What follows belongs to an exercise in optimizing a design on an open flow for small area and a short achievable clock period; a production flow would make more cautious choices.
RTL that was checked went through simulation tests only; none was proved equivalent to the original.
Not every run is shown, and edits may drop behaviour that the tests do not exercise.
The RTL of runs 5 to 8 was laid out without a check of its function.

==> design/flow/design.v <==
parameter REAL_DATA_WIDTH = 32;
typedef logic[REAL_DATA_WIDTH-1:0] RealDataType;
function automatic RealDataType unpackReal(input RealDataType arg, input int NUM_BITS);
    if (NUM_BITS > REAL_DATA_WIDTH) begin
        $error("Attempted to grab %d bits from %d bit RealDataType", NUM_BITS, REAL_DATA_WIDTH);
    end
    unpackReal = arg >> (REAL_DATA_WIDTH - NUM_BITS);
endfunction
function automatic RealDataType packReal(input RealDataType arg, input int NUM_BITS);
    if (NUM_BITS > REAL_DATA_WIDTH) begin
        $error("Attempted to pack %d bits in %d bit RealDataType", NUM_BITS, REAL_DATA_WIDTH);
    end
    packReal = arg << (REAL_DATA_WIDTH - NUM_BITS);
endfunction
typedef struct packed {
    RealDataType re;
    RealDataType im;
} ComplexType;
typedef logic[2*REAL_DATA_WIDTH-1:0] ComplexLogicType;
function automatic ComplexLogicType complexToLogic(input ComplexType arg);
    complexToLogic = {arg.im, arg.re};
endfunction
function automatic ComplexType logicToComplex(input ComplexLogicType arg);
    logicToComplex = {arg[2*REAL_DATA_WIDTH-1:REAL_DATA_WIDTH], arg[REAL_DATA_WIDTH-1:0]};
endfunction
`timescale 1ns/1ns
module radix_2_butterfly #(
    parameter DATA_WIDTH = 16
) (
    input  logic       clkIn,
    input  logic       rstIn,
    input  logic       enIn,
    input  logic       validIn,
    input  ComplexType dataIn,
    output logic       validOut,
    output ComplexType dataOut
);
    typedef enum {DATA_0, DATA_1} StateType;
    logic [2:0] validR;
    StateType stateR;
    always @(posedge clkIn) begin
        if (rstIn) begin
            stateR <= DATA_0;
            validR <= 3'b000;
        end else begin
            if (enIn) begin
                case (stateR)
                    DATA_0 : begin
                        if (validIn) begin
                            stateR <= DATA_1;
                        end
                    end
                    DATA_1 : begin
                        if (validIn) begin
                            stateR <= DATA_0;
                        end
                    end
                endcase
                validR <= {validR[1:0], validIn};
            end
        end
    end
    logic [DATA_WIDTH-1:0] dataRe;
    logic [DATA_WIDTH-1:0] dataIm;
    assign dataRe = unpackReal(dataIn.re, DATA_WIDTH);
    assign dataIm = unpackReal(dataIn.im, DATA_WIDTH);
    logic signed [DATA_WIDTH:0] dataExtendRe;
    logic signed [DATA_WIDTH:0] dataExtendIm;
    assign dataExtendRe = {dataRe[DATA_WIDTH-1], dataRe};
    assign dataExtendIm = {dataIm[DATA_WIDTH-1], dataIm};
    logic signed [DATA_WIDTH:0] dataExtendReR;
    logic signed [DATA_WIDTH:0] dataExtendImR;
    logic signed [1:0][DATA_WIDTH:0] dataReR;
    logic signed [1:0][DATA_WIDTH:0] dataImR;
    logic signed [DATA_WIDTH:0] dataOutReR;
    logic signed [DATA_WIDTH:0] dataOutImR;
    always @(posedge clkIn) begin
        if (enIn) begin
            case (stateR)
                DATA_0 : begin
                    dataExtendReR   <= dataExtendRe;
                    dataExtendImR   <= dataExtendIm;
                    dataReR[1]      <= -dataReR[1];
                    dataImR[1]      <= -dataImR[1];
                end
                DATA_1 : begin
                    dataReR[0]      <= dataExtendReR;
                    dataImR[0]      <= dataExtendImR;
                    dataReR[1]      <= dataExtendRe;
                    dataImR[1]      <= dataExtendIm;
                end
            endcase
            dataOutReR              <= dataReR[0] + dataReR[1];
            dataOutImR              <= dataImR[0] + dataImR[1];
        end
    end
    assign dataOut.re = packReal($unsigned(dataOutReR), DATA_WIDTH+1);
    assign dataOut.im = packReal($unsigned(dataOutImR), DATA_WIDTH+1);
    assign validOut   = validR[2];
endmodule
==> design/flow/run.sh <==
#!/bin/bash
# synth_recipe.tcl (not shown) runs the flow's synth.tcl, then flattens the netlist and writes it again
# the make line also repeats each setting of config.mk as NAME=value (left out here)
make -C /OpenROAD-flow-scripts/flow DESIGN_CONFIG=/design/flow/config.mk WORK_HOME=/design/flow/orfs CLKGATE_MAP_FILE= SYNTH_SCRIPT=/design/flow/synth_recipe.tcl finish
==> design/flow/config.mk <==
export PLATFORM = sky130hd
export DESIGN_NAME = radix_2_butterfly
export DESIGN_NICKNAME = radix_2_butterfly
export VERILOG_FILES = /design/flow/design.v
export SDC_FILE = /design/flow/constraint.sdc
export NUM_CORES = 4
export LEC_CHECK = 0
export CAP_MARGIN = 20
export CORE_MARGIN = 2
export CORE_UTILIZATION = 40
export SLEW_MARGIN = 20
==> design/flow/constraint.sdc <==
create_clock -name core_clock -period 3.0 [get_ports {clkIn}]
set_input_delay 0.6000 -clock core_clock [delete_from_list [all_inputs] [get_ports {clkIn}]]
set_output_delay 0.6000 -clock core_clock [all_outputs]
set_load 0.01 [all_outputs]
==> reports/summary.txt, run 1 <==
outcome = complete, no violations
fin crit share = 89.26%
CTS resizes = 0
critical path class = flip-flop to flip-flop
row count = 47
TritonCTS clock tree = built
Nets = 714
Seq cells post-synth = 136
list of most frequent post-synthesis cells = edfxtp_1, nand2_1, o21ai_0, a21oi_1, ha_1
DR top layer = met4
HPWL after DPL = 8841 um
setup slack, reg-to-reg = 320 ps
Fin. Hold Viols = 0
hold_buf cts = 0
Post-synth EDFFs = 132
asr flop ratio synth = 0%
root buffer cell = clkbuf_16
dominant synthesized flop cell = edfxtp_1
synthesized area = 6665 um^2
Worst Path Max Fanout = 5
Max clock buf depth = 2
Total Routing Usage GR = 15.23%
IO Port Bufs = 70
CP required = 3160 ps
final worst path period need = 2678 ps
initial drt markers = 225
placed cells = 811
drt drc = 0
Crit path largest cell delay = 450 ps
initial antenna violation count = 0
share of cells above drive strength 1 = 7.544%
syn avg cell area = 12.62 um^2
routed vias = 4,171
Post-Layout Inst Area = 8114 um^2
first drt pass iteration count = 5
CP max-delay cell = edfxtp_1
Final Instance Count excl. Fillers = 843
TritonCTS Buffers = 17
maxcap violations = 0
Die ar. = 17,710 um^2
Hold Slack = 413.7 ps
pin count of the biggest net entering global routing = 65
Vias/cell = 4.948
WP buf/inv = 1
met1 wire length = 5935 um
yosys warns = 1
Netlist cell types = 46
Critical Path AT = 2840 ps
largest area contributor in the netlist = edfxtp_1
Cells after Synth = 528
Detail Route Antenna Nets = 0
fmax = 373.5 MHz
met3 routed wirelength = 652 um
most frequent CP cell = nor3_1
Max H-tree Level = 4
Initial Utilization = 40.62%
measured slew at the worst slew-check pin = 856.6 ps
count of final setup violators = 0
clock latency (worst-skew pair) = 420 ps
Area Growth Syn to Fin = 21.74%
post-synth top area share = 59.47%
core area = 16,410 um^2
clk slew on worst S/H paths = 60 ps
DR WL/cell = 15.13 um
worst rel slew slack = 42.90%
clock tree sinks = 136
first-pass GRT wire length = 20,810 um
Placed Area = 7541 um^2
RSZ-0062 raised after global routing = false
Total Wirelength = 12,760 um
max-slew violations = 0
top cells by area, synth = edfxtp_1, ha_1, xor2_1
ant diodes = 0
Ports = 133
Post-Route Setup TNS = 0 ps
min-delay worst type = flip-flop to flip-flop
met2 WL = 5914 um
CP cell instances = ha_1 -> fa_1 -> a21oi_1 -> o21ai_0 -> a221oi_1 -> buf_4 -> nor3_1 -> nor3_1 -> xnor2_1
vias in the first global route = 4,118
Overflow after GRT = 0
Worst Setup End Kind = flip-flop
most common cell in the netlist = edfxtp_1
setup bufs post-CTS = 0
placer congestion estimate = 0.8788
Fin Clk Skew = 8.318 ps
CP top delay family = compound AO/OA/AOI/OAI gates
crit start category = flip-flop
sequential area share after synthesis = 60.67%
run 1: layout by cell type, fill, tap and decap left out, types with 14 or more instances in the layout:
cell             instances
clkdlybuf4s50_1         69
inv_1                   14
nand2_1                 45
xor2_1                  32
xnor2_1                 25
nor2_1                  25
o21ai_0                 40
clkbuf_16               17
edfxtp_1               132
a21oi_1                 36
conb_1                  30
ha_1                    34
run 1: routing by layer:
metal	track usage, %	up-vias
met5	0	-
met4	6.870	0
met3	3.487	15
met2	23.86	118
met1	20.25	1985
li1	-	2053
run 1: kinds of logic (layout without fill, tap and decap cells):
logic type	Yosys count	after routing	share of synthesized area, %
AOI/OAI and AO/OA	106	106	9.161
xor gates and xnor gates	57	57	7.490
adders and majority gates	36	36	6.983
buffers and inverters	56	122	4.843
DFF	136	136	60.67
muxes	4	4	0.6382
other	1	30	0.05626
and+or+nand+nor	132	132	10.16
run 1: sequential cells by signal, summed over array words and instances, names as in the netlist:
register and cells:
dataOutReR 17, dataExtendImR 16, stateR 1, validR 3
dataImR 33, dataExtendReR 16, dataOutImR 17, dataReR 33
run 1: path summary, 6_finish.rpt:
kind | start | end | cells after the start
worst max register to register | dataImR[17]$_DFFE_PP_ | dataOutImR[16]$_DFFE_PP_ | 9
worst max-delay path | dataImR[17]$_DFFE_PP_ | dataOutImR[16]$_DFFE_PP_ | 9
worst min-delay path | dataExtendReR[1]$_DFFE_PP_ | dataReR[1]$_DFFE_PP_ | 0
worst min register to register | dataExtendReR[1]$_DFFE_PP_ | dataReR[1]$_DFFE_PP_ | 0
run 1: cell type report:
class / count / area, um^2
fill: 1434 / 8293
sequential: 136 / 4045
multi-input combinational: 365 / 2415
timing repair buffer: 76 / 753.2
clock buffer: 30 / 564.3
tap: 220 / 275.3
inverter: 14 / 52.55
clock inverter: 2 / 8.758
run 1: per-stage QoR:
| stage | worst slack (ps) | util (%) |
|---|---|---|
| after floorplan | 528.0 | - |
| after global placement | 372.6 | 45.96 |
| after detailed placement | 327.1 | 45.96 |
| after CTS | 339.1 | 49.45 |
| after global routing | 128.7 | 49.45 |
| final | 322.4 | 49.45 |
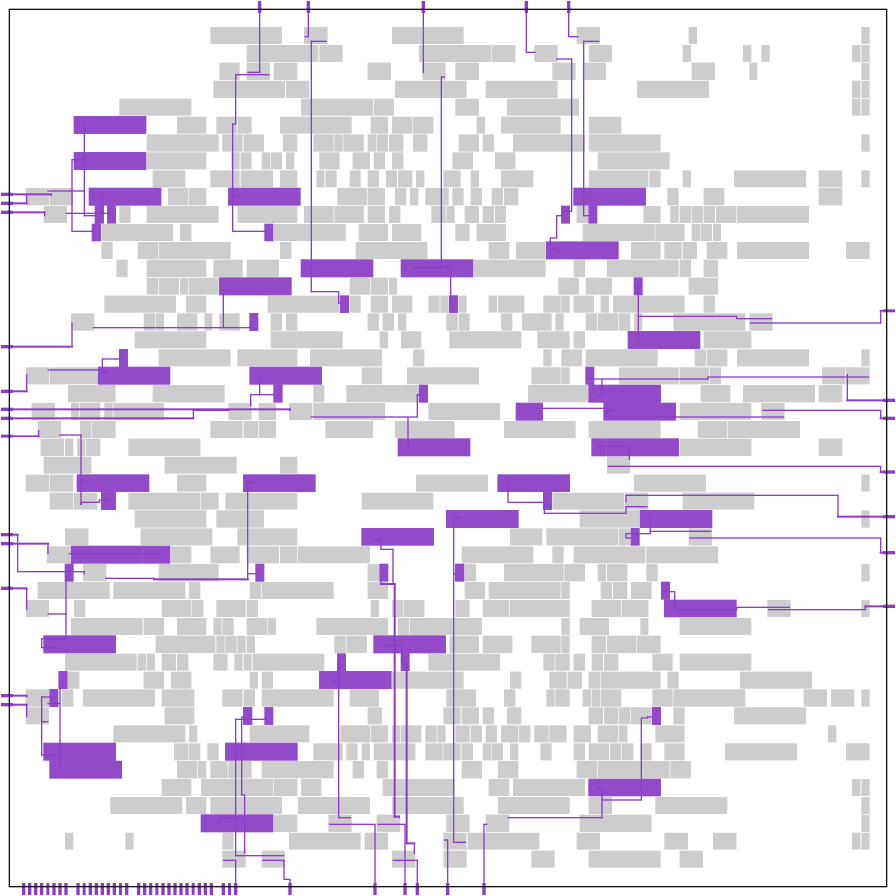
Fig. 1. Port wiring (run 1).
Purple marks `dataIn`, bits 64, direction input, edge 39 bottom, 13 left, 7 right, 5 top, end cells 64, buffers 32, wire 1,330 um.

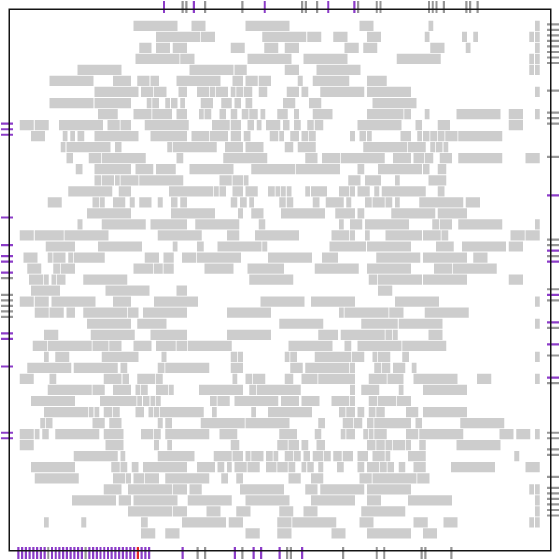
Fig. 2. Pin placement (run 1).
Pins as bars across the die edge, other pins in gray.
Red marks `enIn`, pins 1, direction input, edge bottom. Purple marks `dataIn`, pins 64, direction input, edge 39 bottom, 13 left, 7 right, 5 top.
All pins by edge: 53 bottom, 39 right, 22 top, 19 left.

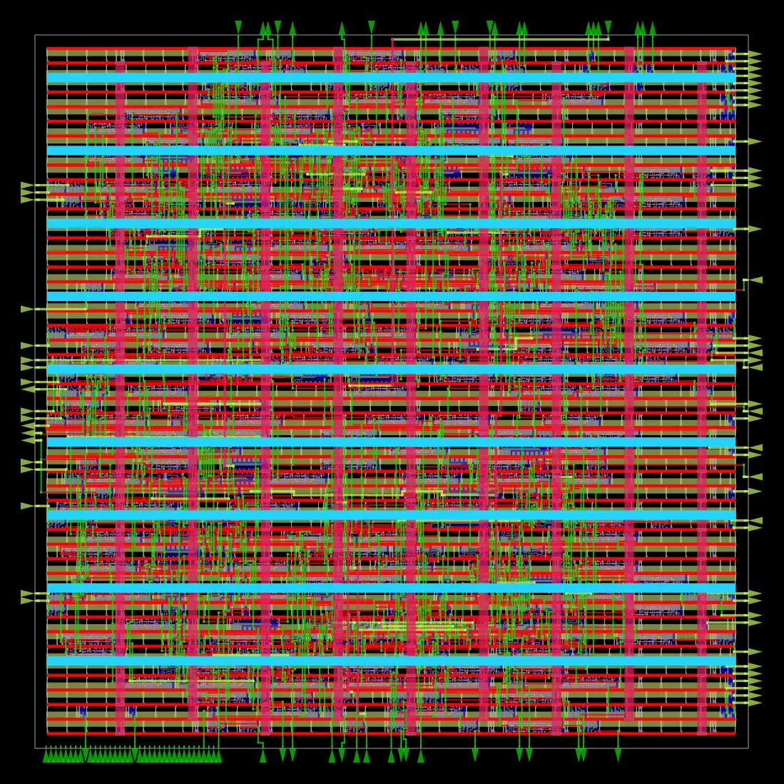
Fig. 3. Top view of the die (run 1).
post-layout util: 49.45%
die width: 133.1 um

Fig. 4: run 1, routed clock nets over the placement
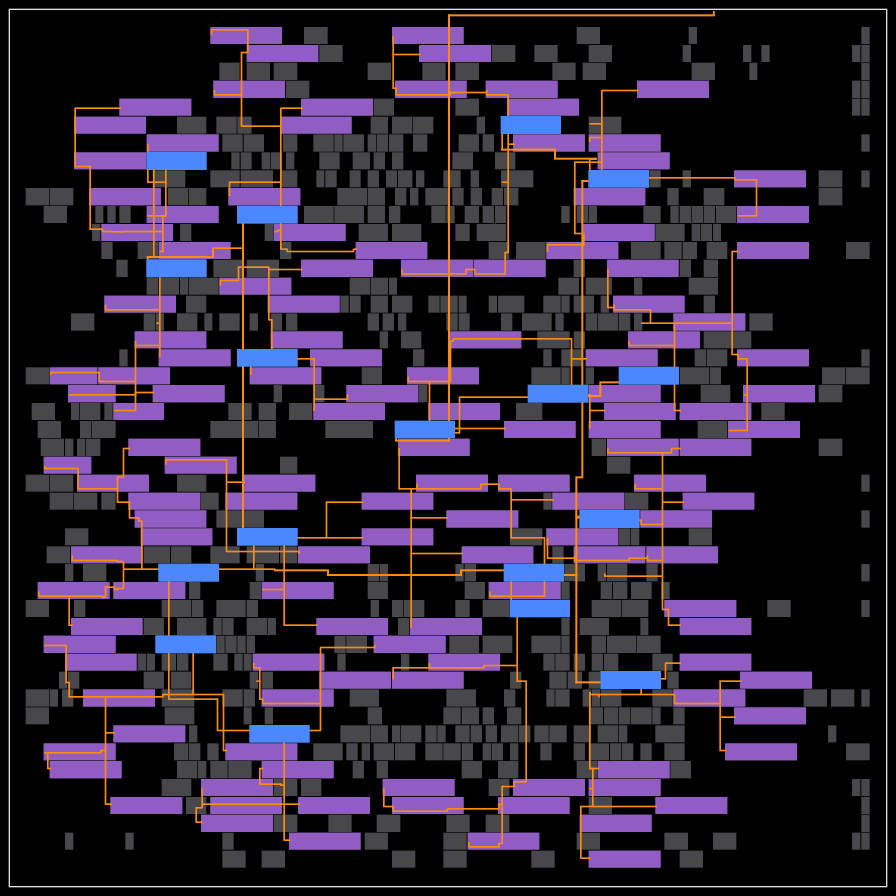

==> run 1 -> run 2 <==
==> design/flow/design.v (replaced) <==
parameter REAL_DATA_WIDTH = 32;
typedef logic[REAL_DATA_WIDTH-1:0] RealDataType;
function automatic RealDataType unpackReal(input RealDataType arg, input int NUM_BITS);
    if (NUM_BITS > REAL_DATA_WIDTH) begin
        $error("Attempted to grab %d bits from %d bit RealDataType", NUM_BITS, REAL_DATA_WIDTH);
    end
    unpackReal = arg >> (REAL_DATA_WIDTH - NUM_BITS);
endfunction
function automatic RealDataType packReal(input RealDataType arg, input int NUM_BITS);
    if (NUM_BITS > REAL_DATA_WIDTH) begin
        $error("Attempted to pack %d bits in %d bit RealDataType", NUM_BITS, REAL_DATA_WIDTH);
    end
    packReal = arg << (REAL_DATA_WIDTH - NUM_BITS);
endfunction
typedef struct packed {
    RealDataType re;
    RealDataType im;
} ComplexType;
typedef logic[2*REAL_DATA_WIDTH-1:0] ComplexLogicType;
function automatic ComplexLogicType complexToLogic(input ComplexType arg);
    complexToLogic = {arg.im, arg.re};
endfunction
function automatic ComplexType logicToComplex(input ComplexLogicType arg);
    logicToComplex = {arg[2*REAL_DATA_WIDTH-1:REAL_DATA_WIDTH], arg[REAL_DATA_WIDTH-1:0]};
endfunction
`timescale 1ns/1ns
module radix_2_butterfly #(
    parameter DATA_WIDTH = 16
) (
    input  logic       clkIn,
    input  logic       rstIn,
    input  logic       enIn,
    input  logic       validIn,
    input  ComplexType dataIn,
    output logic       validOut,
    output ComplexType dataOut
);
    logic       stateR;      
    logic [2:0] validR;
    always_ff @(posedge clkIn) begin
        if (rstIn) begin
            stateR <= 1'b0;
            validR <= 3'b000;
        end else if (enIn) begin
            if (validIn) stateR <= ~stateR;
            validR <= {validR[1:0], validIn};
        end
    end
    logic sumSel;
    assign sumSel = validR[0] & ~stateR;
    logic signed [DATA_WIDTH-1:0] inRe, inIm;
    assign inRe = dataIn[63 -: DATA_WIDTH];
    assign inIm = dataIn[31 -: DATA_WIDTH];
    logic signed [DATA_WIDTH-1:0] x0ReR, x0ImR, x1ReR, x1ImR;
    logic signed [DATA_WIDTH:0]   outReR, outImR;
    always_ff @(posedge clkIn) begin
        if (enIn) begin
            if (stateR) begin
                x1ReR <= inRe;
                x1ImR <= inIm;
            end else begin
                x0ReR <= inRe;
                x0ImR <= inIm;
            end
            if (sumSel) begin
                outReR <= {x0ReR[DATA_WIDTH-1], x0ReR} + {x1ReR[DATA_WIDTH-1], x1ReR};
                outImR <= {x0ImR[DATA_WIDTH-1], x0ImR} + {x1ImR[DATA_WIDTH-1], x1ImR};
            end else begin
                outReR <= {outReR[DATA_WIDTH:1] - x1ReR, outReR[0]};
                outImR <= {outImR[DATA_WIDTH:1] - x1ImR, outImR[0]};
            end
        end
    end
    assign dataOut.re = {outReR, {(32-DATA_WIDTH-1){1'b0}}};
    assign dataOut.im = {outImR, {(32-DATA_WIDTH-1){1'b0}}};
    assign validOut   = validR[2];
endmodule
--- a/design/flow/config.mk
+++ b/design/flow/config.mk
@@ -8,4 +8,5 @@
 export CAP_MARGIN = 20
 export CORE_MARGIN = 2
 export CORE_UTILIZATION = 40
+export SETUP_SLACK_MARGIN = 1.5
 export SLEW_MARGIN = 20
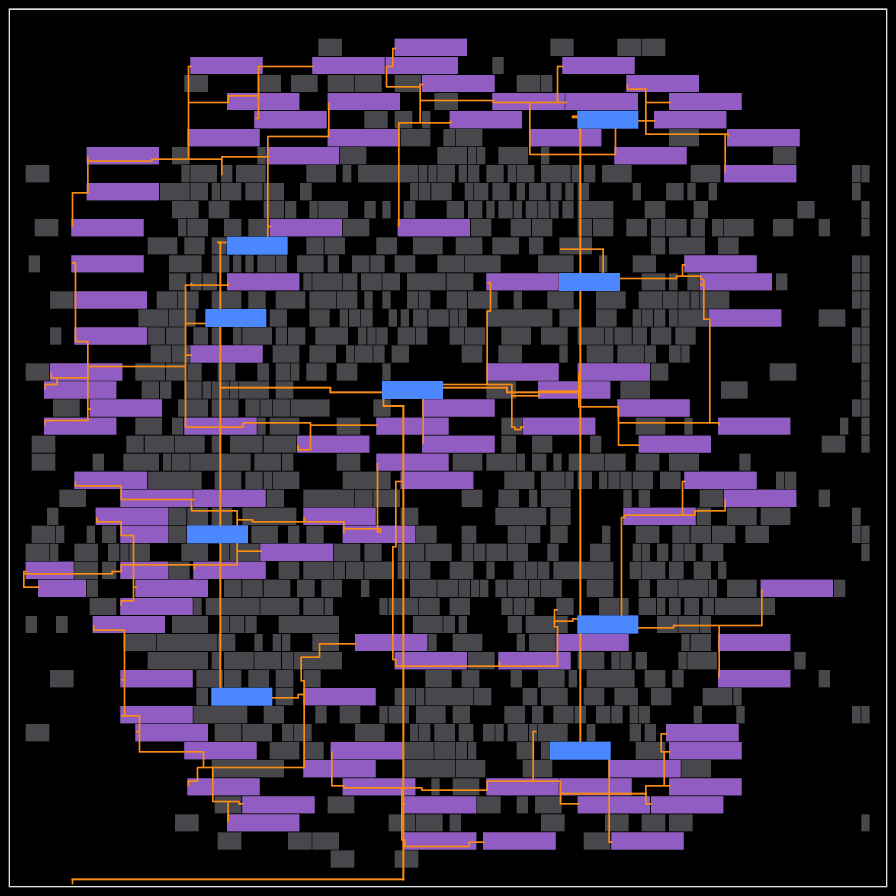
Fig. 5. Routed clock nets over the placement (run 2).
Blue marks clock drivers, count 9. Purple marks flip-flops, count 102. Orange marks clock wires, length 1,420 um.
Position of the flops: widely spread.

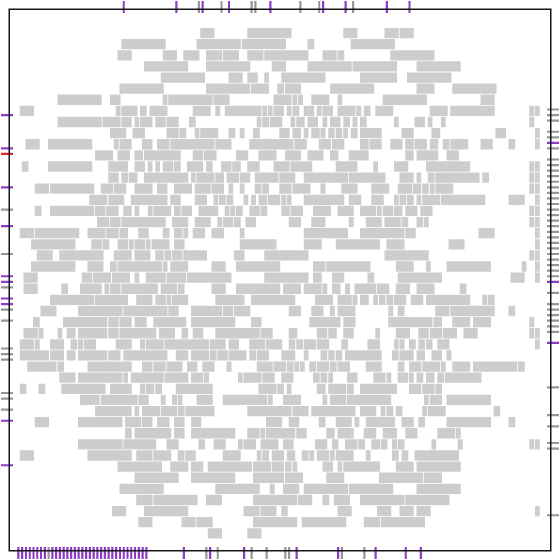
Fig. 6. Pin placement (run 2).
Pins as bars across the die edge, other pins in gray.
Red marks `enIn`, pins 1, direction input, edge left. Purple marks `dataIn`, pins 64, direction input, edge 42 bottom, 10 left, 9 top, 3 right.
All pins by edge: 51 bottom, 44 right, 22 left, 16 top.

==> run 2 against run 1 <==
Highest routed layer unchanged. Sequential cell count is 34 lower. Hold slack better by 86 ps. Clock-buffer cell count is 18 lower. Global-route usage is 2.5 points higher. Clock skew hardly changed. Critical endpoint is now outReR[12]$_DFFE_PP_. Still clean. Sequential share of layout area is 15 points lower. Register-to-register slack worse by 40 ps. Non-clock buffer count is 60 higher. Design area is 6.8% higher.
==> reports/summary.txt, run 2 <==
Worst Path Max Fanout = 2 (-3)
syn avg cell area = 10.84 um^2 (-14%)
fmax = 368.4 MHz (-1.3%)
asr flop ratio synth = 0% (unchanged)
first-pass GRT wire length = 24,540 um (+18%)
Max clock buf depth = 2 (unchanged)
die width = 132.1 um (-0.72%)
most common cell in the netlist = edfxtp_1
Netlist cell types = 58 (+26%)
RSZ-0062 raised after global routing = true
ant diodes = 0 (unchanged)
R2R cell count = 9 (unchanged)
setup slack, reg-to-reg = 290 ps (-40 ps)
Initial Utilization = 41.19% (+0.56 points)
critical path class = flip-flop to flip-flop
RR Endpoint = outReR[12]$_DFFE_PP_
crit start category = flip-flop
drt drc = 0 (unchanged)
first drt pass iteration count = 4 (-1)
commonest non-fill, non-tap cells in the layout = edfxtp_1, ha_1, buf_6
Fin Clk Skew = 7.935 ps (-0.3831 ps)
Post-Route Setup TNS = 0 ps (unchanged)
sequential area share after synthesis = 46.04% (-15 points)
Worst Setup End Kind = flip-flop
Critical Path AT = 2820 ps (-20 ps)
count of final setup violators = 0 (unchanged)
CP required = 3110 ps (-50 ps)
core area = 15,940 um^2 (-2.8%)
biggest regs = outImR: 17 flops, outReR: 17 flops
Seq cells post-synth = 102 (-25%)
placer congestion estimate = 0.8618 (-1.9%)
Nets = 877 (+23%)
cell count of the worst hold path = 2 (+2)
commonest non-fill, non-tap cell in the layout = edfxtp_1
hold path start = validR[1]$_SDFFE_PP0P_
max-slew violations = 0 (unchanged)
yosys warns = 1 (unchanged)
routed vias = 5,023 (+20%)
HPWL after DPL = 10,560 um (+19%)
share of cells above drive strength 1 = 26.07% (+19 points)
clock latency (worst-skew pair) = 350 ps (-70 ps)
clock tree sinks = 102 (-25%)
outcome = complete, no violations
Cells after Synth = 606 (+15%)
dominant synthesized flop cell = edfxtp_1
min-delay worst type = flip-flop to flip-flop
initial antenna violation count = 1 (+1)
fin crit share = 90.47% (+1.2 points)
DR WL/cell = 15.99 um (+5.7%)
final worst path period need = 2714 ps (+36.45 ps)
Area Growth Syn to Fin = 31.99%
worst rel slew slack = 61.84% (+19 points)
Detail Route Antenna Nets = 0 (unchanged)
root buffer cell = clkbuf_16
clk slew on worst S/H paths = 70 ps (about the same)
measured slew at the worst slew-check pin = 572.3 ps (-284.2 ps)
Overflow after GRT = 0 (unchanged)
list of most frequent post-synthesis cells = edfxtp_1, ha_1, a21oi_1, inv_1, o21ai_0
Vias/cell = 5.211 (+5.3%)
Fillers = 1,379 (-3.8%)
Total Routing Usage GR = 17.69% (+2.5 points)
Placed Area = 7550 um^2 (+0.12%)
RR Startpoint = x1ReR[0]$_DFFE_PP_
maxcap violations = 0 (unchanged)
post-synth top area share = 44.82% (-15 points)
register area = 3023 um^2 (-25%)
pin count of the biggest net entering global routing = 33 (-49%)
Die ar. = 17,460 um^2 (-1.4%)
Fin. Hold Viols = 0 (unchanged)
initial drt markers = 289 (+28%)
TritonCTS clock tree = built
largest area contributor in the netlist = edfxtp_1
Post-synth EDFFs = 98 (-26%)
top cells by area, synth = edfxtp_1, ha_1, a21oi_1
Post-Layout Inst Area = 8667 um^2 (+6.8%)
IO Port Bufs = 70 (unchanged)
multi-input combinational cell area = 3654 um^2 (+51%)
row count = 46 (-2.1%)
hold path endpoint = validR[1]$_SDFFE_PP0P_
synthesized area = 6566 um^2 (-1.5%)
vias in the first global route = 4,963 (+21%)
Max H-tree Level = 3 (-1)
TritonCTS Buffers = 9 (-8)
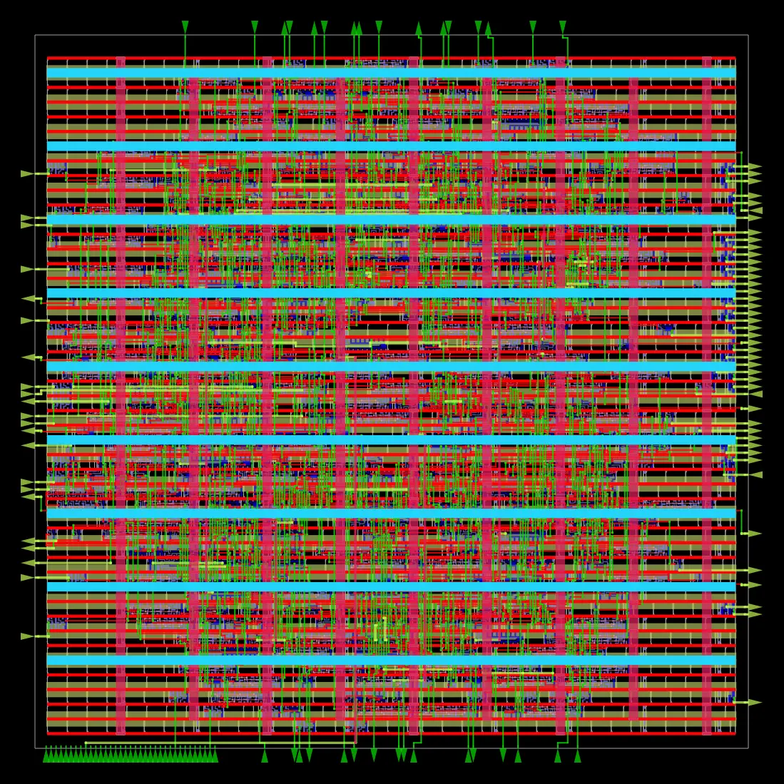
Fig. 7. Top view of the die (run 2).
Ports: 133
Total Wirelength: 15,410 um
Vert. Die Dim: 132.1 um
post-layout util: 54.36%

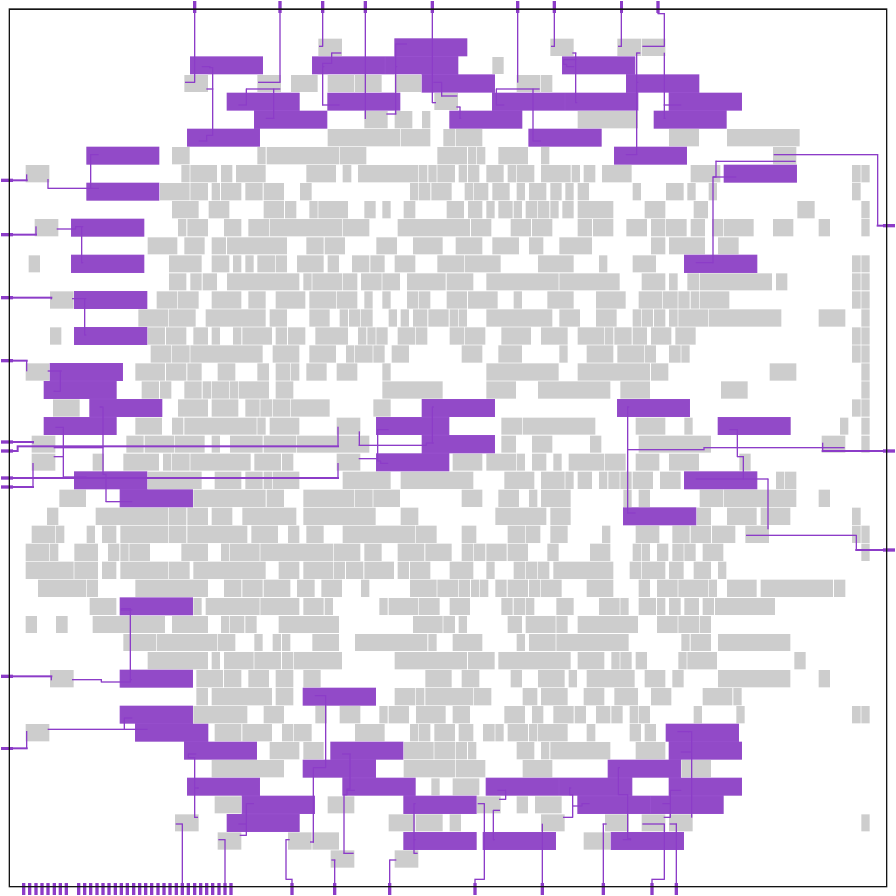
Fig. 8. Port wiring (run 2).
Purple marks `dataIn`, bits 64, direction input, edge 42 bottom, 10 left, 9 top, 3 right, end cells 64, buffers 32, wire 905 um.

==> run 2: changes by cell type after synthesis, moves of 6 or more <==
cell,delta
nand2_1,-11
edfxtp_1,-34
inv_1,+26
a21oi_1,+13
a31oi_1,+6
nor2b_1,+7
o21a_1,+6
mux2i_1,+6
ha_1,+28
nor2_1,+11
xor2_1,-7
o31ai_1,+6
a211oi_1,+7
==> run 2: timing repair <==
| item | CTS | global route |
|---|---|---|
| resized for setup | 205 | 47 |
| hold buffers | 0 | 0 |
| pin swaps | 29 | 30 |
| setup buffers | 42 | 20 |
| setup endpoints to repair | 118 | 65 |
==> run 2: worst max path at each step <==
stage / from / slack, ps / to / cells after the start
after floorplan: x1ReR[0]$_DFFE_PP_ / 390 / outReR[12]$_DFFE_PP_ / 9
after global placement: x1ReR[0]$_DFFE_PP_ / 240 / outReR[12]$_DFFE_PP_ / 9
after detailed placement: x1ReR[0]$_DFFE_PP_ / 210 / outReR[12]$_DFFE_PP_ / 9
after CTS: x1ReR[0]$_DFFE_PP_ / 260 / outReR[12]$_DFFE_PP_ / 9
after global routing: x1ReR[0]$_DFFE_PP_ / 180 / outReR[12]$_DFFE_PP_ / 9
final: x1ReR[0]$_DFFE_PP_ / 290 / outReR[12]$_DFFE_PP_ / 9
==> run 2: critical path, stage by stage (launching register included) <==
cell and delay, ps:
edfxtp_1 390, ha_2 200, fa_2 350, a211o_1 300
a2111o_1 400, a21oi_2 180, or2_1 140, o21ai_0 90
xnor2_1 150, mux2_2 270
==> run 2: cell families (layout without fill, tap and decap cells) <==
| logic type | after synthesis | after routing | synth area share [%] |
|---|---|---|---|
| mux | 11 | 11 | 1.791 |
| flops | 102 | 102 | 46.04 |
| buf+inv | 79 | 192 | 6.345 |
| compound gates | 169 | 169 | 16.65 |
| xor+xnor | 50 | 50 | 6.669 |
| other cells | 1 | 30 | 0.05711 |
| fa+ha+maj | 66 | 66 | 13.03 |
| simple gates | 128 | 128 | 9.413 |
==> run 2: area by class of cell <==
cell class | instances | share of cell area [%]
multi-input cells | 454 | 42.15
flip-flops and latches | 102 | 34.88
repair buffers | 136 | 14.72
well taps | 216 | 3.118
clock buffers | 12 | 2.844
inverters | 40 | 1.732
clock inverters | 4 | 0.5486
==> run 2: per-layer routing <==
| metal | track usage [%] | share of wire, % |
|---|---|---|
| met1 | 23.63 | 45 |
| met2 | 28.56 | 47 |
| met3 | 2.960 | 5.2 |
| met4 | 7.367 | 2.3 |
| met5 | 0 | 0 |
==> run 2: per-stage QoR <==
step	setup slack (ps)	instances	util [%]	hold slack [ps]
3_5_place_dp	209.7	886	47.36	487.6
4_1_cts	256.0	944	52.50	503.8
3_3_place_gp	240.1	886	47.36	477.4
5_1_grt	176.2	964	54.36	548.2
6_report	285.9	964	54.36	499.9
2_1_floorplan	389.4	635	-	460.1
==> run 2 -> run 3 <==
--- a/design/flow/config.mk
+++ b/design/flow/config.mk
@@ -5,6 +5,7 @@
 export SDC_FILE = /design/flow/constraint.sdc
 export NUM_CORES = 4
 export LEC_CHECK = 0
+export ABC_CLOCK_PERIOD_IN_PS = 1500
 export CAP_MARGIN = 20
 export CORE_MARGIN = 2
 export CORE_UTILIZATION = 40
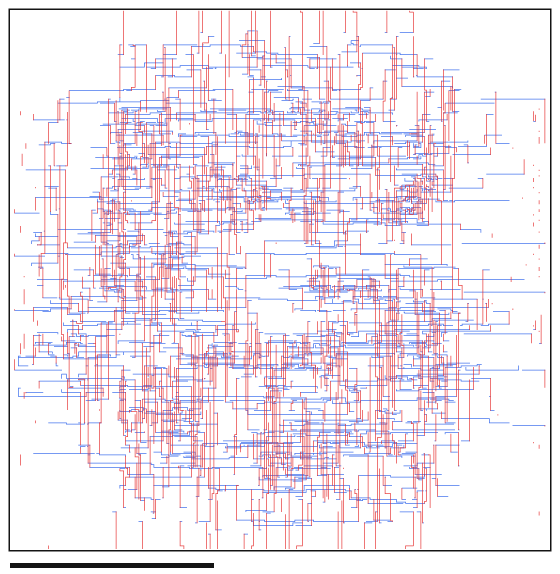
Fig. 9. Signal wires by layer (run 3).
Scale bar: 50 um. Two of the layers only.
Blue marks metal 1, wire length 6,950 um. Red marks metal 2, wire length 7,320 um.

==> run 3 against run 2 <==
Critical path type unchanged. Synthesized cell count unchanged. Still clean on timing, DRC and antenna. Via count unchanged. Core utilization stayed put. Worst setup slack unchanged. Critical path depth unchanged. Global-route usage unchanged. Die area is the same. Clock skew unchanged. Sequential cell count did not move. Highest routed layer unchanged. Cell count stayed put.
==> reports/summary.txt, run 3 <==
Nets = 877 (unchanged)
RR Startpoint = x1ReR[0]$_DFFE_PP_
hold path start = validR[1]$_SDFFE_PP0P_
syn avg cell area = 10.84 um^2 (unchanged)
Fillers = 1,379 (unchanged)
Area Growth Syn to Fin = 31.99% (unchanged)
Post-synth EDFFs = 98 (unchanged)
drt drc = 0 (unchanged)
setup slack, reg-to-reg = 290 ps (about the same)
clock tree sinks = 102 (unchanged)
initial antenna violation count = 1 (unchanged)
list of most frequent post-synthesis cells = edfxtp_1, ha_1, a21oi_1, inv_1, o21ai_0
fin crit share = 90.47% (unchanged)
Initial Utilization = 41.19% (unchanged)
HPWL after DPL = 10,560 um (unchanged)
placer congestion estimate = 0.8618 (unchanged)
most common cell in the netlist = edfxtp_1
cell count of the worst hold path = 2 (unchanged)
initial drt markers = 289 (unchanged)
Worst Setup End Kind = flip-flop
hold_buf cts = 0 (unchanged)
Max clock buf depth = 2 (unchanged)
ant diodes = 0 (unchanged)
placed cells = 886 (unchanged)
Fin Clk Skew = 7.935 ps (unchanged)
Die ar. = 17,460 um^2 (unchanged)
DR WL/cell = 15.99 um (unchanged)
fmax = 368.4 MHz (unchanged)
routed vias = 5,023 (unchanged)
RSZ-0062 raised after global routing = true
critical path class = flip-flop to flip-flop
final worst path period need = 2714 ps (unchanged)
outcome = complete, no violations
CP required = 3110 ps (about the same)
worst rel slew slack = 61.84% (unchanged)
Vert. Die Dim = 132.1 um (unchanged)
Cells after Synth = 606 (unchanged)
RR Endpoint = outReR[12]$_DFFE_PP_
core area = 15,940 um^2 (unchanged)
Total Wirelength = 15,410 um (unchanged)
Vias/cell = 5.211 (unchanged)
commonest non-fill, non-tap cells in the layout = edfxtp_1, ha_1, buf_6
die width = 132.1 um (unchanged)
Worst Path Max Fanout = 2 (unchanged)
first drt pass iteration count = 4 (unchanged)
dominant synthesized flop cell = edfxtp_1
count of final setup violators = 0 (unchanged)
Netlist cell types = 58 (unchanged)
top cells by area, synth = edfxtp_1, ha_1, a21oi_1
pin count of the biggest net entering global routing = 33 (unchanged)
Max H-tree Level = 3 (unchanged)
yosys warns = 1 (unchanged)
Total Routing Usage GR = 17.69% (unchanged)
share of cells above drive strength 1 = 26.07% (unchanged)
Final Instance Count excl. Fillers = 964 (unchanged)
TritonCTS Buffers = 9 (unchanged)
Overflow after GRT = 0 (unchanged)
maxcap violations = 0 (unchanged)
TritonCTS clock tree = built
hold path endpoint = validR[1]$_SDFFE_PP0P_
root buffer cell = clkbuf_16
Ports = 133 (unchanged)
clk slew on worst S/H paths = 70 ps (about the same)
clock latency (worst-skew pair) = 350 ps (about the same)
Detail Route Antenna Nets = 0 (unchanged)
vias in the first global route = 4,963 (unchanged)
IO Port Bufs = 70 (unchanged)
Seq cells post-synth = 102 (unchanged)
synthesized area = 6566 um^2 (unchanged)
first-pass GRT wire length = 24,540 um (unchanged)
measured slew at the worst slew-check pin = 572.3 ps (unchanged)
R2R cell count = 9 (unchanged)
biggest regs = outImR: 17 flops, outReR: 17 flops
asr flop ratio synth = 0% (unchanged)
Critical Path AT = 2820 ps (about the same)
largest area contributor in the netlist = edfxtp_1
min-delay worst type = flip-flop to flip-flop
Fin. Hold Viols = 0 (unchanged)
sequential area share after synthesis = 46.04% (unchanged)
Post-Route Setup TNS = 0 ps (unchanged)
commonest non-fill, non-tap cell in the layout = edfxtp_1
post-synth top area share = 44.82% (unchanged)
row count = 46 (unchanged)
max-slew violations = 0 (unchanged)
crit start category = flip-flop
[run 3: routing by layer]
layer	GRT usage (%)	vias up	share of wire [%]
met3	2.960	22	5.2
met5	0	-	0
met1	23.63	2409	45
met4	7.367	0	2.3
li1	-	2459	-
met2	28.56	133	47
[run 3: stage by stage]
step | instance area, um^2 | setup slack, ps | hold slack [ps] | utilization [%]
floorplan | 6818 | 389.4 | 460.1 | -
global placement | 7550 | 240.1 | 477.4 | 47.36
detailed placement | 7550 | 209.7 | 487.6 | 47.36
CTS | 8369 | 256.0 | 503.8 | 52.50
global route | 8667 | 176.2 | 548.2 | 54.36
finish | 8667 | 285.9 | 499.9 | 54.36
[run 3: worst max path at each step]
stage,from,end,slack [ps],depth (start not counted)
after floorplan,x1ReR[0]$_DFFE_PP_,outReR[12]$_DFFE_PP_,390,9
after global placement,x1ReR[0]$_DFFE_PP_,outReR[12]$_DFFE_PP_,240,9
after detailed placement,x1ReR[0]$_DFFE_PP_,outReR[12]$_DFFE_PP_,210,9
after CTS,x1ReR[0]$_DFFE_PP_,outReR[12]$_DFFE_PP_,260,9
after global routing,x1ReR[0]$_DFFE_PP_,outReR[12]$_DFFE_PP_,180,9
final,x1ReR[0]$_DFFE_PP_,outReR[12]$_DFFE_PP_,290,9
[run 3: final cells by class]
class | count | area [um^2] | area share [%]
clock buffer | 12 | 246.5 | 2.844
inverter | 40 | 150.1 | 1.732
tap | 216 | 270.3 | 3.118
clock inverter | 4 | 47.55 | 0.5486
multi-input combinational | 454 | 3654 | 42.15
sequential | 102 | 3023 | 34.88
timing repair buffer | 136 | 1276 | 14.72
[run 3: repair_timing]
item,CTS,global route
buffers inserted,42,20
pin swaps,29,30
resized for setup,205,47
endpoints found under the hold margin,0,0
setup endpoints to repair,118,65
[run 3: critical path: stages (launching register included)]
cell	delay, ps
edfxtp_1	390
ha_2	200
fa_2	350
a211o_1	300
a2111o_1	400
a21oi_2	180
or2_1	140
o21ai_0	90
xnor2_1	150
mux2_2	270
[run 3: cells by family (layout without fill, tap and decap cells)]
group | count (synthesis) | count (layout) | synth area share, %
DFF | 102 | 102 | 46.04
other | 1 | 30 | 0.05711
adders and majority gates | 66 | 66 | 13.03
buffers and inverters | 79 | 192 | 6.345
xor gates and xnor gates | 50 | 50 | 6.669
AOI/OAI and AO/OA | 169 | 169 | 16.65
muxes | 11 | 11 | 1.791
and+or+nand+nor | 128 | 128 | 9.413
==> run 3 -> run 4 <==
--- a/design/flow/config.mk
+++ b/design/flow/config.mk
@@ -5,9 +5,7 @@
 export SDC_FILE = /design/flow/constraint.sdc
 export NUM_CORES = 4
 export LEC_CHECK = 0
-export ABC_CLOCK_PERIOD_IN_PS = 1500
 export CAP_MARGIN = 20
 export CORE_MARGIN = 2
 export CORE_UTILIZATION = 40
-export SETUP_SLACK_MARGIN = 1.5
 export SLEW_MARGIN = 20
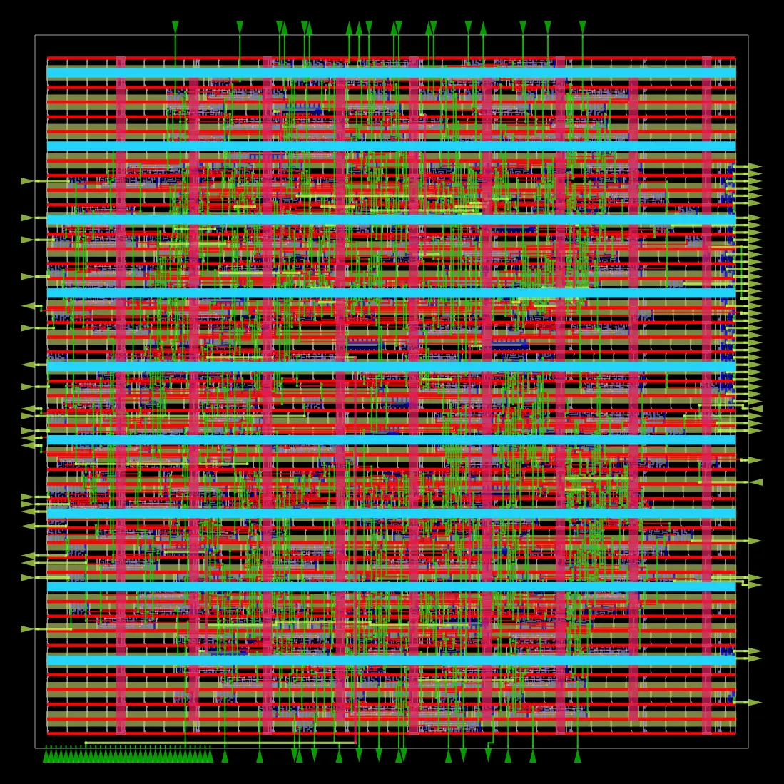
Fig. 10. Top view of the die (run 4).
Total Wirelength: 14,020 um
row count: 46
Post-Layout Inst Area: 7782 um^2
post-layout util: 48.81%
Die ar.: 17,460 um^2

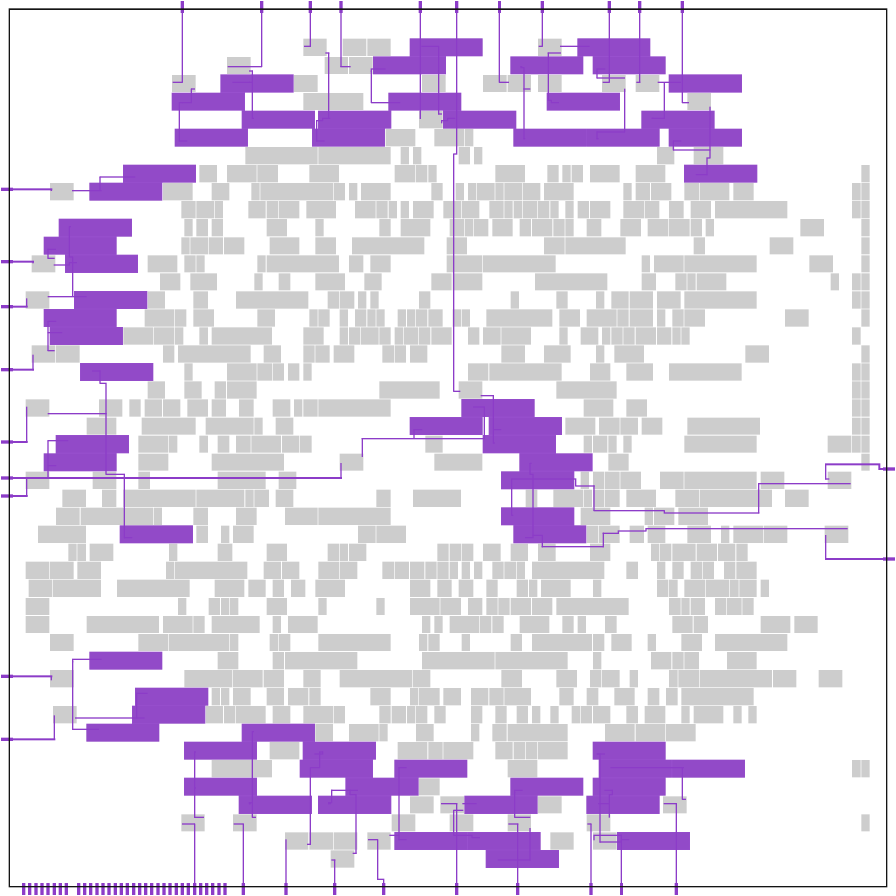
Fig. 11. Port wiring (run 4).
Purple marks `dataIn`, bits 64, direction input, edge 42 bottom, 11 top, 9 left, 2 right, end cells 64, buffers 32, wire 984 um.

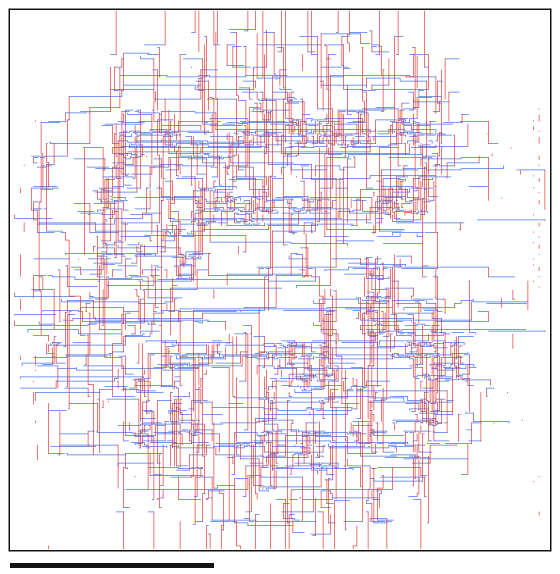
Fig. 12. Signal wires by layer (run 4).
Scale bar: 50 um. Two of the layers only.
Blue marks metal 1, wire length 6,730 um. Red marks metal 2, wire length 6,390 um.

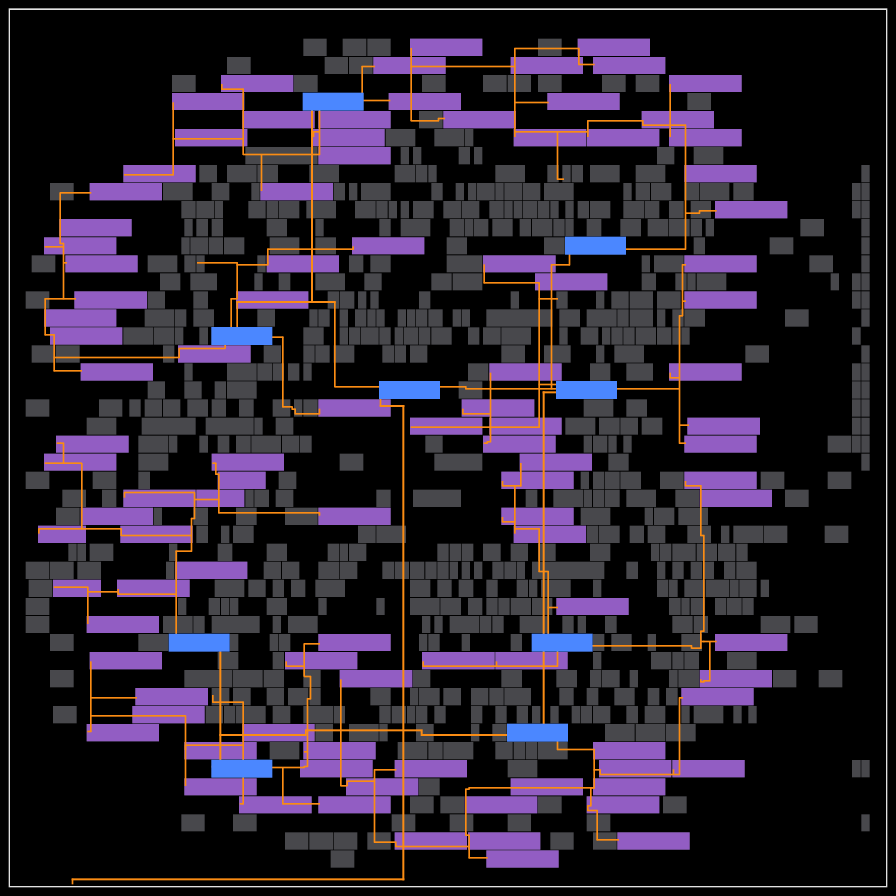
Fig. 13. Routed clock nets over the placement (run 4).
Orange marks clock wires, length 1,390 um. Purple marks flip-flops, count 102. Blue marks clock drivers, count 9.
Position of the flops: widely spread. There are 10 routed clock nets.

==> run 4 against run 3 <==
Routed wire length is 9.1% lower. Global-route usage is 0.86 points lower. Still clean on timing, DRC and antenna. Clock-buffer cell count is 2 lower. Hold slack better by 5.2 ps. Area after synthesis stayed put. Critical path type unchanged.
==> reports/summary.txt, run 4 <==
maxcap violations = 0 (unchanged)
Seq cells post-synth = 102 (unchanged)
largest area contributor in the netlist = edfxtp_1
Max clock buf depth = 2 (unchanged)
drt drc = 0 (unchanged)
count of final setup violators = 0 (unchanged)
Synth Area in Compound Gates = 16.65% (unchanged)
commonest non-fill, non-tap cells in the layout = edfxtp_1, clkdlybuf4s50_1, ha_1
adder-cell area share of the yosys netlist = 13.03% (unchanged)
Worst Setup End Kind = flip-flop
initial drt markers = 296 (+2.4%)
TritonCTS Buffers = 9 (unchanged)
biggest regs = outImR: 17 flops, outReR: 17 flops
sequential area share after synthesis = 46.04% (unchanged)
Final Instance Count excl. Fillers = 907 (-5.9%)
Cells after Synth = 606 (unchanged)
final worst path period need = 2860 ps (+145.6 ps)
clock latency (worst-skew pair) = 350 ps (about the same)
Worst Path Max Fanout = 3 (+1)
Overflow after GRT = 0 (unchanged)
Post-Route Setup TNS = 0 ps (unchanged)
top cells by area, synth = edfxtp_1, ha_1, a21oi_1
crit start category = flip-flop
synthesized area = 6566 um^2 (unchanged)
dominant combinational cell family by area after synthesis = compound AO/OA/AOI/OAI gates
Critical Path AT = 2960 ps (+140 ps)
Netlist cell types = 58 (unchanged)
Initial Utilization = 41.19% (unchanged)
vias in the first global route = 4,770 (-3.9%)
IO Port Bufs = 70 (unchanged)
Crit path largest cell delay = 410 ps (about the same)
yosys warns = 1 (unchanged)
placer congestion estimate = 0.8723 (+1.2%)
Vias/cell = 5.209 (about the same)
first-pass GRT wire length = 23,400 um (-4.7%)
post-synth top area share = 44.82% (unchanged)
CP max-delay cell = a2111o_1
WP buf/inv = 0 (unchanged)
multiplexer share of the synthesized area = 1.791% (unchanged)
asr flop ratio synth = 0% (unchanged)
Vert. Die Dim = 132.1 um (unchanged)
Fin. Hold Viols = 0 (unchanged)
fmax = 349.7 MHz (-5.1%)
Nets = 820 (-6.5%)
fin crit share = 95.32% (+4.9 points)
min-delay worst type = flip-flop to flip-flop
DR WL/cell = 15.46 um (-3.3%)
Fin Clk Skew = 11.89 ps (+3.957 ps)
Placed Area = 7467 um^2 (-1.1%)
first drt pass iteration count = 5 (+1)
outcome = complete, no violations
TritonCTS clock tree = built
Final WS setup = 140.3 ps (-145.6 ps)
share of cells above drive strength 1 = 4.920% (-21 points)
syn avg cell area = 10.84 um^2 (unchanged)
clock tree sinks = 102 (unchanged)
Synth Area in Simple Gates = 9.413% (unchanged)
placed cells = 890 (+0.45%)
CP top delay family = compound AO/OA/AOI/OAI gates
Max H-tree Level = 3 (unchanged)
Post-synth EDFFs = 98 (unchanged)
Ports = 133 (unchanged)
core area = 15,940 um^2 (unchanged)
ant diodes = 0 (unchanged)
CP required = 3100 ps (about the same)
measured slew at the worst slew-check pin = 552.3 ps (-20.01 ps)
routed vias = 4,725 (-5.9%)
xor/xnor share of the synthesized area = 6.669% (unchanged)
dominant synthesized flop cell = edfxtp_1
worst rel slew slack = 62.96% (+1.1 points)
pre-CTS WS = 130.8 ps (-78.89 ps)
hold_buf cts = 0 (unchanged)
Hold Slack = 505.0 ps (+5.151 ps)
critical path class = flip-flop to flip-flop
pin count of the biggest net entering global routing = 29 (-12%)
HPWL after DPL = 10,660 um (+0.95%)
commonest non-fill, non-tap cell in the layout = edfxtp_1
clk slew on worst S/H paths = 70 ps (about the same)
max-slew violations = 0 (unchanged)
die width = 132.1 um (unchanged)
Detail Route Antenna Nets = 0 (unchanged)
most common cell in the netlist = edfxtp_1
initial antenna violation count = 1 (unchanged)
CP cell instances = ha_1 -> fa_2 -> a211o_1 -> a2111o_1 -> a21oi_2 -> or2_1 -> o21ai_0 -> xnor2_1 -> mux2_2
Total Routing Usage GR = 16.83% (-0.86 points)
Area Growth Syn to Fin = 18.52%
list of most frequent post-synthesis cells = edfxtp_1, ha_1, a21oi_1, inv_1, o21ai_0
root buffer cell = clkbuf_16
run 4: changes by cell type in the layout (fill, tap and decap cells not counted), sizes merged:
cell	delta
clkbuf	-4
clkdlybuf4s50	+35
clkinv	+2
buf	-89
bufinv	+1
clkdlybuf4s15	-1
clkinvlp	-1
run 4: logic make-up after synthesis:
| group | count (synthesis) |
|---|---|
| AO/OA/AOI/OAI | 169 |
| XOR/XNOR | 50 |
| adder cells (fa/ha/maj) | 66 |
| buffers and inverters | 79 |
| flip-flops | 102 |
| multiplexers | 11 |
| other | 1 |
| AND/OR/NAND/NOR | 128 |
run 4: cell type report:
| cell class | count | area, um^2 |
|---|---|---|
| clock inverters | 6 | 76.32 |
| clock buffers | 10 | 229.0 |
| fillers | 1450 | 8160 |
| inverters | 40 | 150.1 |
| flip-flops and latches | 102 | 3023 |
| well taps | 216 | 270.3 |
| repair buffers | 79 | 788.3 |
| multi-input cells | 454 | 3246 |
run 4: worst reg2reg max path, stage by stage, from the launching register on:
cell      delay (ps)
edfxtp_1         400
ha_1             240
fa_2             380
a211o_1          330
a2111o_1         410
a21oi_2          190
or2_1            140
o21ai_0          100
xnor2_1          150
mux2_2           260
run 4: per-layer routing:
| layer | track usage, % | share of wire [%] |
|---|---|---|
| met5 | 0 | 0 |
| met1 | 22.90 | 48 |
| met4 | 5.737 | 1.5 |
| met2 | 26.62 | 46 |
| met3 | 3.691 | 4.9 |
run 4: timing repair:
item	CTS	global route
setup endpoints to repair	0	3
resized for setup	0	1
setup buffers	0	1
run 4: path summary, 6_finish.rpt:
kind	from	end	slack, ps	depth (start not counted)
hold reg to reg	validR[1]$_SDFFE_PP0P_	validR[2]$_SDFFE_PP0P_	510	2
setup reg to reg	x1ReR[0]$_DFFE_PP_	outReR[12]$_DFFE_PP_	140	9
setup / recovery	x1ReR[0]$_DFFE_PP_	outReR[12]$_DFFE_PP_	140	9
hold / removal	validR[1]$_SDFFE_PP0P_	validR[2]$_SDFFE_PP0P_	510	2
Fig. 14: run 4, pin placement
Pins as bars across the die edge, other pins in gray.
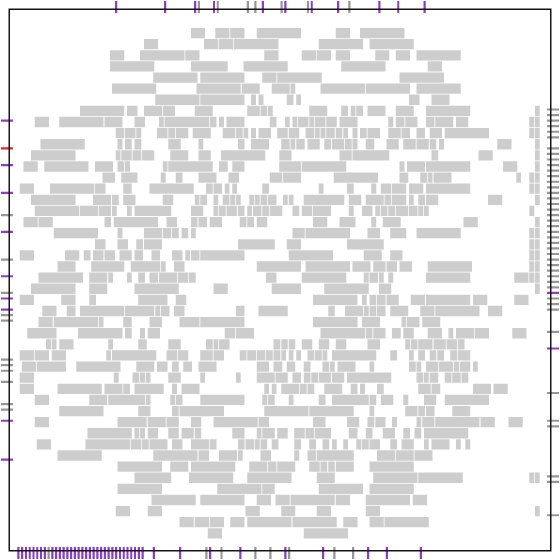

==> run 4 -> run 5 <==
--- a/design/flow/design.v
+++ b/design/flow/design.v
@@ -53,6 +53,11 @@
     assign inIm = dataIn[31 -: DATA_WIDTH];
     logic signed [DATA_WIDTH-1:0] x0ReR, x0ImR, x1ReR, x1ImR;
     logic signed [DATA_WIDTH:0]   outReR, outImR;
+    logic [DATA_WIDTH:0] opARe, opAIm, opBRe, opBIm;
+    assign opARe = sumSel ? {x0ReR[DATA_WIDTH-1], x0ReR} : outReR;
+    assign opAIm = sumSel ? {x0ImR[DATA_WIDTH-1], x0ImR} : outImR;
+    assign opBRe = sumSel ? {x1ReR[DATA_WIDTH-1], x1ReR} : {~x1ReR, 1'b1};
+    assign opBIm = sumSel ? {x1ImR[DATA_WIDTH-1], x1ImR} : {~x1ImR, 1'b1};
     always_ff @(posedge clkIn) begin
         if (enIn) begin
             if (stateR) begin
@@ -62,13 +67,8 @@
                 x0ReR <= inRe;
                 x0ImR <= inIm;
             end
-            if (sumSel) begin
-                outReR <= {x0ReR[DATA_WIDTH-1], x0ReR} + {x1ReR[DATA_WIDTH-1], x1ReR};
-                outImR <= {x0ImR[DATA_WIDTH-1], x0ImR} + {x1ImR[DATA_WIDTH-1], x1ImR};
-            end else begin
-                outReR <= {outReR[DATA_WIDTH:1] - x1ReR, outReR[0]};
-                outImR <= {outImR[DATA_WIDTH:1] - x1ImR, outImR[0]};
-            end
+            outReR <= opARe + opBRe + {{DATA_WIDTH{1'b0}}, ~sumSel};
+            outImR <= opAIm + opBIm + {{DATA_WIDTH{1'b0}}, ~sumSel};
         end
     end
     assign dataOut.re = {outReR, {(32-DATA_WIDTH-1){1'b0}}};
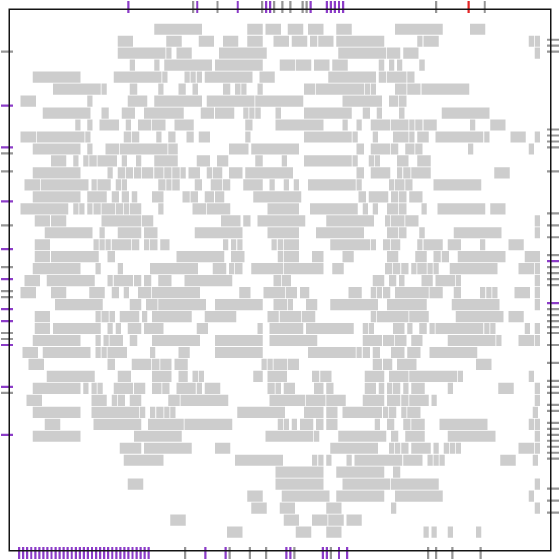
Fig. 15. Pin placement (run 5).
Pins as bars across the die edge, other pins in gray.
Purple marks `dataIn`, pins 64, direction input, edge 41 bottom, 11 top, 10 left, 2 right. Red marks `enIn`, pins 1, direction input, edge top.
All pins by edge: 51 bottom, 40 right, 22 top, 20 left.

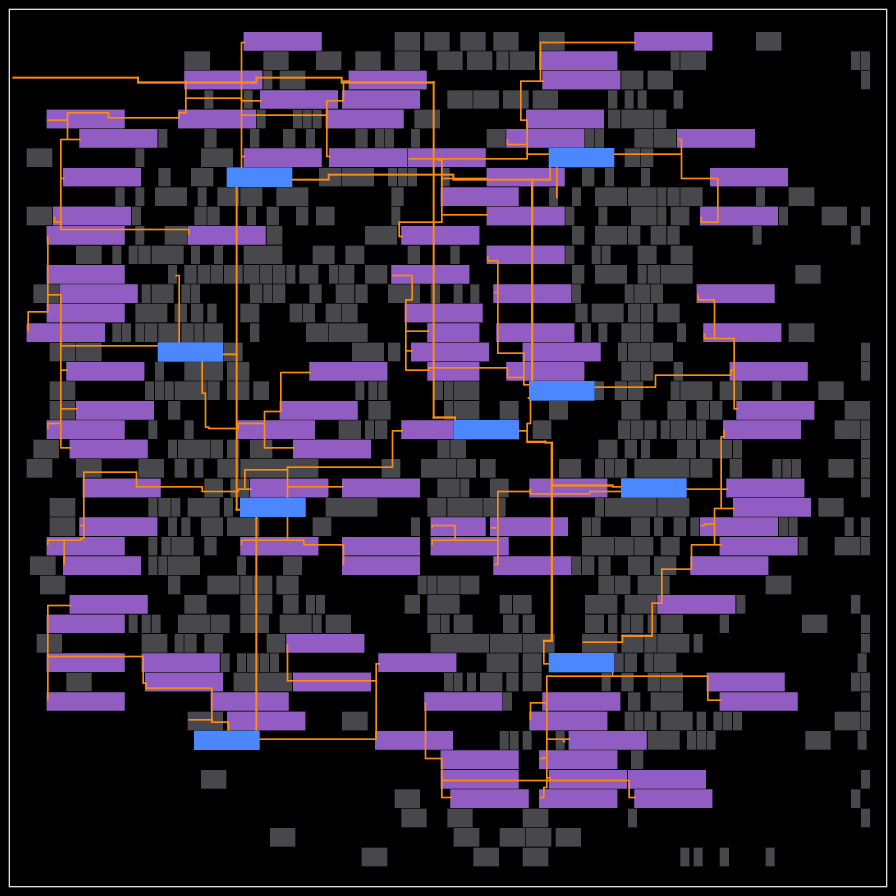
Fig. 16. Routed clock nets over the placement (run 5).
Orange marks clock wires, length 1,280 um. Purple marks flip-flops, count 102. Blue marks clock drivers, count 9.
There are 10 routed clock nets. Position of the flops: widely spread.

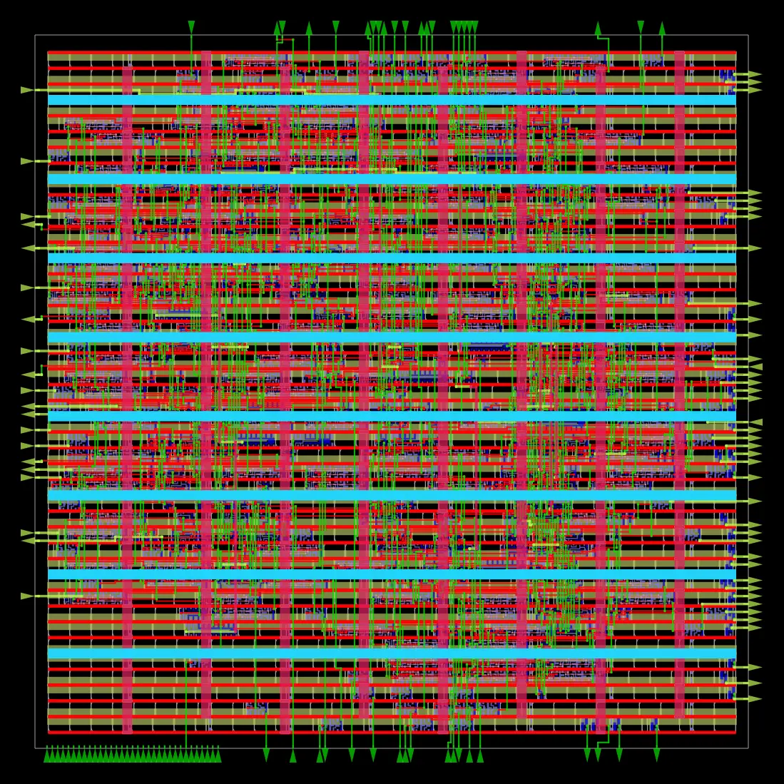
Fig. 17. Top view of the die (run 5).
Post-Layout Inst Area: 6875 um^2
row count: 43
Total Wirelength: 11,680 um
die width: 122.7 um
Die ar.: 15,050 um^2

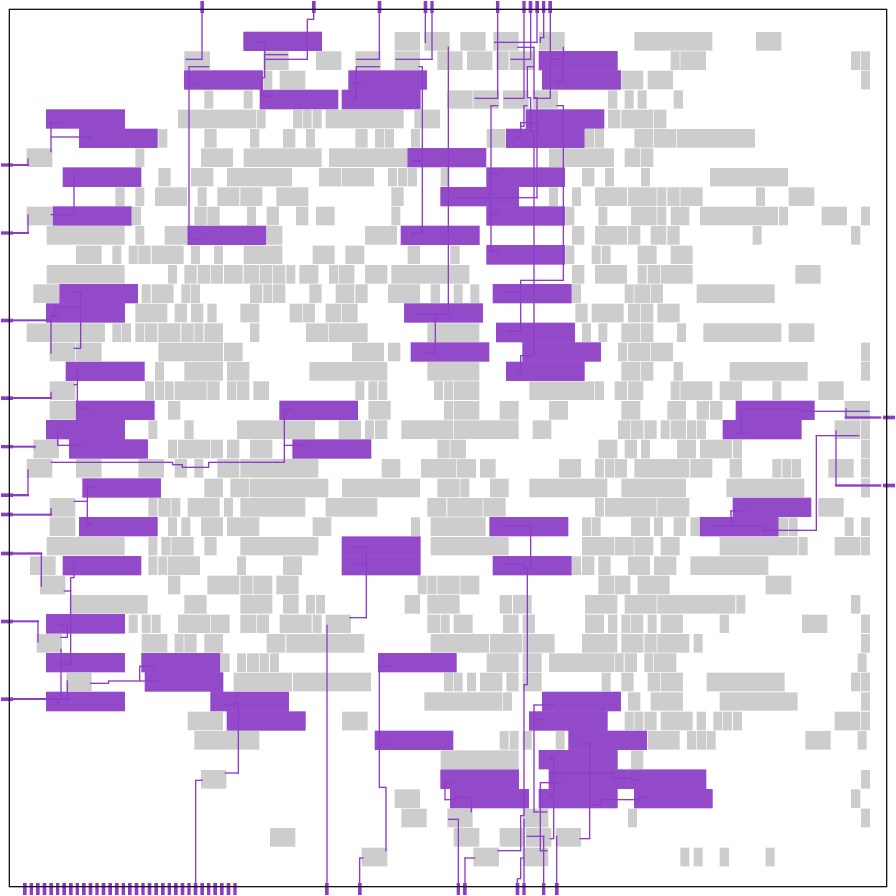
Fig. 18. Port wiring (run 5).
Purple marks `dataIn`, bits 64, direction input, edge 41 bottom, 11 top, 10 left, 2 right, end cells 64, buffers 32, wire 1,020 um.

==> run 5 against run 4 <==
Still clean. Worst setup slack improved by 28 ps. Hold slack gained 5.1 ps. Global-route usage down 0.12 points. Fmax grew 0.99%. Clock-buffer cell count grew 5. Routed wire length decreased by 17%. Non-clock buffer count is 9 higher. First-iteration DRC count decreased by 48%. Sequential share of layout area rose by 5.1 points. Critical endpoint is now outImR[16]$_DFFE_PP_.
==> reports/summary.txt, run 5 <==
Synth Area in Compound Gates = 13.03% (-3.6 points)
Netlist cell types = 49 (-16%)
xor/xnor share of the synthesized area = 5.129% (-1.5 points)
drt drc = 0 (unchanged)
asr flop ratio synth = 0% (unchanged)
pin count of the biggest net entering global routing = 60 (+110%)
dominant combinational cell family by area after synthesis = simple AND/OR/NAND/NOR gates
first-pass GRT wire length = 19,040 um (-19%)
TritonCTS clock tree = built
fin crit share = 94.39% (-0.93 points)
critical path class = flip-flop to flip-flop
Area Growth Syn to Fin = 22.00%
adder-cell area share of the yosys netlist = 7.815% (-5.2 points)
clk slew on worst S/H paths = 60 ps (about the same)
Max H-tree Level = 3 (unchanged)
Nets = 714 (-13%)
vias in the first global route = 3,917 (-18%)
first drt pass iteration count = 4 (-1)
hold_buf cts = 0 (unchanged)
Fin Clk Skew = 5.728 ps (-6.164 ps)
multiplexer share of the synthesized area = 0.5329% (-1.3 points)
routed vias = 3,971 (-16%)
Post-Route Setup TNS = 0 ps (unchanged)
Worst Path Max Fanout = 7 (+4)
DR WL/cell = 14.65 um (-5.2%)
Ports = 133 (unchanged)
Total Routing Usage GR = 16.71% (-0.12 points)
share of cells above drive strength 1 = 9.400% (+4.5 points)
register area = 3024 um^2 (about the same)
fmax = 353.1 MHz (+0.99%)
top cells by area, synth = edfxtp_1, nand2_1, ha_1
syn avg cell area = 10.65 um^2 (-1.7%)
most common cell in the netlist = nand2_1
Vias/cell = 4.982 (-4.4%)
Fin. Hold Viols = 0 (unchanged)
TritonCTS Buffers = 9 (unchanged)
Post-synth EDFFs = 98 (unchanged)
initial drt markers = 153 (-48%)
core area = 13,830 um^2 (-13%)
Synth Area in Simple Gates = 14.52% (+5.1 points)
Seq cells post-synth = 102 (unchanged)
RSZ-0062 raised after global routing = false
synthesized area = 5635 um^2 (-14%)
multi-input combinational cell area = 2474 um^2 (-24%)
Hold Slack = 510.1 ps (+5.065 ps)
initial antenna violation count = 0 (-1)
min-delay worst type = flip-flop to flip-flop
IO Port Bufs = 70 (unchanged)
root buffer cell = clkbuf_16
outcome = complete, no violations
worst rel slew slack = 65.63% (+2.7 points)
largest area contributor in the netlist = edfxtp_1
commonest non-fill, non-tap cells in the layout = nand2_1, edfxtp_1, clkdlybuf4s50_1
sequential area share after synthesis = 53.64% (+7.6 points)
crit start category = flip-flop
ant diodes = 0 (unchanged)
clock tree sinks = 102 (unchanged)
final worst path period need = 2832 ps (-27.90 ps)
dominant synthesized flop cell = edfxtp_1
measured slew at the worst slew-check pin = 515.5 ps (-36.84 ps)
max-slew violations = 0 (unchanged)
placer congestion estimate = 0.9230 (+5.8%)
yosys warns = 1 (unchanged)
Overflow after GRT = 0 (unchanged)
clock latency (worst-skew pair) = 350 ps (about the same)
Max clock buf depth = 2 (unchanged)
HPWL after DPL = 8493 um (-20%)
maxcap violations = 0 (unchanged)
Worst Setup End Kind = flip-flop
Critical Path AT = 2930 ps (-30 ps)
commonest non-fill, non-tap cell in the layout = nand2_1
count of final setup violators = 0 (unchanged)
Initial Utilization = 40.76% (-0.43 points)
post-synth top area share = 52.22% (+7.4 points)
Placed Area = 6543 um^2 (-12%)
Cells after Synth = 529 (-13%)
CP required = 3100 ps (about the same)
biggest regs = outImR: 17 flops, outReR: 17 flops
Fillers = 1,275 (-12%)
list of most frequent post-synthesis cells = nand2_1, edfxtp_1, a21oi_1, nor2_1, ha_1
Detail Route Antenna Nets = 0 (unchanged)
run 5: changes by cell type after synthesis, moves of 7 or more:
cell      delta
o21ai_0     -29
xnor2_1     -11
nor2b_1      -7
nand2_1     +83
a21oi_1      +9
a211oi_1     -7
ha_1        -30
inv_1       -37
nor2_1       +7
run 5: stage by stage:
stage          setup WS, ps  utilization, %  cells
6_report              168.2           49.72    797
5_1_grt              0.3435           49.72    797
4_1_cts               53.51           49.54    797
3_5_place_dp          2.663           47.32    781
3_3_place_gp          42.21           47.32    781
2_1_floorplan         4.008               -    558
run 5: path summary, 6_finish.rpt:
kind	startpoint	end	slack (ps)	cells past startpoint
max	validR[0]$_SDFFE_PP0P_	outImR[16]$_DFFE_PP_	170	13
min	validR[1]$_SDFFE_PP0P_	validR[2]$_SDFFE_PP0P_	510	2
min reg2reg	validR[1]$_SDFFE_PP0P_	validR[2]$_SDFFE_PP0P_	510	2
max reg2reg	validR[0]$_SDFFE_PP0P_	outImR[16]$_DFFE_PP_	170	13
run 5: logic make-up (layout without fill, tap and decap cells):
kind of cell,after synthesis,in the layout
multiplexers,3,3
AO/OA/AOI/OAI,113,113
flip-flops,102,102
adder cells (fa/ha/maj),34,34
buffers and inverters,48,107
other,1,30
AND/OR/NAND/NOR,195,195
XOR/XNOR,33,33
run 5: layout make-up:
class	count	area share [%]
Clock inverter	1	0.4368
Clock buffer	15	3.894
Tap cell	180	3.276
Multi-Input combinational cell	408	35.98
Timing Repair Buffer	88	12.27
Inverter	3	0.1638
Sequential cell	102	43.99
run 5: layer usage:
metal	routed length [um]	global-route usage, %	vias to the layer above
met4	264	7.328	0
met1	5128	20.80	1862
li1	-	-	1993
met3	425	3.160	18
met2	5859	28.25	98
met5	0	0	-
run 5: worst max-delay path, stage by stage (launching register included):
cell      delay [ps]
dfxtp_1          330
buf_4            130
nand2b_4          90
nand2_1           80
nand2_1           60
ha_1             200
o21bai_1         170
fa_2             370
a211oi_2         260
o21ai_2          100
o221a_4          310
a31oi_4          230
o2111a_1         210
nor3_2            50
run 5: what timing repair did:
item / CTS / global route
pin swaps: 0 / 6
resized for setup: 2 / 7
buffers inserted: 0 / 0
endpoints found under the setup margin: 1 / 10
Fig. 19: run 5, signal wires by layer
Scale bar: 20 um. Two of the layers only.
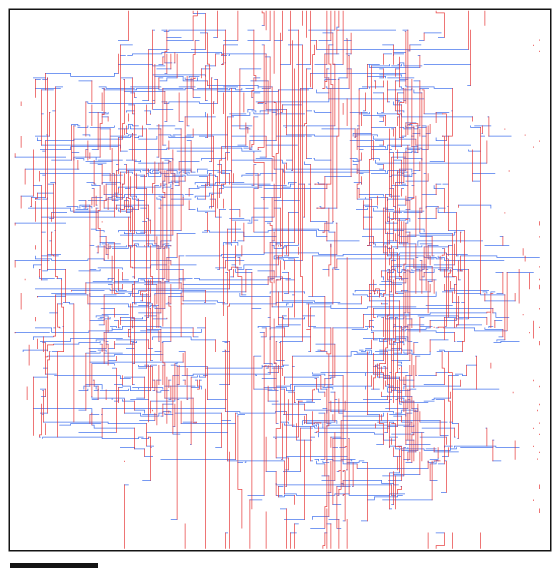

==> run 5 -> run 6 <==
--- a/design/flow/design.v
+++ b/design/flow/design.v
@@ -53,6 +53,30 @@
     assign inIm = dataIn[31 -: DATA_WIDTH];
     logic signed [DATA_WIDTH-1:0] x0ReR, x0ImR, x1ReR, x1ImR;
     logic signed [DATA_WIDTH:0]   outReR, outImR;
+    localparam int AW = DATA_WIDTH + 1;
+    function automatic logic [AW-1:0] prefixAdd(input logic [AW-1:0] a,
+                                                  input logic [AW-1:0] b,
+                                                  input logic cin);
+        logic [AW-1:0] p, g, gg, pp, gn, pn;
+        p  = a ^ b;
+        g  = a & b;
+        gg = g;
+        pp = p;
+        gg[0] = g[0] | (p[0] & cin);
+        for (int l = 0; (1 << l) < AW; l++) begin
+            gn = gg;
+            pn = pp;
+            for (int i = 0; i < AW; i++) begin
+                if ((i >> l) & 1) begin
+                    gn[i] = gg[i] | (pp[i] & gg[((i >> l) << l) - 1]);
+                    pn[i] = pp[i] & pp[((i >> l) << l) - 1];
+                end
+            end
+            gg = gn;
+            pp = pn;
+        end
+        prefixAdd = p ^ {gg[AW-2:0], cin};
+    endfunction
     logic [DATA_WIDTH:0] opARe, opAIm, opBRe, opBIm;
     assign opARe = sumSel ? {x0ReR[DATA_WIDTH-1], x0ReR} : outReR;
     assign opAIm = sumSel ? {x0ImR[DATA_WIDTH-1], x0ImR} : outImR;
@@ -67,8 +91,8 @@
                 x0ReR <= inRe;
                 x0ImR <= inIm;
             end
-            outReR <= opARe + opBRe + {{DATA_WIDTH{1'b0}}, ~sumSel};
-            outImR <= opAIm + opBIm + {{DATA_WIDTH{1'b0}}, ~sumSel};
+            outReR <= prefixAdd(opARe, opBRe, ~sumSel);
+            outImR <= prefixAdd(opAIm, opBIm, ~sumSel);
         end
     end
     assign dataOut.re = {outReR, {(32-DATA_WIDTH-1){1'b0}}};
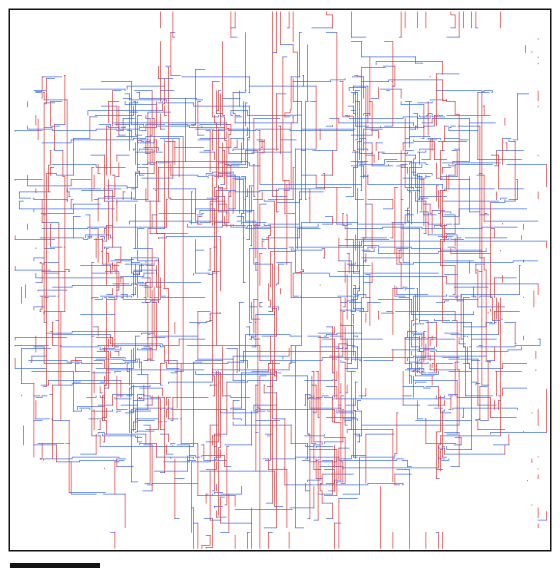
Fig. 20. Signal wires by layer (run 6).
Scale bar: 20 um. Two of the layers only.
Blue marks metal 1, wire length 4,750 um. Red marks metal 2, wire length 5,460 um.

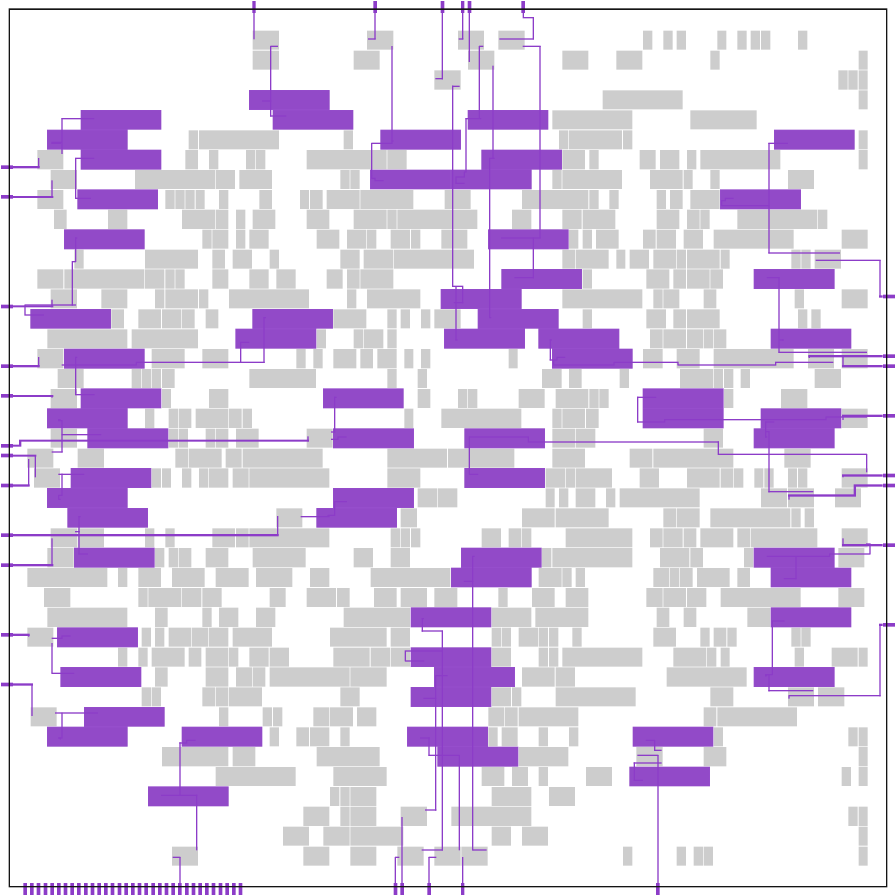
Fig. 21. Port wiring (run 6).
Purple marks `dataIn`, bits 64, direction input, edge 38 bottom, 12 left, 8 right, 6 top, end cells 64, buffers 32, wire 1,070 um.

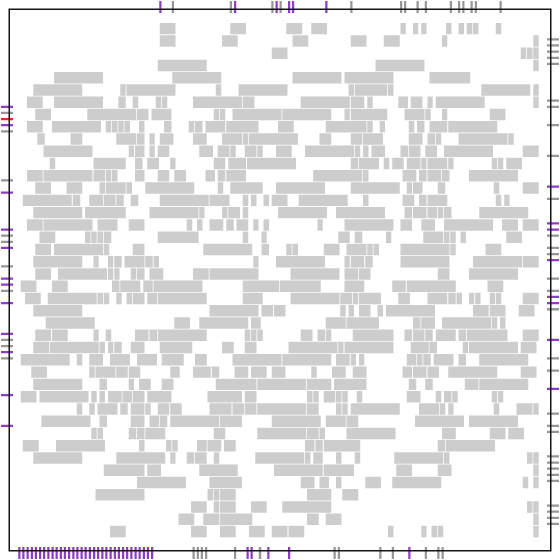
Fig. 22. Pin placement (run 6).
Pins as bars across the die edge, other pins in gray.
Purple marks `dataIn`, pins 64, direction input, edge 38 bottom, 12 left, 8 right, 6 top. Red marks `enIn`, pins 1, direction input, edge left.
All pins by edge: 51 bottom, 38 right, 23 left, 21 top.

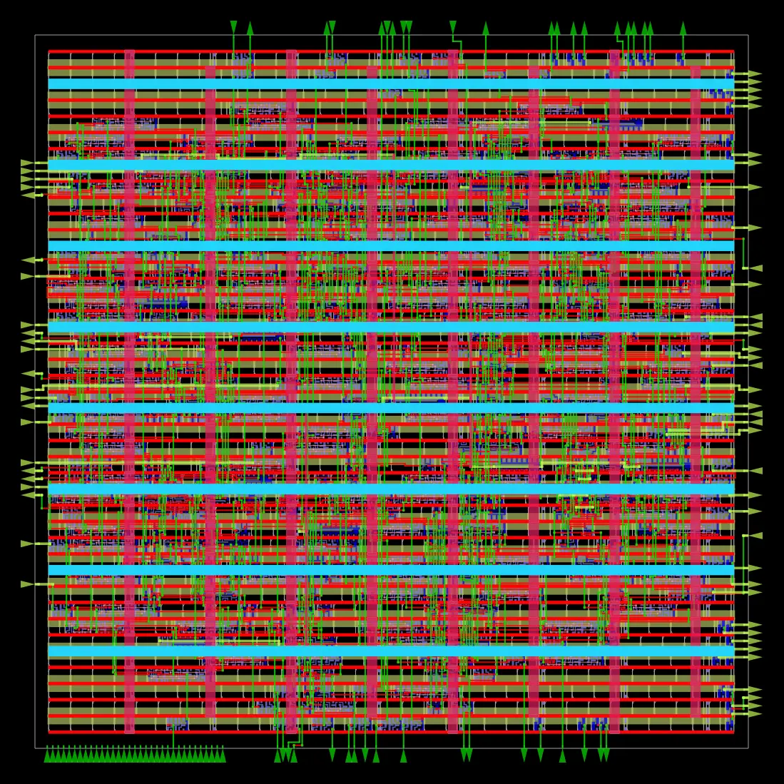
Fig. 23. Top view of the die (run 6).
Vert. Die Dim: 119.7 um
Total Wirelength: 10,870 um
Post-Layout Inst Area: 6760 um^2
die width: 119.7 um

==> run 6 against run 5 <==
Still clean. Global-route usage down 0.89 points. Sequential cell count unchanged. Core utilization up 1.7 points. Hold slack worse by 6.1 ps. Synthesized cell count down 9.8%. Register-to-register slack worse by 110 ps. Clock skew up 2.4 ps. Critical endpoint is now outImR[8]$_DFFE_PP_.
==> reports/summary.txt, run 6 <==
vias in the first global route = 3,595 (-8.2%)
row count = 42 (-2.3%)
count of final setup violators = 0 (unchanged)
DR WL/cell = 14.32 um (-2.2%)
pre-CTS WS = -77.90 ps (-80.57 ps)
TritonCTS Buffers = 9 (unchanged)
placer congestion estimate = 0.7704 (-17%)
most common cell in the netlist = edfxtp_1
CP endpoint = outImR[8]$_DFFE_PP_
ant diodes = 0 (unchanged)
clock tree sinks = 102 (unchanged)
sequential area share after synthesis = 56.42% (+2.8 points)
commonest non-fill, non-tap cells in the layout = edfxtp_1, nand2_1, clkdlybuf4s50_1
TritonCTS clock tree = built
routed vias = 3,588 (-9.6%)
Netlist cell types = 40 (-18%)
crit start category = flip-flop
commonest non-fill, non-tap cell in the layout = edfxtp_1
Worst Path Max Fanout = 6 (-1)
Fillers = 1,204 (-5.6%)
RR Endpoint = outImR[8]$_DFFE_PP_
Final Instance Count excl. Fillers = 759 (-4.8%)
synthesized area = 5358 um^2 (-4.9%)
Initial Utilization = 40.78% (about the same)
syn avg cell area = 11.23 um^2 (+5.4%)
fmax = 340.4 MHz (-3.6%)
IO Port Bufs = 70 (unchanged)
Cells after Synth = 477 (-9.8%)
placed cells = 733 (-6.1%)
share of cells above drive strength 1 = 13.38% (+4.0 points)
clock latency (worst-skew pair) = 360 ps (about the same)
Post-synth EDFFs = 98 (unchanged)
R2R cell count = 14 (+1)
RSZ-0062 raised after global routing = true
clk slew on worst S/H paths = 70 ps (about the same)
list of most frequent post-synthesis cells = edfxtp_1, nand2_1, nor2_1, a21oi_1
post-synth top area share = 54.93% (+2.7 points)
drt drc = 0 (unchanged)
CP required = 3220 ps (+120 ps)
critical path class = flip-flop to flip-flop
maxcap violations = 0 (unchanged)
Fin. Hold Viols = 0 (unchanged)
register area = 3028 um^2 (+0.12%)
Max H-tree Level = 3 (unchanged)
Final WS setup = 61.94 ps (-106.3 ps)
root buffer cell = clkbuf_16
asr flop ratio synth = 0% (unchanged)
final worst path period need = 2938 ps (+106.3 ps)
Overflow after GRT = 0 (unchanged)
Worst Setup End Kind = flip-flop
outcome = complete, no violations
beginning of the critical path = stateR$_SDFFE_PP0P_
RR Startpoint = stateR$_SDFFE_PP0P_
first drt pass iteration count = 4 (unchanged)
Nets = 684 (-4.2%)
worst rel slew slack = 59.40% (-6.2 points)
Total Routing Usage GR = 15.82% (-0.89 points)
top cells by area, synth = edfxtp_1, ha_1, nand2_1
yosys warns = 1 (unchanged)
first-pass GRT wire length = 17,440 um (-8.4%)
post-layout util = 51.46% (+1.7 points)
Ports = 133 (unchanged)
Seq cells post-synth = 102 (unchanged)
Vias/cell = 4.727 (-5.1%)
biggest regs = outImR: 17 flops, outReR: 17 flops
initial antenna violation count = 0 (unchanged)
hold_buf cts = 0 (unchanged)
Max clock buf depth = 2 (unchanged)
min-delay worst type = flip-flop to flip-flop
dominant synthesized flop cell = edfxtp_1
Critical Path AT = 3160 ps (+230 ps)
initial drt markers = 192 (+25%)
measured slew at the worst slew-check pin = 608.9 ps (+93.46 ps)
pin count of the biggest net entering global routing = 39 (-35%)
fin crit share = 97.94% (+3.5 points)
Area Growth Syn to Fin = 26.18%
multi-input combinational cell area = 2165 um^2 (-12%)
Placed Area = 6334 um^2 (-3.2%)
Detail Route Antenna Nets = 0 (unchanged)
largest area contributor in the netlist = edfxtp_1
setup slack, reg-to-reg = 60 ps (-110 ps)
HPWL after DPL = 7468 um (-12%)
core area = 13,140 um^2 (-5.0%)
Die ar. = 14,340 um^2 (-4.8%)
max-slew violations = 0 (unchanged)
Fin Clk Skew = 8.162 ps (+2.435 ps)
run 6: changes by cell type after synthesis, sizes merged, moves of 7 or more:
cell	delta
a21oi	-16
buf	+7
clkbuf	-7
inv	+18
nand2	-21
xor2	-14
run 6: worst max-delay path, stage by stage, from the launching register on:
cell,delay [ps]
dfxtp_4,370
nand2b_4,190
nand2_2,80
nand2_2,50
ha_2,160
o21bai_4,170
fa_2,390
a21o_1,200
a21oi_2,180
o21ai_2,100
and2_4,140
o21a_1,180
nor2_2,110
fa_1,410
inv_1,60
run 6: per-layer routing:
metal,share of wire (%),GRT usage [%],up-vias
li1,-,-,1797
met1,44,18.69,1700
met5,0,0,-
met2,50,27.21,82
met4,1.3,5.882,0
met3,4.8,4.753,9
run 6: stage by stage:
stage	hold WS, ps	setup TNS, ps
3_3_place_gp	476.1	0
6_report	503.9	0
4_1_cts	510.2	0
3_5_place_dp	481.9	-103.4
5_1_grt	549.1	-156.4
2_1_floorplan	460.1	-16.06
run 6: timing repair:
action | CTS | global route
pin swaps | 1 | 9
gates resized for setup | 3 | 15
endpoints found under the setup margin | 2 | 12
gates cloned | 0 | 1
setup buffers | 0 | 9
run 6: worst min-delay path by stage:
stage	start	endpoint	slack [ps]	cells after the start
after floorplan	validR[1]$_SDFFE_PP0P_	validR[1]$_SDFFE_PP0P_	460	2
after global placement	validR[2]$_SDFFE_PP0P_	validR[2]$_SDFFE_PP0P_	480	2
after detailed placement	validR[1]$_SDFFE_PP0P_	validR[2]$_SDFFE_PP0P_	480	2
after CTS	validR[1]$_SDFFE_PP0P_	validR[2]$_SDFFE_PP0P_	510	2
after global routing	validR[1]$_SDFFE_PP0P_	validR[1]$_SDFFE_PP0P_	550	2
final	validR[2]$_SDFFE_PP0P_	validR[2]$_SDFFE_PP0P_	500	2
run 6: cells by family after synthesis:
family	share of synthesized area [%]
xor gates and xnor gates	3.596
DFF	56.42
buffers and inverters	6.773
other	0.06999
AOI/OAI and AO/OA	9.318
adders and majority gates	9.995
and+or+nand+nor	12.70
muxes	1.121
run 6: cell type report:
type / count / area share, %
Timing Repair Buffer: 105 / 14.58
Clock buffer: 9 / 3.331
Tap cell: 176 / 3.257
Inverter: 21 / 1.166
Sequential cell: 102 / 44.79
Clock inverter: 7 / 0.8514
Multi-Input combinational cell: 339 / 32.02
Fig. 24: run 6, routed clock nets over the placement
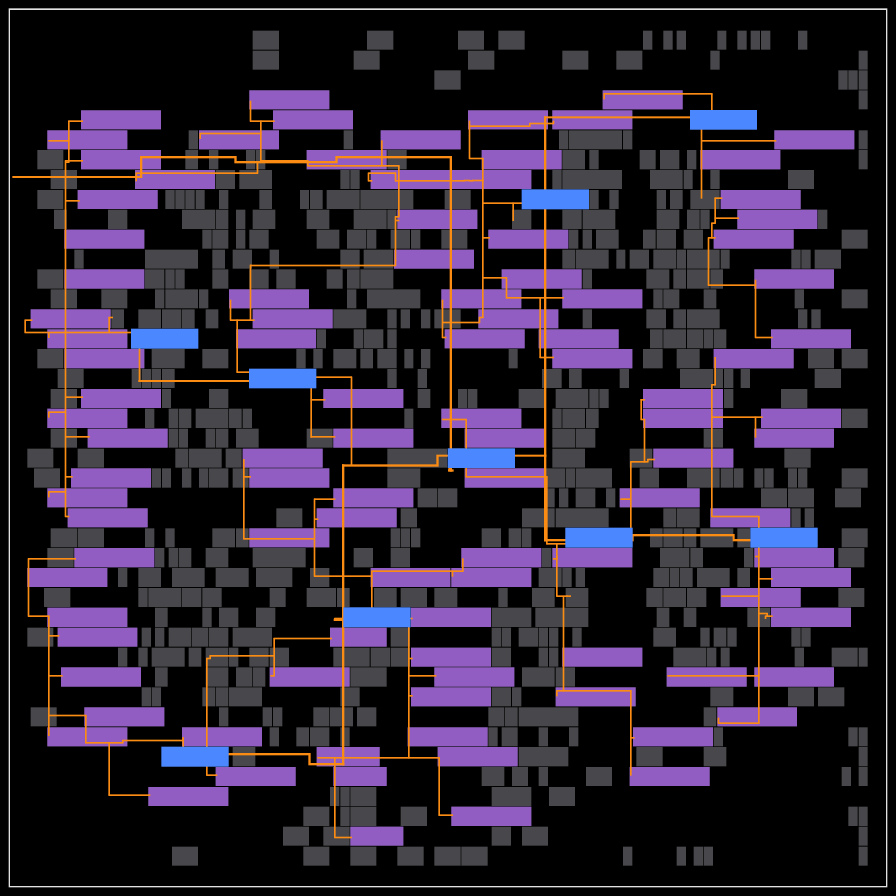

==> run 6 -> run 7 <==
==> design/flow/flow/run.sh (new file) <==
#!/bin/bash
set -euo pipefail
bash standard.sh ADDER_MAP_FILE= finish > orfs_flow.log 2>&1
==> design/flow/standard.sh (new file) <==
#!/bin/bash
# synth_recipe.tcl (not shown) runs the flow's synth.tcl, then flattens the netlist and writes it again
# the make line also repeats each setting of config.mk as NAME=value (left out here)
make -C /OpenROAD-flow-scripts/flow DESIGN_CONFIG=/design/flow/config.mk WORK_HOME=/design/flow/orfs CLKGATE_MAP_FILE= SYNTH_SCRIPT=/design/flow/synth_recipe.tcl "${@:-finish}"
removed: design/flow/run.sh
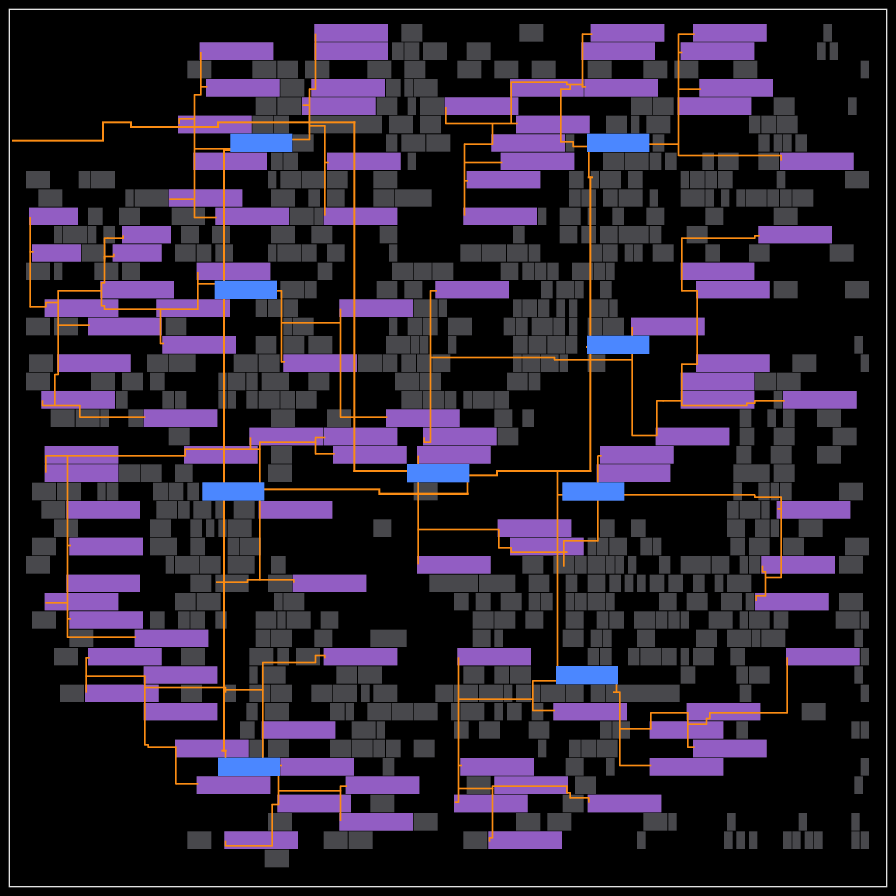
Fig. 25. Routed clock nets over the placement (run 7).
Purple marks flip-flops, count 102. Blue marks clock drivers, count 9. Orange marks clock wires, length 1,360 um.
There are 10 routed clock nets.

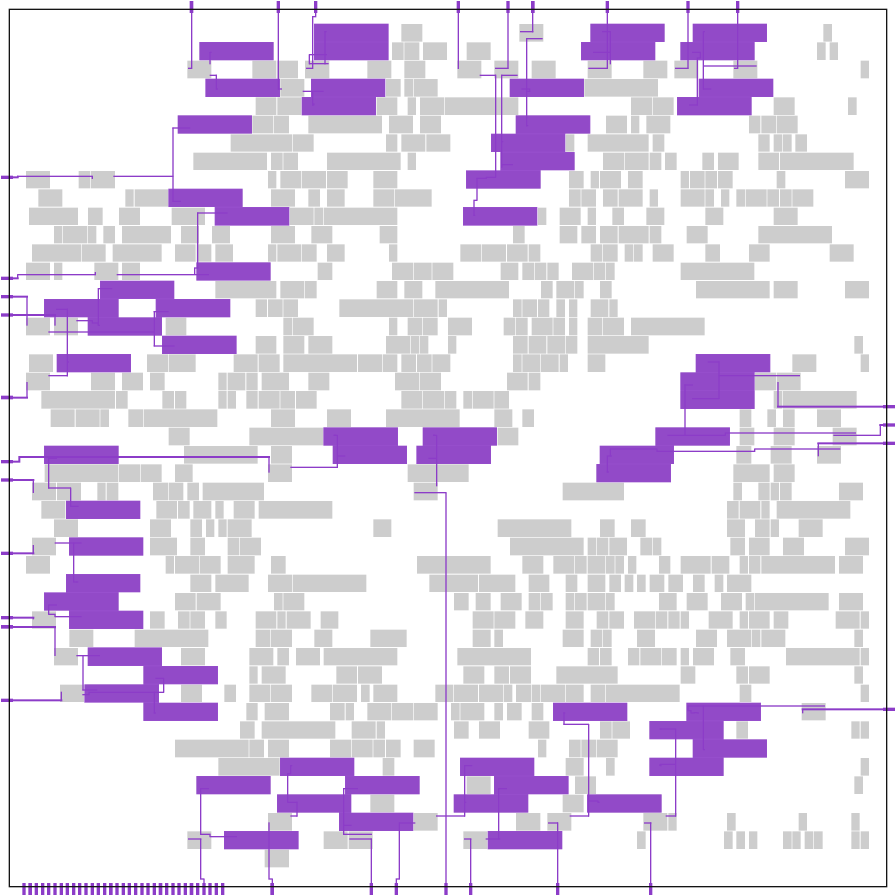
Fig. 26. Port wiring (run 7).
Purple marks `dataIn`, bits 64, direction input, edge 40 bottom, 11 left, 9 top, 4 right, end cells 64, buffers 32, wire 919 um.

==> run 7 against run 6 <==
Global-route usage barely moved. Clock skew rose by 1.7 ps. Area after synthesis grew 18%. Hold slack lost 8.0 ps. Synthesized cell count rose by 24%. Still clean on timing, DRC and antenna. Largest cell class unchanged. Via count is 25% higher. Register-to-register slack gained 140 ps.
==> reports/summary.txt, run 7 <==
outcome = complete, no violations
Die ar. = 16,870 um^2 (+18%)
hold path endpoint = validR[2]$_SDFFE_PP0P_
Post-synth EDFFs = 98 (unchanged)
dominant synthesized flop cell = edfxtp_1
Fillers = 1,449 (+20%)
cell count of the worst hold path = 2 (unchanged)
TritonCTS clock tree = built
Max H-tree Level = 3 (unchanged)
max-slew violations = 0 (unchanged)
Overflow after GRT = 0 (unchanged)
root buffer cell = clkbuf_16
Initial Utilization = 40.48% (-0.30 points)
CTS resizes = 0 (-3)
fin crit share = 93.25% (-4.7 points)
Vias/cell = 5.098 (+7.8%)
most common cell in the netlist = edfxtp_1
Worst Setup End Kind = flip-flop
Area Growth Syn to Fin = 18.34%
Critical Path AT = 2890 ps (-270 ps)
share of cells above drive strength 1 = 8.296% (-5.1 points)
placer congestion estimate = 0.8630 (+12%)
WP buf/inv = 0 (-1)
TritonCTS Buffers = 9 (unchanged)
Post-Layout Inst Area = 7500 um^2 (+11%)
Seq cells post-synth = 102 (unchanged)
measured slew at the worst slew-check pin = 703.2 ps (+94.28 ps)
final worst path period need = 2797 ps (-140.6 ps)
yosys warns = 1 (unchanged)
Post-Route Setup TNS = 0 ps (unchanged)
hold_buf cts = 0 (unchanged)
Ports = 133 (unchanged)
beginning of the critical path = validR[0]$_SDFFE_PP0P_
CP top delay family = compound AO/OA/AOI/OAI gates
crit start category = flip-flop
top cells by area, synth = edfxtp_1, xnor2_1, xor2_1
CP cell instances = nand2b_2 -> or3_1 -> o21ai_1 -> o211ai_1 -> a211o_1 -> o22ai_1 -> a31oi_1 -> xnor2_1
commonest non-fill, non-tap cells in the layout = edfxtp_1, clkdlybuf4s50_1, xnor2_1
Cells after Synth = 593 (+24%)
vias in the first global route = 4,347 (+21%)
RR Startpoint = validR[0]$_SDFFE_PP0P_
R2R cell count = 8 (-6)
Max clock buf depth = 2 (unchanged)
setup bufs post-CTS = 0 (unchanged)
Final WS setup = 202.6 ps (+140.6 ps)
count of final setup violators = 0 (unchanged)
critical path class = flip-flop to flip-flop
ant diodes = 0 (unchanged)
sequential area share after synthesis = 47.70% (-8.7 points)
syn avg cell area = 10.69 um^2 (-4.9%)
post-synth top area share = 46.44% (-8.5 points)
list of most frequent post-synthesis cells = edfxtp_1, xnor2_1, xor2_1, a21oi_1, buf_4
Fin. Hold Viols = 0 (unchanged)
CP required = 3090 ps (-130 ps)
synthesized area = 6337 um^2 (+18%)
biggest regs = outImR: 17 flops, outReR: 17 flops
clk slew on worst S/H paths = 70 ps (about the same)
Nets = 726 (+6.1%)
Placed Area = 7158 um^2 (+13%)
asr flop ratio synth = 0% (unchanged)
clock latency (worst-skew pair) = 350 ps (about the same)
clock tree sinks = 102 (unchanged)
Detail Route Antenna Nets = 0 (unchanged)
first drt pass iteration count = 6 (+2)
DR WL/cell = 15.11 um (+5.5%)
core area = 15,660 um^2 (+19%)
post-layout util = 47.91% (-3.6 points)
Worst Path Max Fanout = 13 (+7)
RR Endpoint = outImR[15]$_DFFE_PP_
RSZ-0062 raised after global routing = false
IO Port Bufs = 70 (unchanged)
initial drt markers = 219 (+14%)
Total Routing Usage GR = 15.86% (+0.042 points)
worst rel slew slack = 52.80% (-6.6 points)
setup slack, reg-to-reg = 200 ps (+140 ps)
hold path start = validR[1]$_SDFFE_PP0P_
pin count of the biggest net entering global routing = 36 (-7.7%)
routed vias = 4,481 (+25%)
pre-CTS WS = 164.5 ps (+242.4 ps)
drt drc = 0 (unchanged)
commonest non-fill, non-tap cell in the layout = edfxtp_1
first-pass GRT wire length = 20,900 um (+20%)
CP max-delay cell = dfxtp_1
HPWL after DPL = 9459 um (+27%)
maxcap violations = 0 (unchanged)
min-delay worst type = flip-flop to flip-flop
initial antenna violation count = 0 (unchanged)
fmax = 357.5 MHz (+5.0%)
Netlist cell types = 52 (+30%)
largest area contributor in the netlist = edfxtp_1
Fin Clk Skew = 9.883 ps (+1.721 ps)
Crit path largest cell delay = 520 ps (+110 ps)
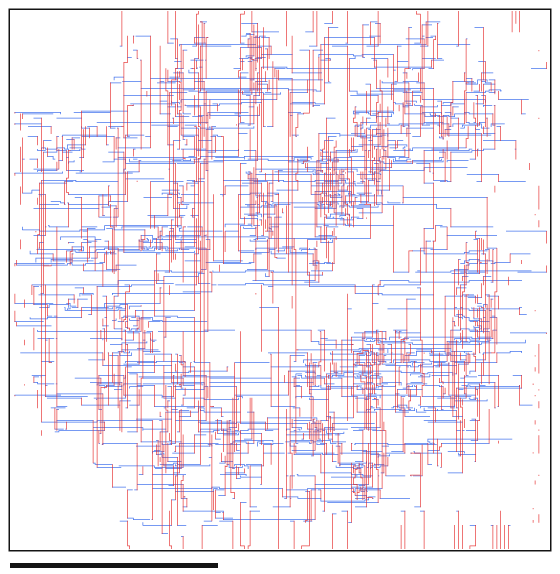
Fig. 27. Signal wires by layer (run 7).
Scale bar: 50 um. Two of the layers only.
Red marks metal 2, wire length 6,360 um. Blue marks metal 1, wire length 6,130 um.

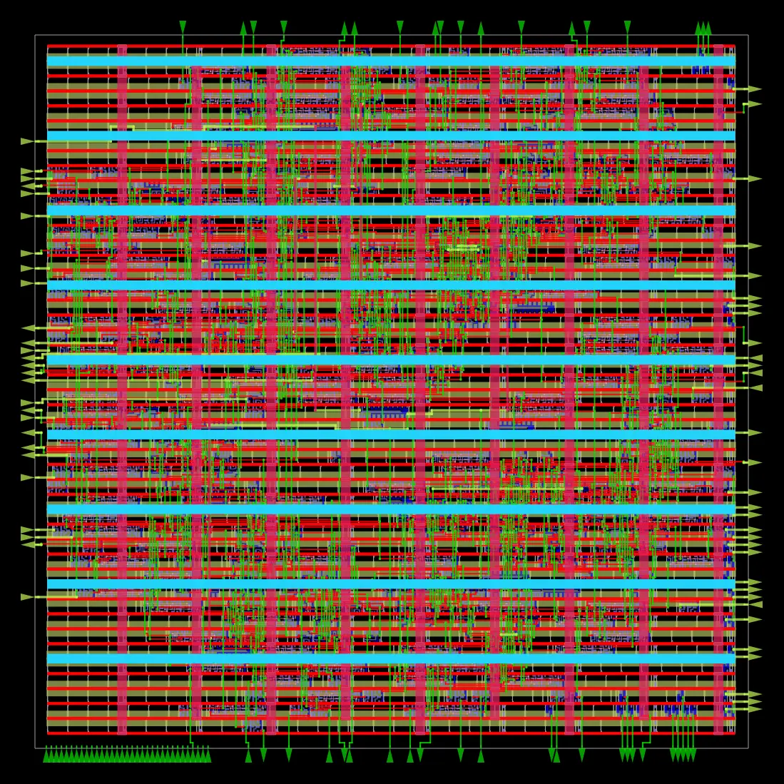
Fig. 28. Top view of the die (run 7).
die width: 129.9 um
Total Wirelength: 13,280 um
Vert. Die Dim: 129.9 um
row count: 46

[run 7: cell types whose count changed in the layout (fill, tap and decap cells not counted), moves of 13 or more]
cell,before,now
mux2i_1,4,24
maj3_1,0,27
xnor2_1,17,48
o21ai_0,6,21
nor2b_1,1,14
buf_4,31,15
ha_1,29,0
xor2_1,5,37
nand2_1,94,28
a31oi_1,0,14
[run 7: logic make-up after synthesis]
| group | Yosys count | share of synthesized area, % |
|---|---|---|
| AND/OR/NAND/NOR | 131 | 10.38 |
| XOR/XNOR | 85 | 11.75 |
| other | 1 | 0.05917 |
| multiplexers | 24 | 3.791 |
| buffers and inverters | 92 | 7.976 |
| flip-flops | 102 | 47.70 |
| adder cells (fa/ha/maj) | 29 | 4.620 |
| AO/OA/AOI/OAI | 129 | 13.72 |
[run 7: worst max path at each step]
stage                     slack, ps  cells after the start              endpoint
after global routing             50                      9  outImR[16]$_DFFE_PP_
after detailed placement        160                      8  outReR[16]$_DFFE_PP_
final                           200                      8  outImR[15]$_DFFE_PP_
after CTS                       130                      8  outReR[16]$_DFFE_PP_
after global placement          180                      8  outReR[16]$_DFFE_PP_
after floorplan                 530                      1    x0ImR[0]$_DFFE_PP_
[run 7: cell type report]
type | count | area [um^2] | share of cell area [%]
well taps | 216 | 270.3 | 3.604
clock buffers | 11 | 242.7 | 3.237
flip-flops and latches | 102 | 3023 | 40.31
clock inverters | 5 | 81.33 | 1.084
inverters | 29 | 108.9 | 1.451
repair buffers | 86 | 828.3 | 11.04
multi-input cells | 430 | 2945 | 39.27
[run 7: worst register-to-register path, stage by stage, from the launching register on]
cell and delay, ps:
dfxtp_1 520, nand2b_2 320, or3_1 440, o21ai_1 120, o211ai_1 220, a211o_1 400, o22ai_1 230, a31oi_1 150
xnor2_1 140
[run 7: routing by layer]
metal / vias up / wire length [um] / track usage [%]
met1: 2168 / 6134 / 20.57
met5: - / 0 / 0
li1: 2211 / - / -
met3: 15 / 527 / 3.157
met2: 87 / 6364 / 25.84
met4: 0 / 258 / 7.021
[run 7: per-stage QoR]
step | hold slack, ps | std cells
finish | 496.0 | 879
global route | 556.2 | 879
CTS | 505.1 | 877
detailed placement | 487.4 | 861
global placement | 477.8 | 861
floorplan | 460.1 | 622
Fig. 29: run 7, pin placement
Pins as bars across the die edge, other pins in gray.
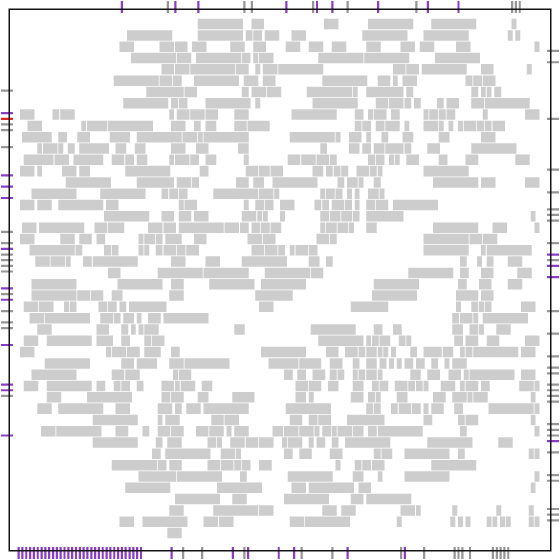

==> run 7 -> run 8 <==
--- a/design/flow/config.mk
+++ b/design/flow/config.mk
@@ -8,4 +8,5 @@
 export CAP_MARGIN = 20
 export CORE_MARGIN = 2
 export CORE_UTILIZATION = 40
+export SETUP_SLACK_MARGIN = 1.4
 export SLEW_MARGIN = 20
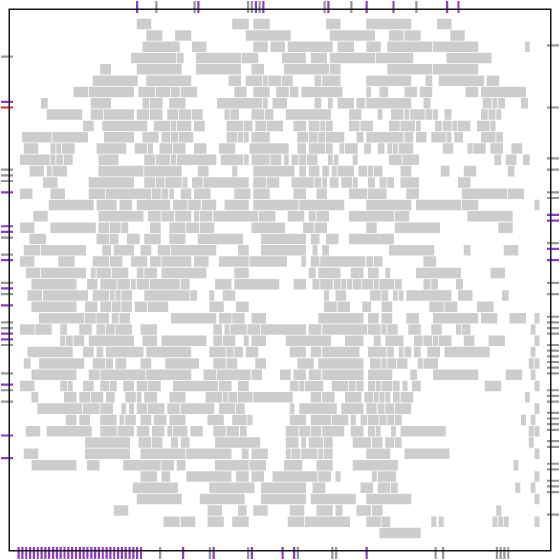
Fig. 30. Pin placement (run 8).
Pins as bars across the die edge, other pins in gray.
Purple marks `dataIn`, pins 64, direction input, edge 39 bottom, 12 left, 9 top, 4 right. Red marks `enIn`, pins 1, direction input, edge left.
All pins by edge: 51 bottom, 38 right, 27 left, 17 top.

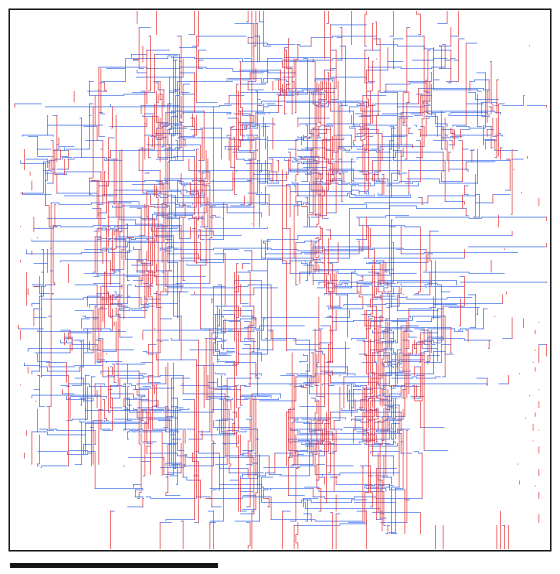
Fig. 31. Signal wires by layer (run 8).
Scale bar: 50 um. Two of the layers only.
Blue marks metal 1, wire length 6,630 um. Red marks metal 2, wire length 7,290 um.

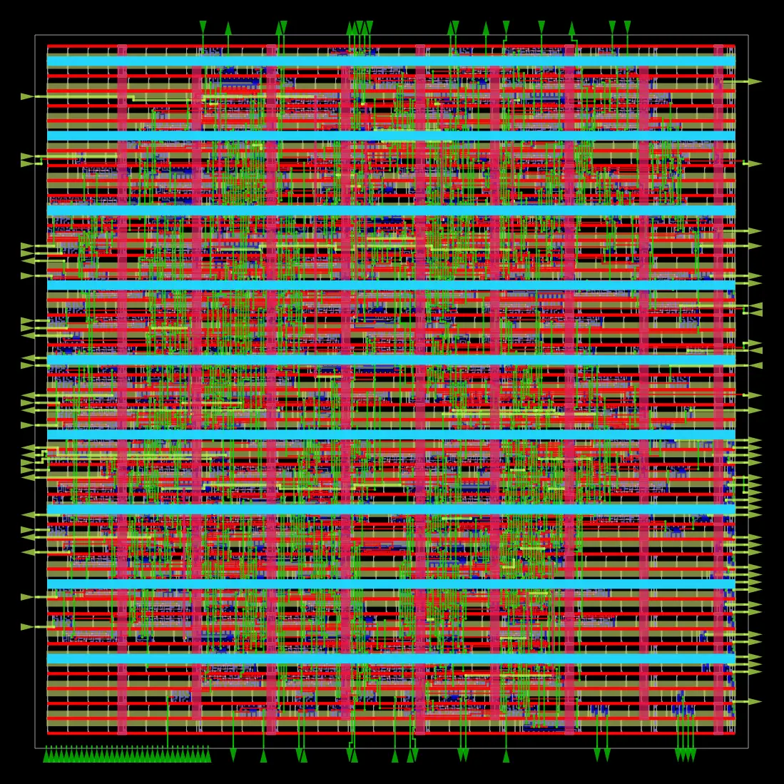
Fig. 32. Top view of the die (run 8).
Post-Layout Inst Area: 8742 um^2
Die ar.: 16,870 um^2
Total Wirelength: 14,910 um
Final Instance Count excl. Fillers: 970

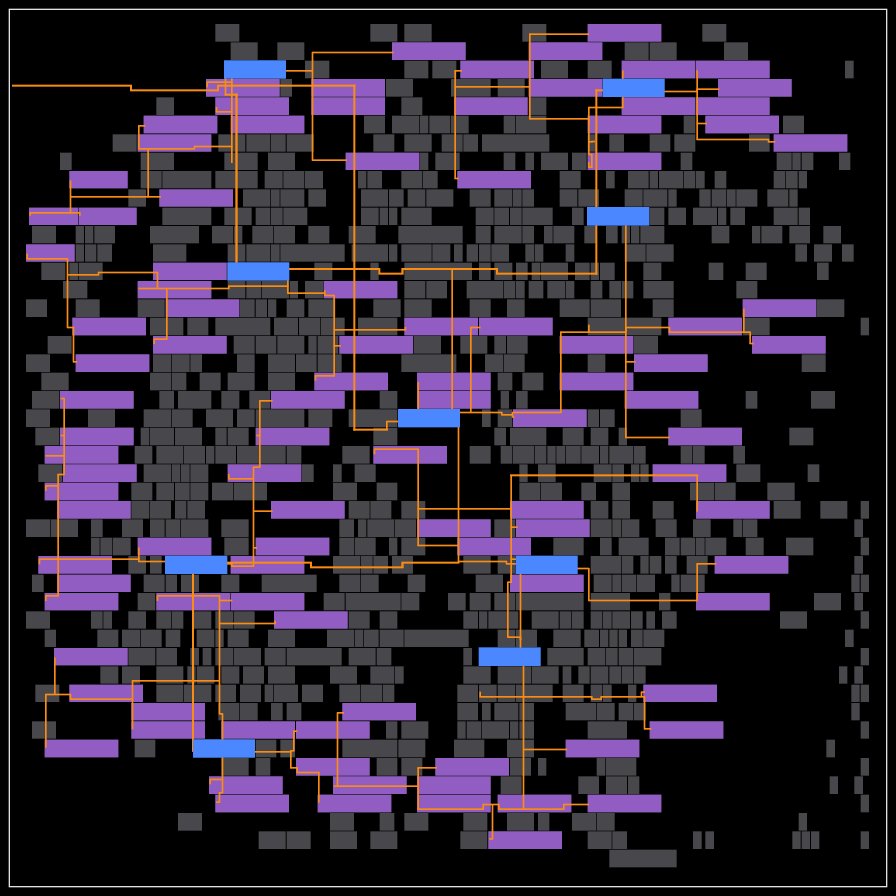
Fig. 33. Routed clock nets over the placement (run 8).
Blue marks clock drivers, count 9. Orange marks clock wires, length 1,350 um. Purple marks flip-flops, count 102.
There are 10 routed clock nets.

==> run 8 against run 7 <==
Still clean. Sequential share of layout area shrank 5.6 points. Die area unchanged. Non-clock buffer count increased by 92. Cell count up 10%. Worst setup slack improved by 280 ps. Sequential cell count stayed put. Critical path depth stayed put. Design area increased by 17%. Global-route usage up 1.8 points. Core utilization up 7.9 points. Critical path type unchanged.
==> reports/summary.txt, run 8 <==
Crit path largest cell delay = 400 ps (-120 ps)
clock latency (worst-skew pair) = 350 ps (about the same)
clk slew on worst S/H paths = 70 ps (about the same)
dominant synthesized flop cell = edfxtp_1
fin crit share = 83.94% (-9.3 points)
asr flop ratio synth = 0% (unchanged)
multi-input combinational cell area = 3326 um^2 (+13%)
drt drc = 0 (unchanged)
Vert. Die Dim = 129.9 um (unchanged)
vias in the first global route = 4,852 (+12%)
core area = 15,660 um^2 (unchanged)
synthesized area = 6337 um^2 (unchanged)
Nets = 817 (+13%)
most common cell in the netlist = edfxtp_1
CP required = 3100 ps (about the same)
pin count of the biggest net entering global routing = 36 (unchanged)
Synth Area in Compound Gates = 13.72% (unchanged)
ant diodes = 0 (unchanged)
root buffer cell = clkbuf_16
Seq cells post-synth = 102 (unchanged)
final worst path period need = 2518 ps (-279.3 ps)
initial antenna violation count = 0 (unchanged)
Detail Route Antenna Nets = 0 (unchanged)
first drt pass iteration count = 4 (-2)
share of cells above drive strength 1 = 31.83% (+24 points)
TritonCTS clock tree = built
placer congestion estimate = 0.8629 (about the same)
RSZ-0062 raised after global routing = true
largest area contributor in the netlist = edfxtp_1
Final WS setup = 481.9 ps (+279.3 ps)
initial drt markers = 215 (-1.8%)
Post-synth EDFFs = 98 (unchanged)
routed vias = 4,891 (+9.1%)
Hold Slack = 510.0 ps (+13.98 ps)
first-pass GRT wire length = 23,290 um (+11%)
biggest regs = outImR: 17 flops, outReR: 17 flops
Fin. Hold Viols = 0 (unchanged)
Synth Area in Simple Gates = 10.38% (unchanged)
yosys warns = 1 (unchanged)
post-synth top area share = 46.44% (unchanged)
hold_buf cts = 0 (unchanged)
max-slew violations = 0 (unchanged)
Worst Path Max Fanout = 3 (-10)
top cells by area, synth = edfxtp_1, xnor2_1, xor2_1
Area Growth Syn to Fin = 37.95%
fmax = 397.1 MHz (+11%)
multiplexer share of the synthesized area = 3.791% (unchanged)
WP buf/inv = 0 (unchanged)
Max H-tree Level = 3 (unchanged)
placed cells = 856 (-0.58%)
TritonCTS Buffers = 9 (unchanged)
IO Port Bufs = 70 (unchanged)
Max clock buf depth = 2 (unchanged)
Worst Setup End Kind = flip-flop
sequential area share after synthesis = 47.70% (unchanged)
maxcap violations = 0 (unchanged)
Total Routing Usage GR = 17.71% (+1.8 points)
CP cell instances = and2_4 -> maj3_2 -> o2111a_1 -> o211ai_1 -> nand2_1 -> maj3_2 -> mux2i_4 -> xnor2_1
min-delay worst type = flip-flop to flip-flop
clock tree sinks = 102 (unchanged)
count of final setup violators = 0 (unchanged)
adder-cell area share of the yosys netlist = 4.620% (unchanged)
CP max-delay cell = edfxtp_1
register area = 3030 um^2 (+0.25%)
HPWL after DPL = 9566 um (+1.1%)
Vias/cell = 5.042 (-1.1%)
Initial Utilization = 40.48% (unchanged)
list of most frequent post-synthesis cells = edfxtp_1, xnor2_1, xor2_1, a21oi_1, buf_4
Fillers = 1,335 (-7.9%)
commonest non-fill, non-tap cells in the layout = edfxtp_1, buf_6, buf_4
critical path class = flip-flop to flip-flop
DR WL/cell = 15.37 um (+1.7%)
xor/xnor share of the synthesized area = 11.75% (unchanged)
row count = 46 (unchanged)
die width = 129.9 um (unchanged)
most frequent CP cell = maj3_2
syn avg cell area = 10.69 um^2 (unchanged)
Cells after Synth = 593 (unchanged)
CP top delay family = adder cells
outcome = complete, no violations
pre-CTS WS = 252.8 ps (+88.38 ps)
Fin Clk Skew = 5.534 ps (-4.349 ps)
dominant combinational cell family by area after synthesis = compound AO/OA/AOI/OAI gates
commonest non-fill, non-tap cell in the layout = edfxtp_1
Overflow after GRT = 0 (unchanged)
Critical Path AT = 2620 ps (-270 ps)
crit start category = flip-flop
Ports = 133 (unchanged)
Post-Route Setup TNS = 0 ps (unchanged)
Netlist cell types = 52 (unchanged)
[run 8: cell types whose count changed in the layout (fill, tap and decap cells not counted), moves of 8 or more]
cell             delta
o21ai_0            -11
buf_4              +45
maj3_2             +14
mux2i_1             -8
o21ai_2             +8
buf_6              +64
buf_2               +9
maj3_1             -14
clkdlybuf4s50_1    -35
[run 8: cells by family (layout without fill, tap and decap cells)]
family / count (synthesis) / in the layout
multiplexers: 24 / 24
buffers and inverters: 92 / 223
AO/OA/AOI/OAI: 129 / 129
adder cells (fa/ha/maj): 29 / 29
XOR/XNOR: 85 / 85
flip-flops: 102 / 102
other: 1 / 30
AND/OR/NAND/NOR: 131 / 132
[run 8: metal layers]
metal	share of wire (%)	track usage, %	up-vias
li1	-	-	2398
met1	44	22.24	2348
met2	49	29.69	122
met3	4.9	4.059	23
met4	1.7	7.084	0
met5	0	0	-
[run 8: layout make-up]
| cell class | instances | area share [%] |
|---|---|---|
| clock buffer | 10 | 2.619 |
| clock inverter | 6 | 0.7156 |
| inverter | 29 | 1.245 |
| multi-input combinational | 429 | 38.04 |
| tap | 216 | 3.091 |
| timing repair buffer | 178 | 19.62 |
| sequential | 102 | 34.66 |
[run 8: what timing repair did]
action / CTS / global route
gates resized for setup: 191 / 62
gates cloned: 1 / 0
pin swaps: 27 / 22
endpoints found under the setup margin: 107 / 59
setup buffers: 72 / 25
[run 8: final timing paths]
path                                from                endpoint  slack [ps]  depth (start not counted)
setup / recovery      x1ReR[0]$_DFFE_PP_     outReR[9]$_DFFE_PP_         480                          8
hold / removal    validR[2]$_SDFFE_PP0P_  validR[2]$_SDFFE_PP0P_         510                          2
setup reg to reg      x1ReR[0]$_DFFE_PP_     outReR[9]$_DFFE_PP_         480                          8
hold reg to reg   validR[2]$_SDFFE_PP0P_  validR[2]$_SDFFE_PP0P_         510                          2
[run 8: worst reg2reg max path, cell delays in order (launching register included)]
cell	delay, ps
edfxtp_1	400
and2_4	160
maj3_2	330
o2111a_1	280
o211ai_1	310
nand2_1	160
maj3_2	360
mux2i_4	180
xnor2_1	90
[run 8: stage by stage]
step | util, % | area (um^2)
after floorplan | - | 6634
after global placement | 46.56 | 7288
after detailed placement | 46.56 | 7288
after CTS | 53.39 | 8358
after global routing | 55.84 | 8742
final | 55.84 | 8742

separate check: timing with driven ports:
The flow's constraints put no driver on any port. The routed layouts listed below were extracted and timed again, unchanged, in two steps. Step 1, drivers: a clkbuf_16 drives clkIn and a buf_2 each remaining input, both assumed. Step 2 adds t to the input delays and takes it off the output delays; t is the mean of the earliest and latest rising clock arrival at the registers after step 1. Input paths then give back, and output paths get back, about the clock's delay inside the block. Slacks: ideal ports / drivers / drivers and shift; pairs: ideal ports / drivers.
| run | shift t [ns] | setup slack, ns | worst setup path after step 2 | clock arrival spread, ns | pins driven straight from the clock port |
|---|---|---|---|---|---|
| run 1 | 0.451 | 0.322 / 0.322 / 0.322 | register to register | 0.010 / 0.010 | 1 |
| run 2 | 0.393 | 0.286 / 0.286 / 0.286 | register to register | 0.008 / 0.008 | 1 |
| run 3 | 0.393 | 0.286 / 0.286 / 0.286 | register to register | 0.008 / 0.008 | 1 |
| run 4 | 0.387 | 0.140 / 0.140 / 0.140 | register to register | 0.012 / 0.012 | 1 |
| run 5 | 0.389 | 0.168 / 0.168 / 0.168 | register to register | 0.007 / 0.007 | 1 |
| run 6 | 0.392 | 0.062 / 0.062 / 0.062 | register to register | 0.012 / 0.012 | 1 |
| run 7 | 0.384 | 0.203 / 0.203 / 0.203 | register to register | 0.010 / 0.010 | 1 |
| run 8 | 0.389 | 0.482 / 0.482 / 0.482 | register to register | 0.005 / 0.006 | 1 |
After both steps setup and hold are still met in every run listed.
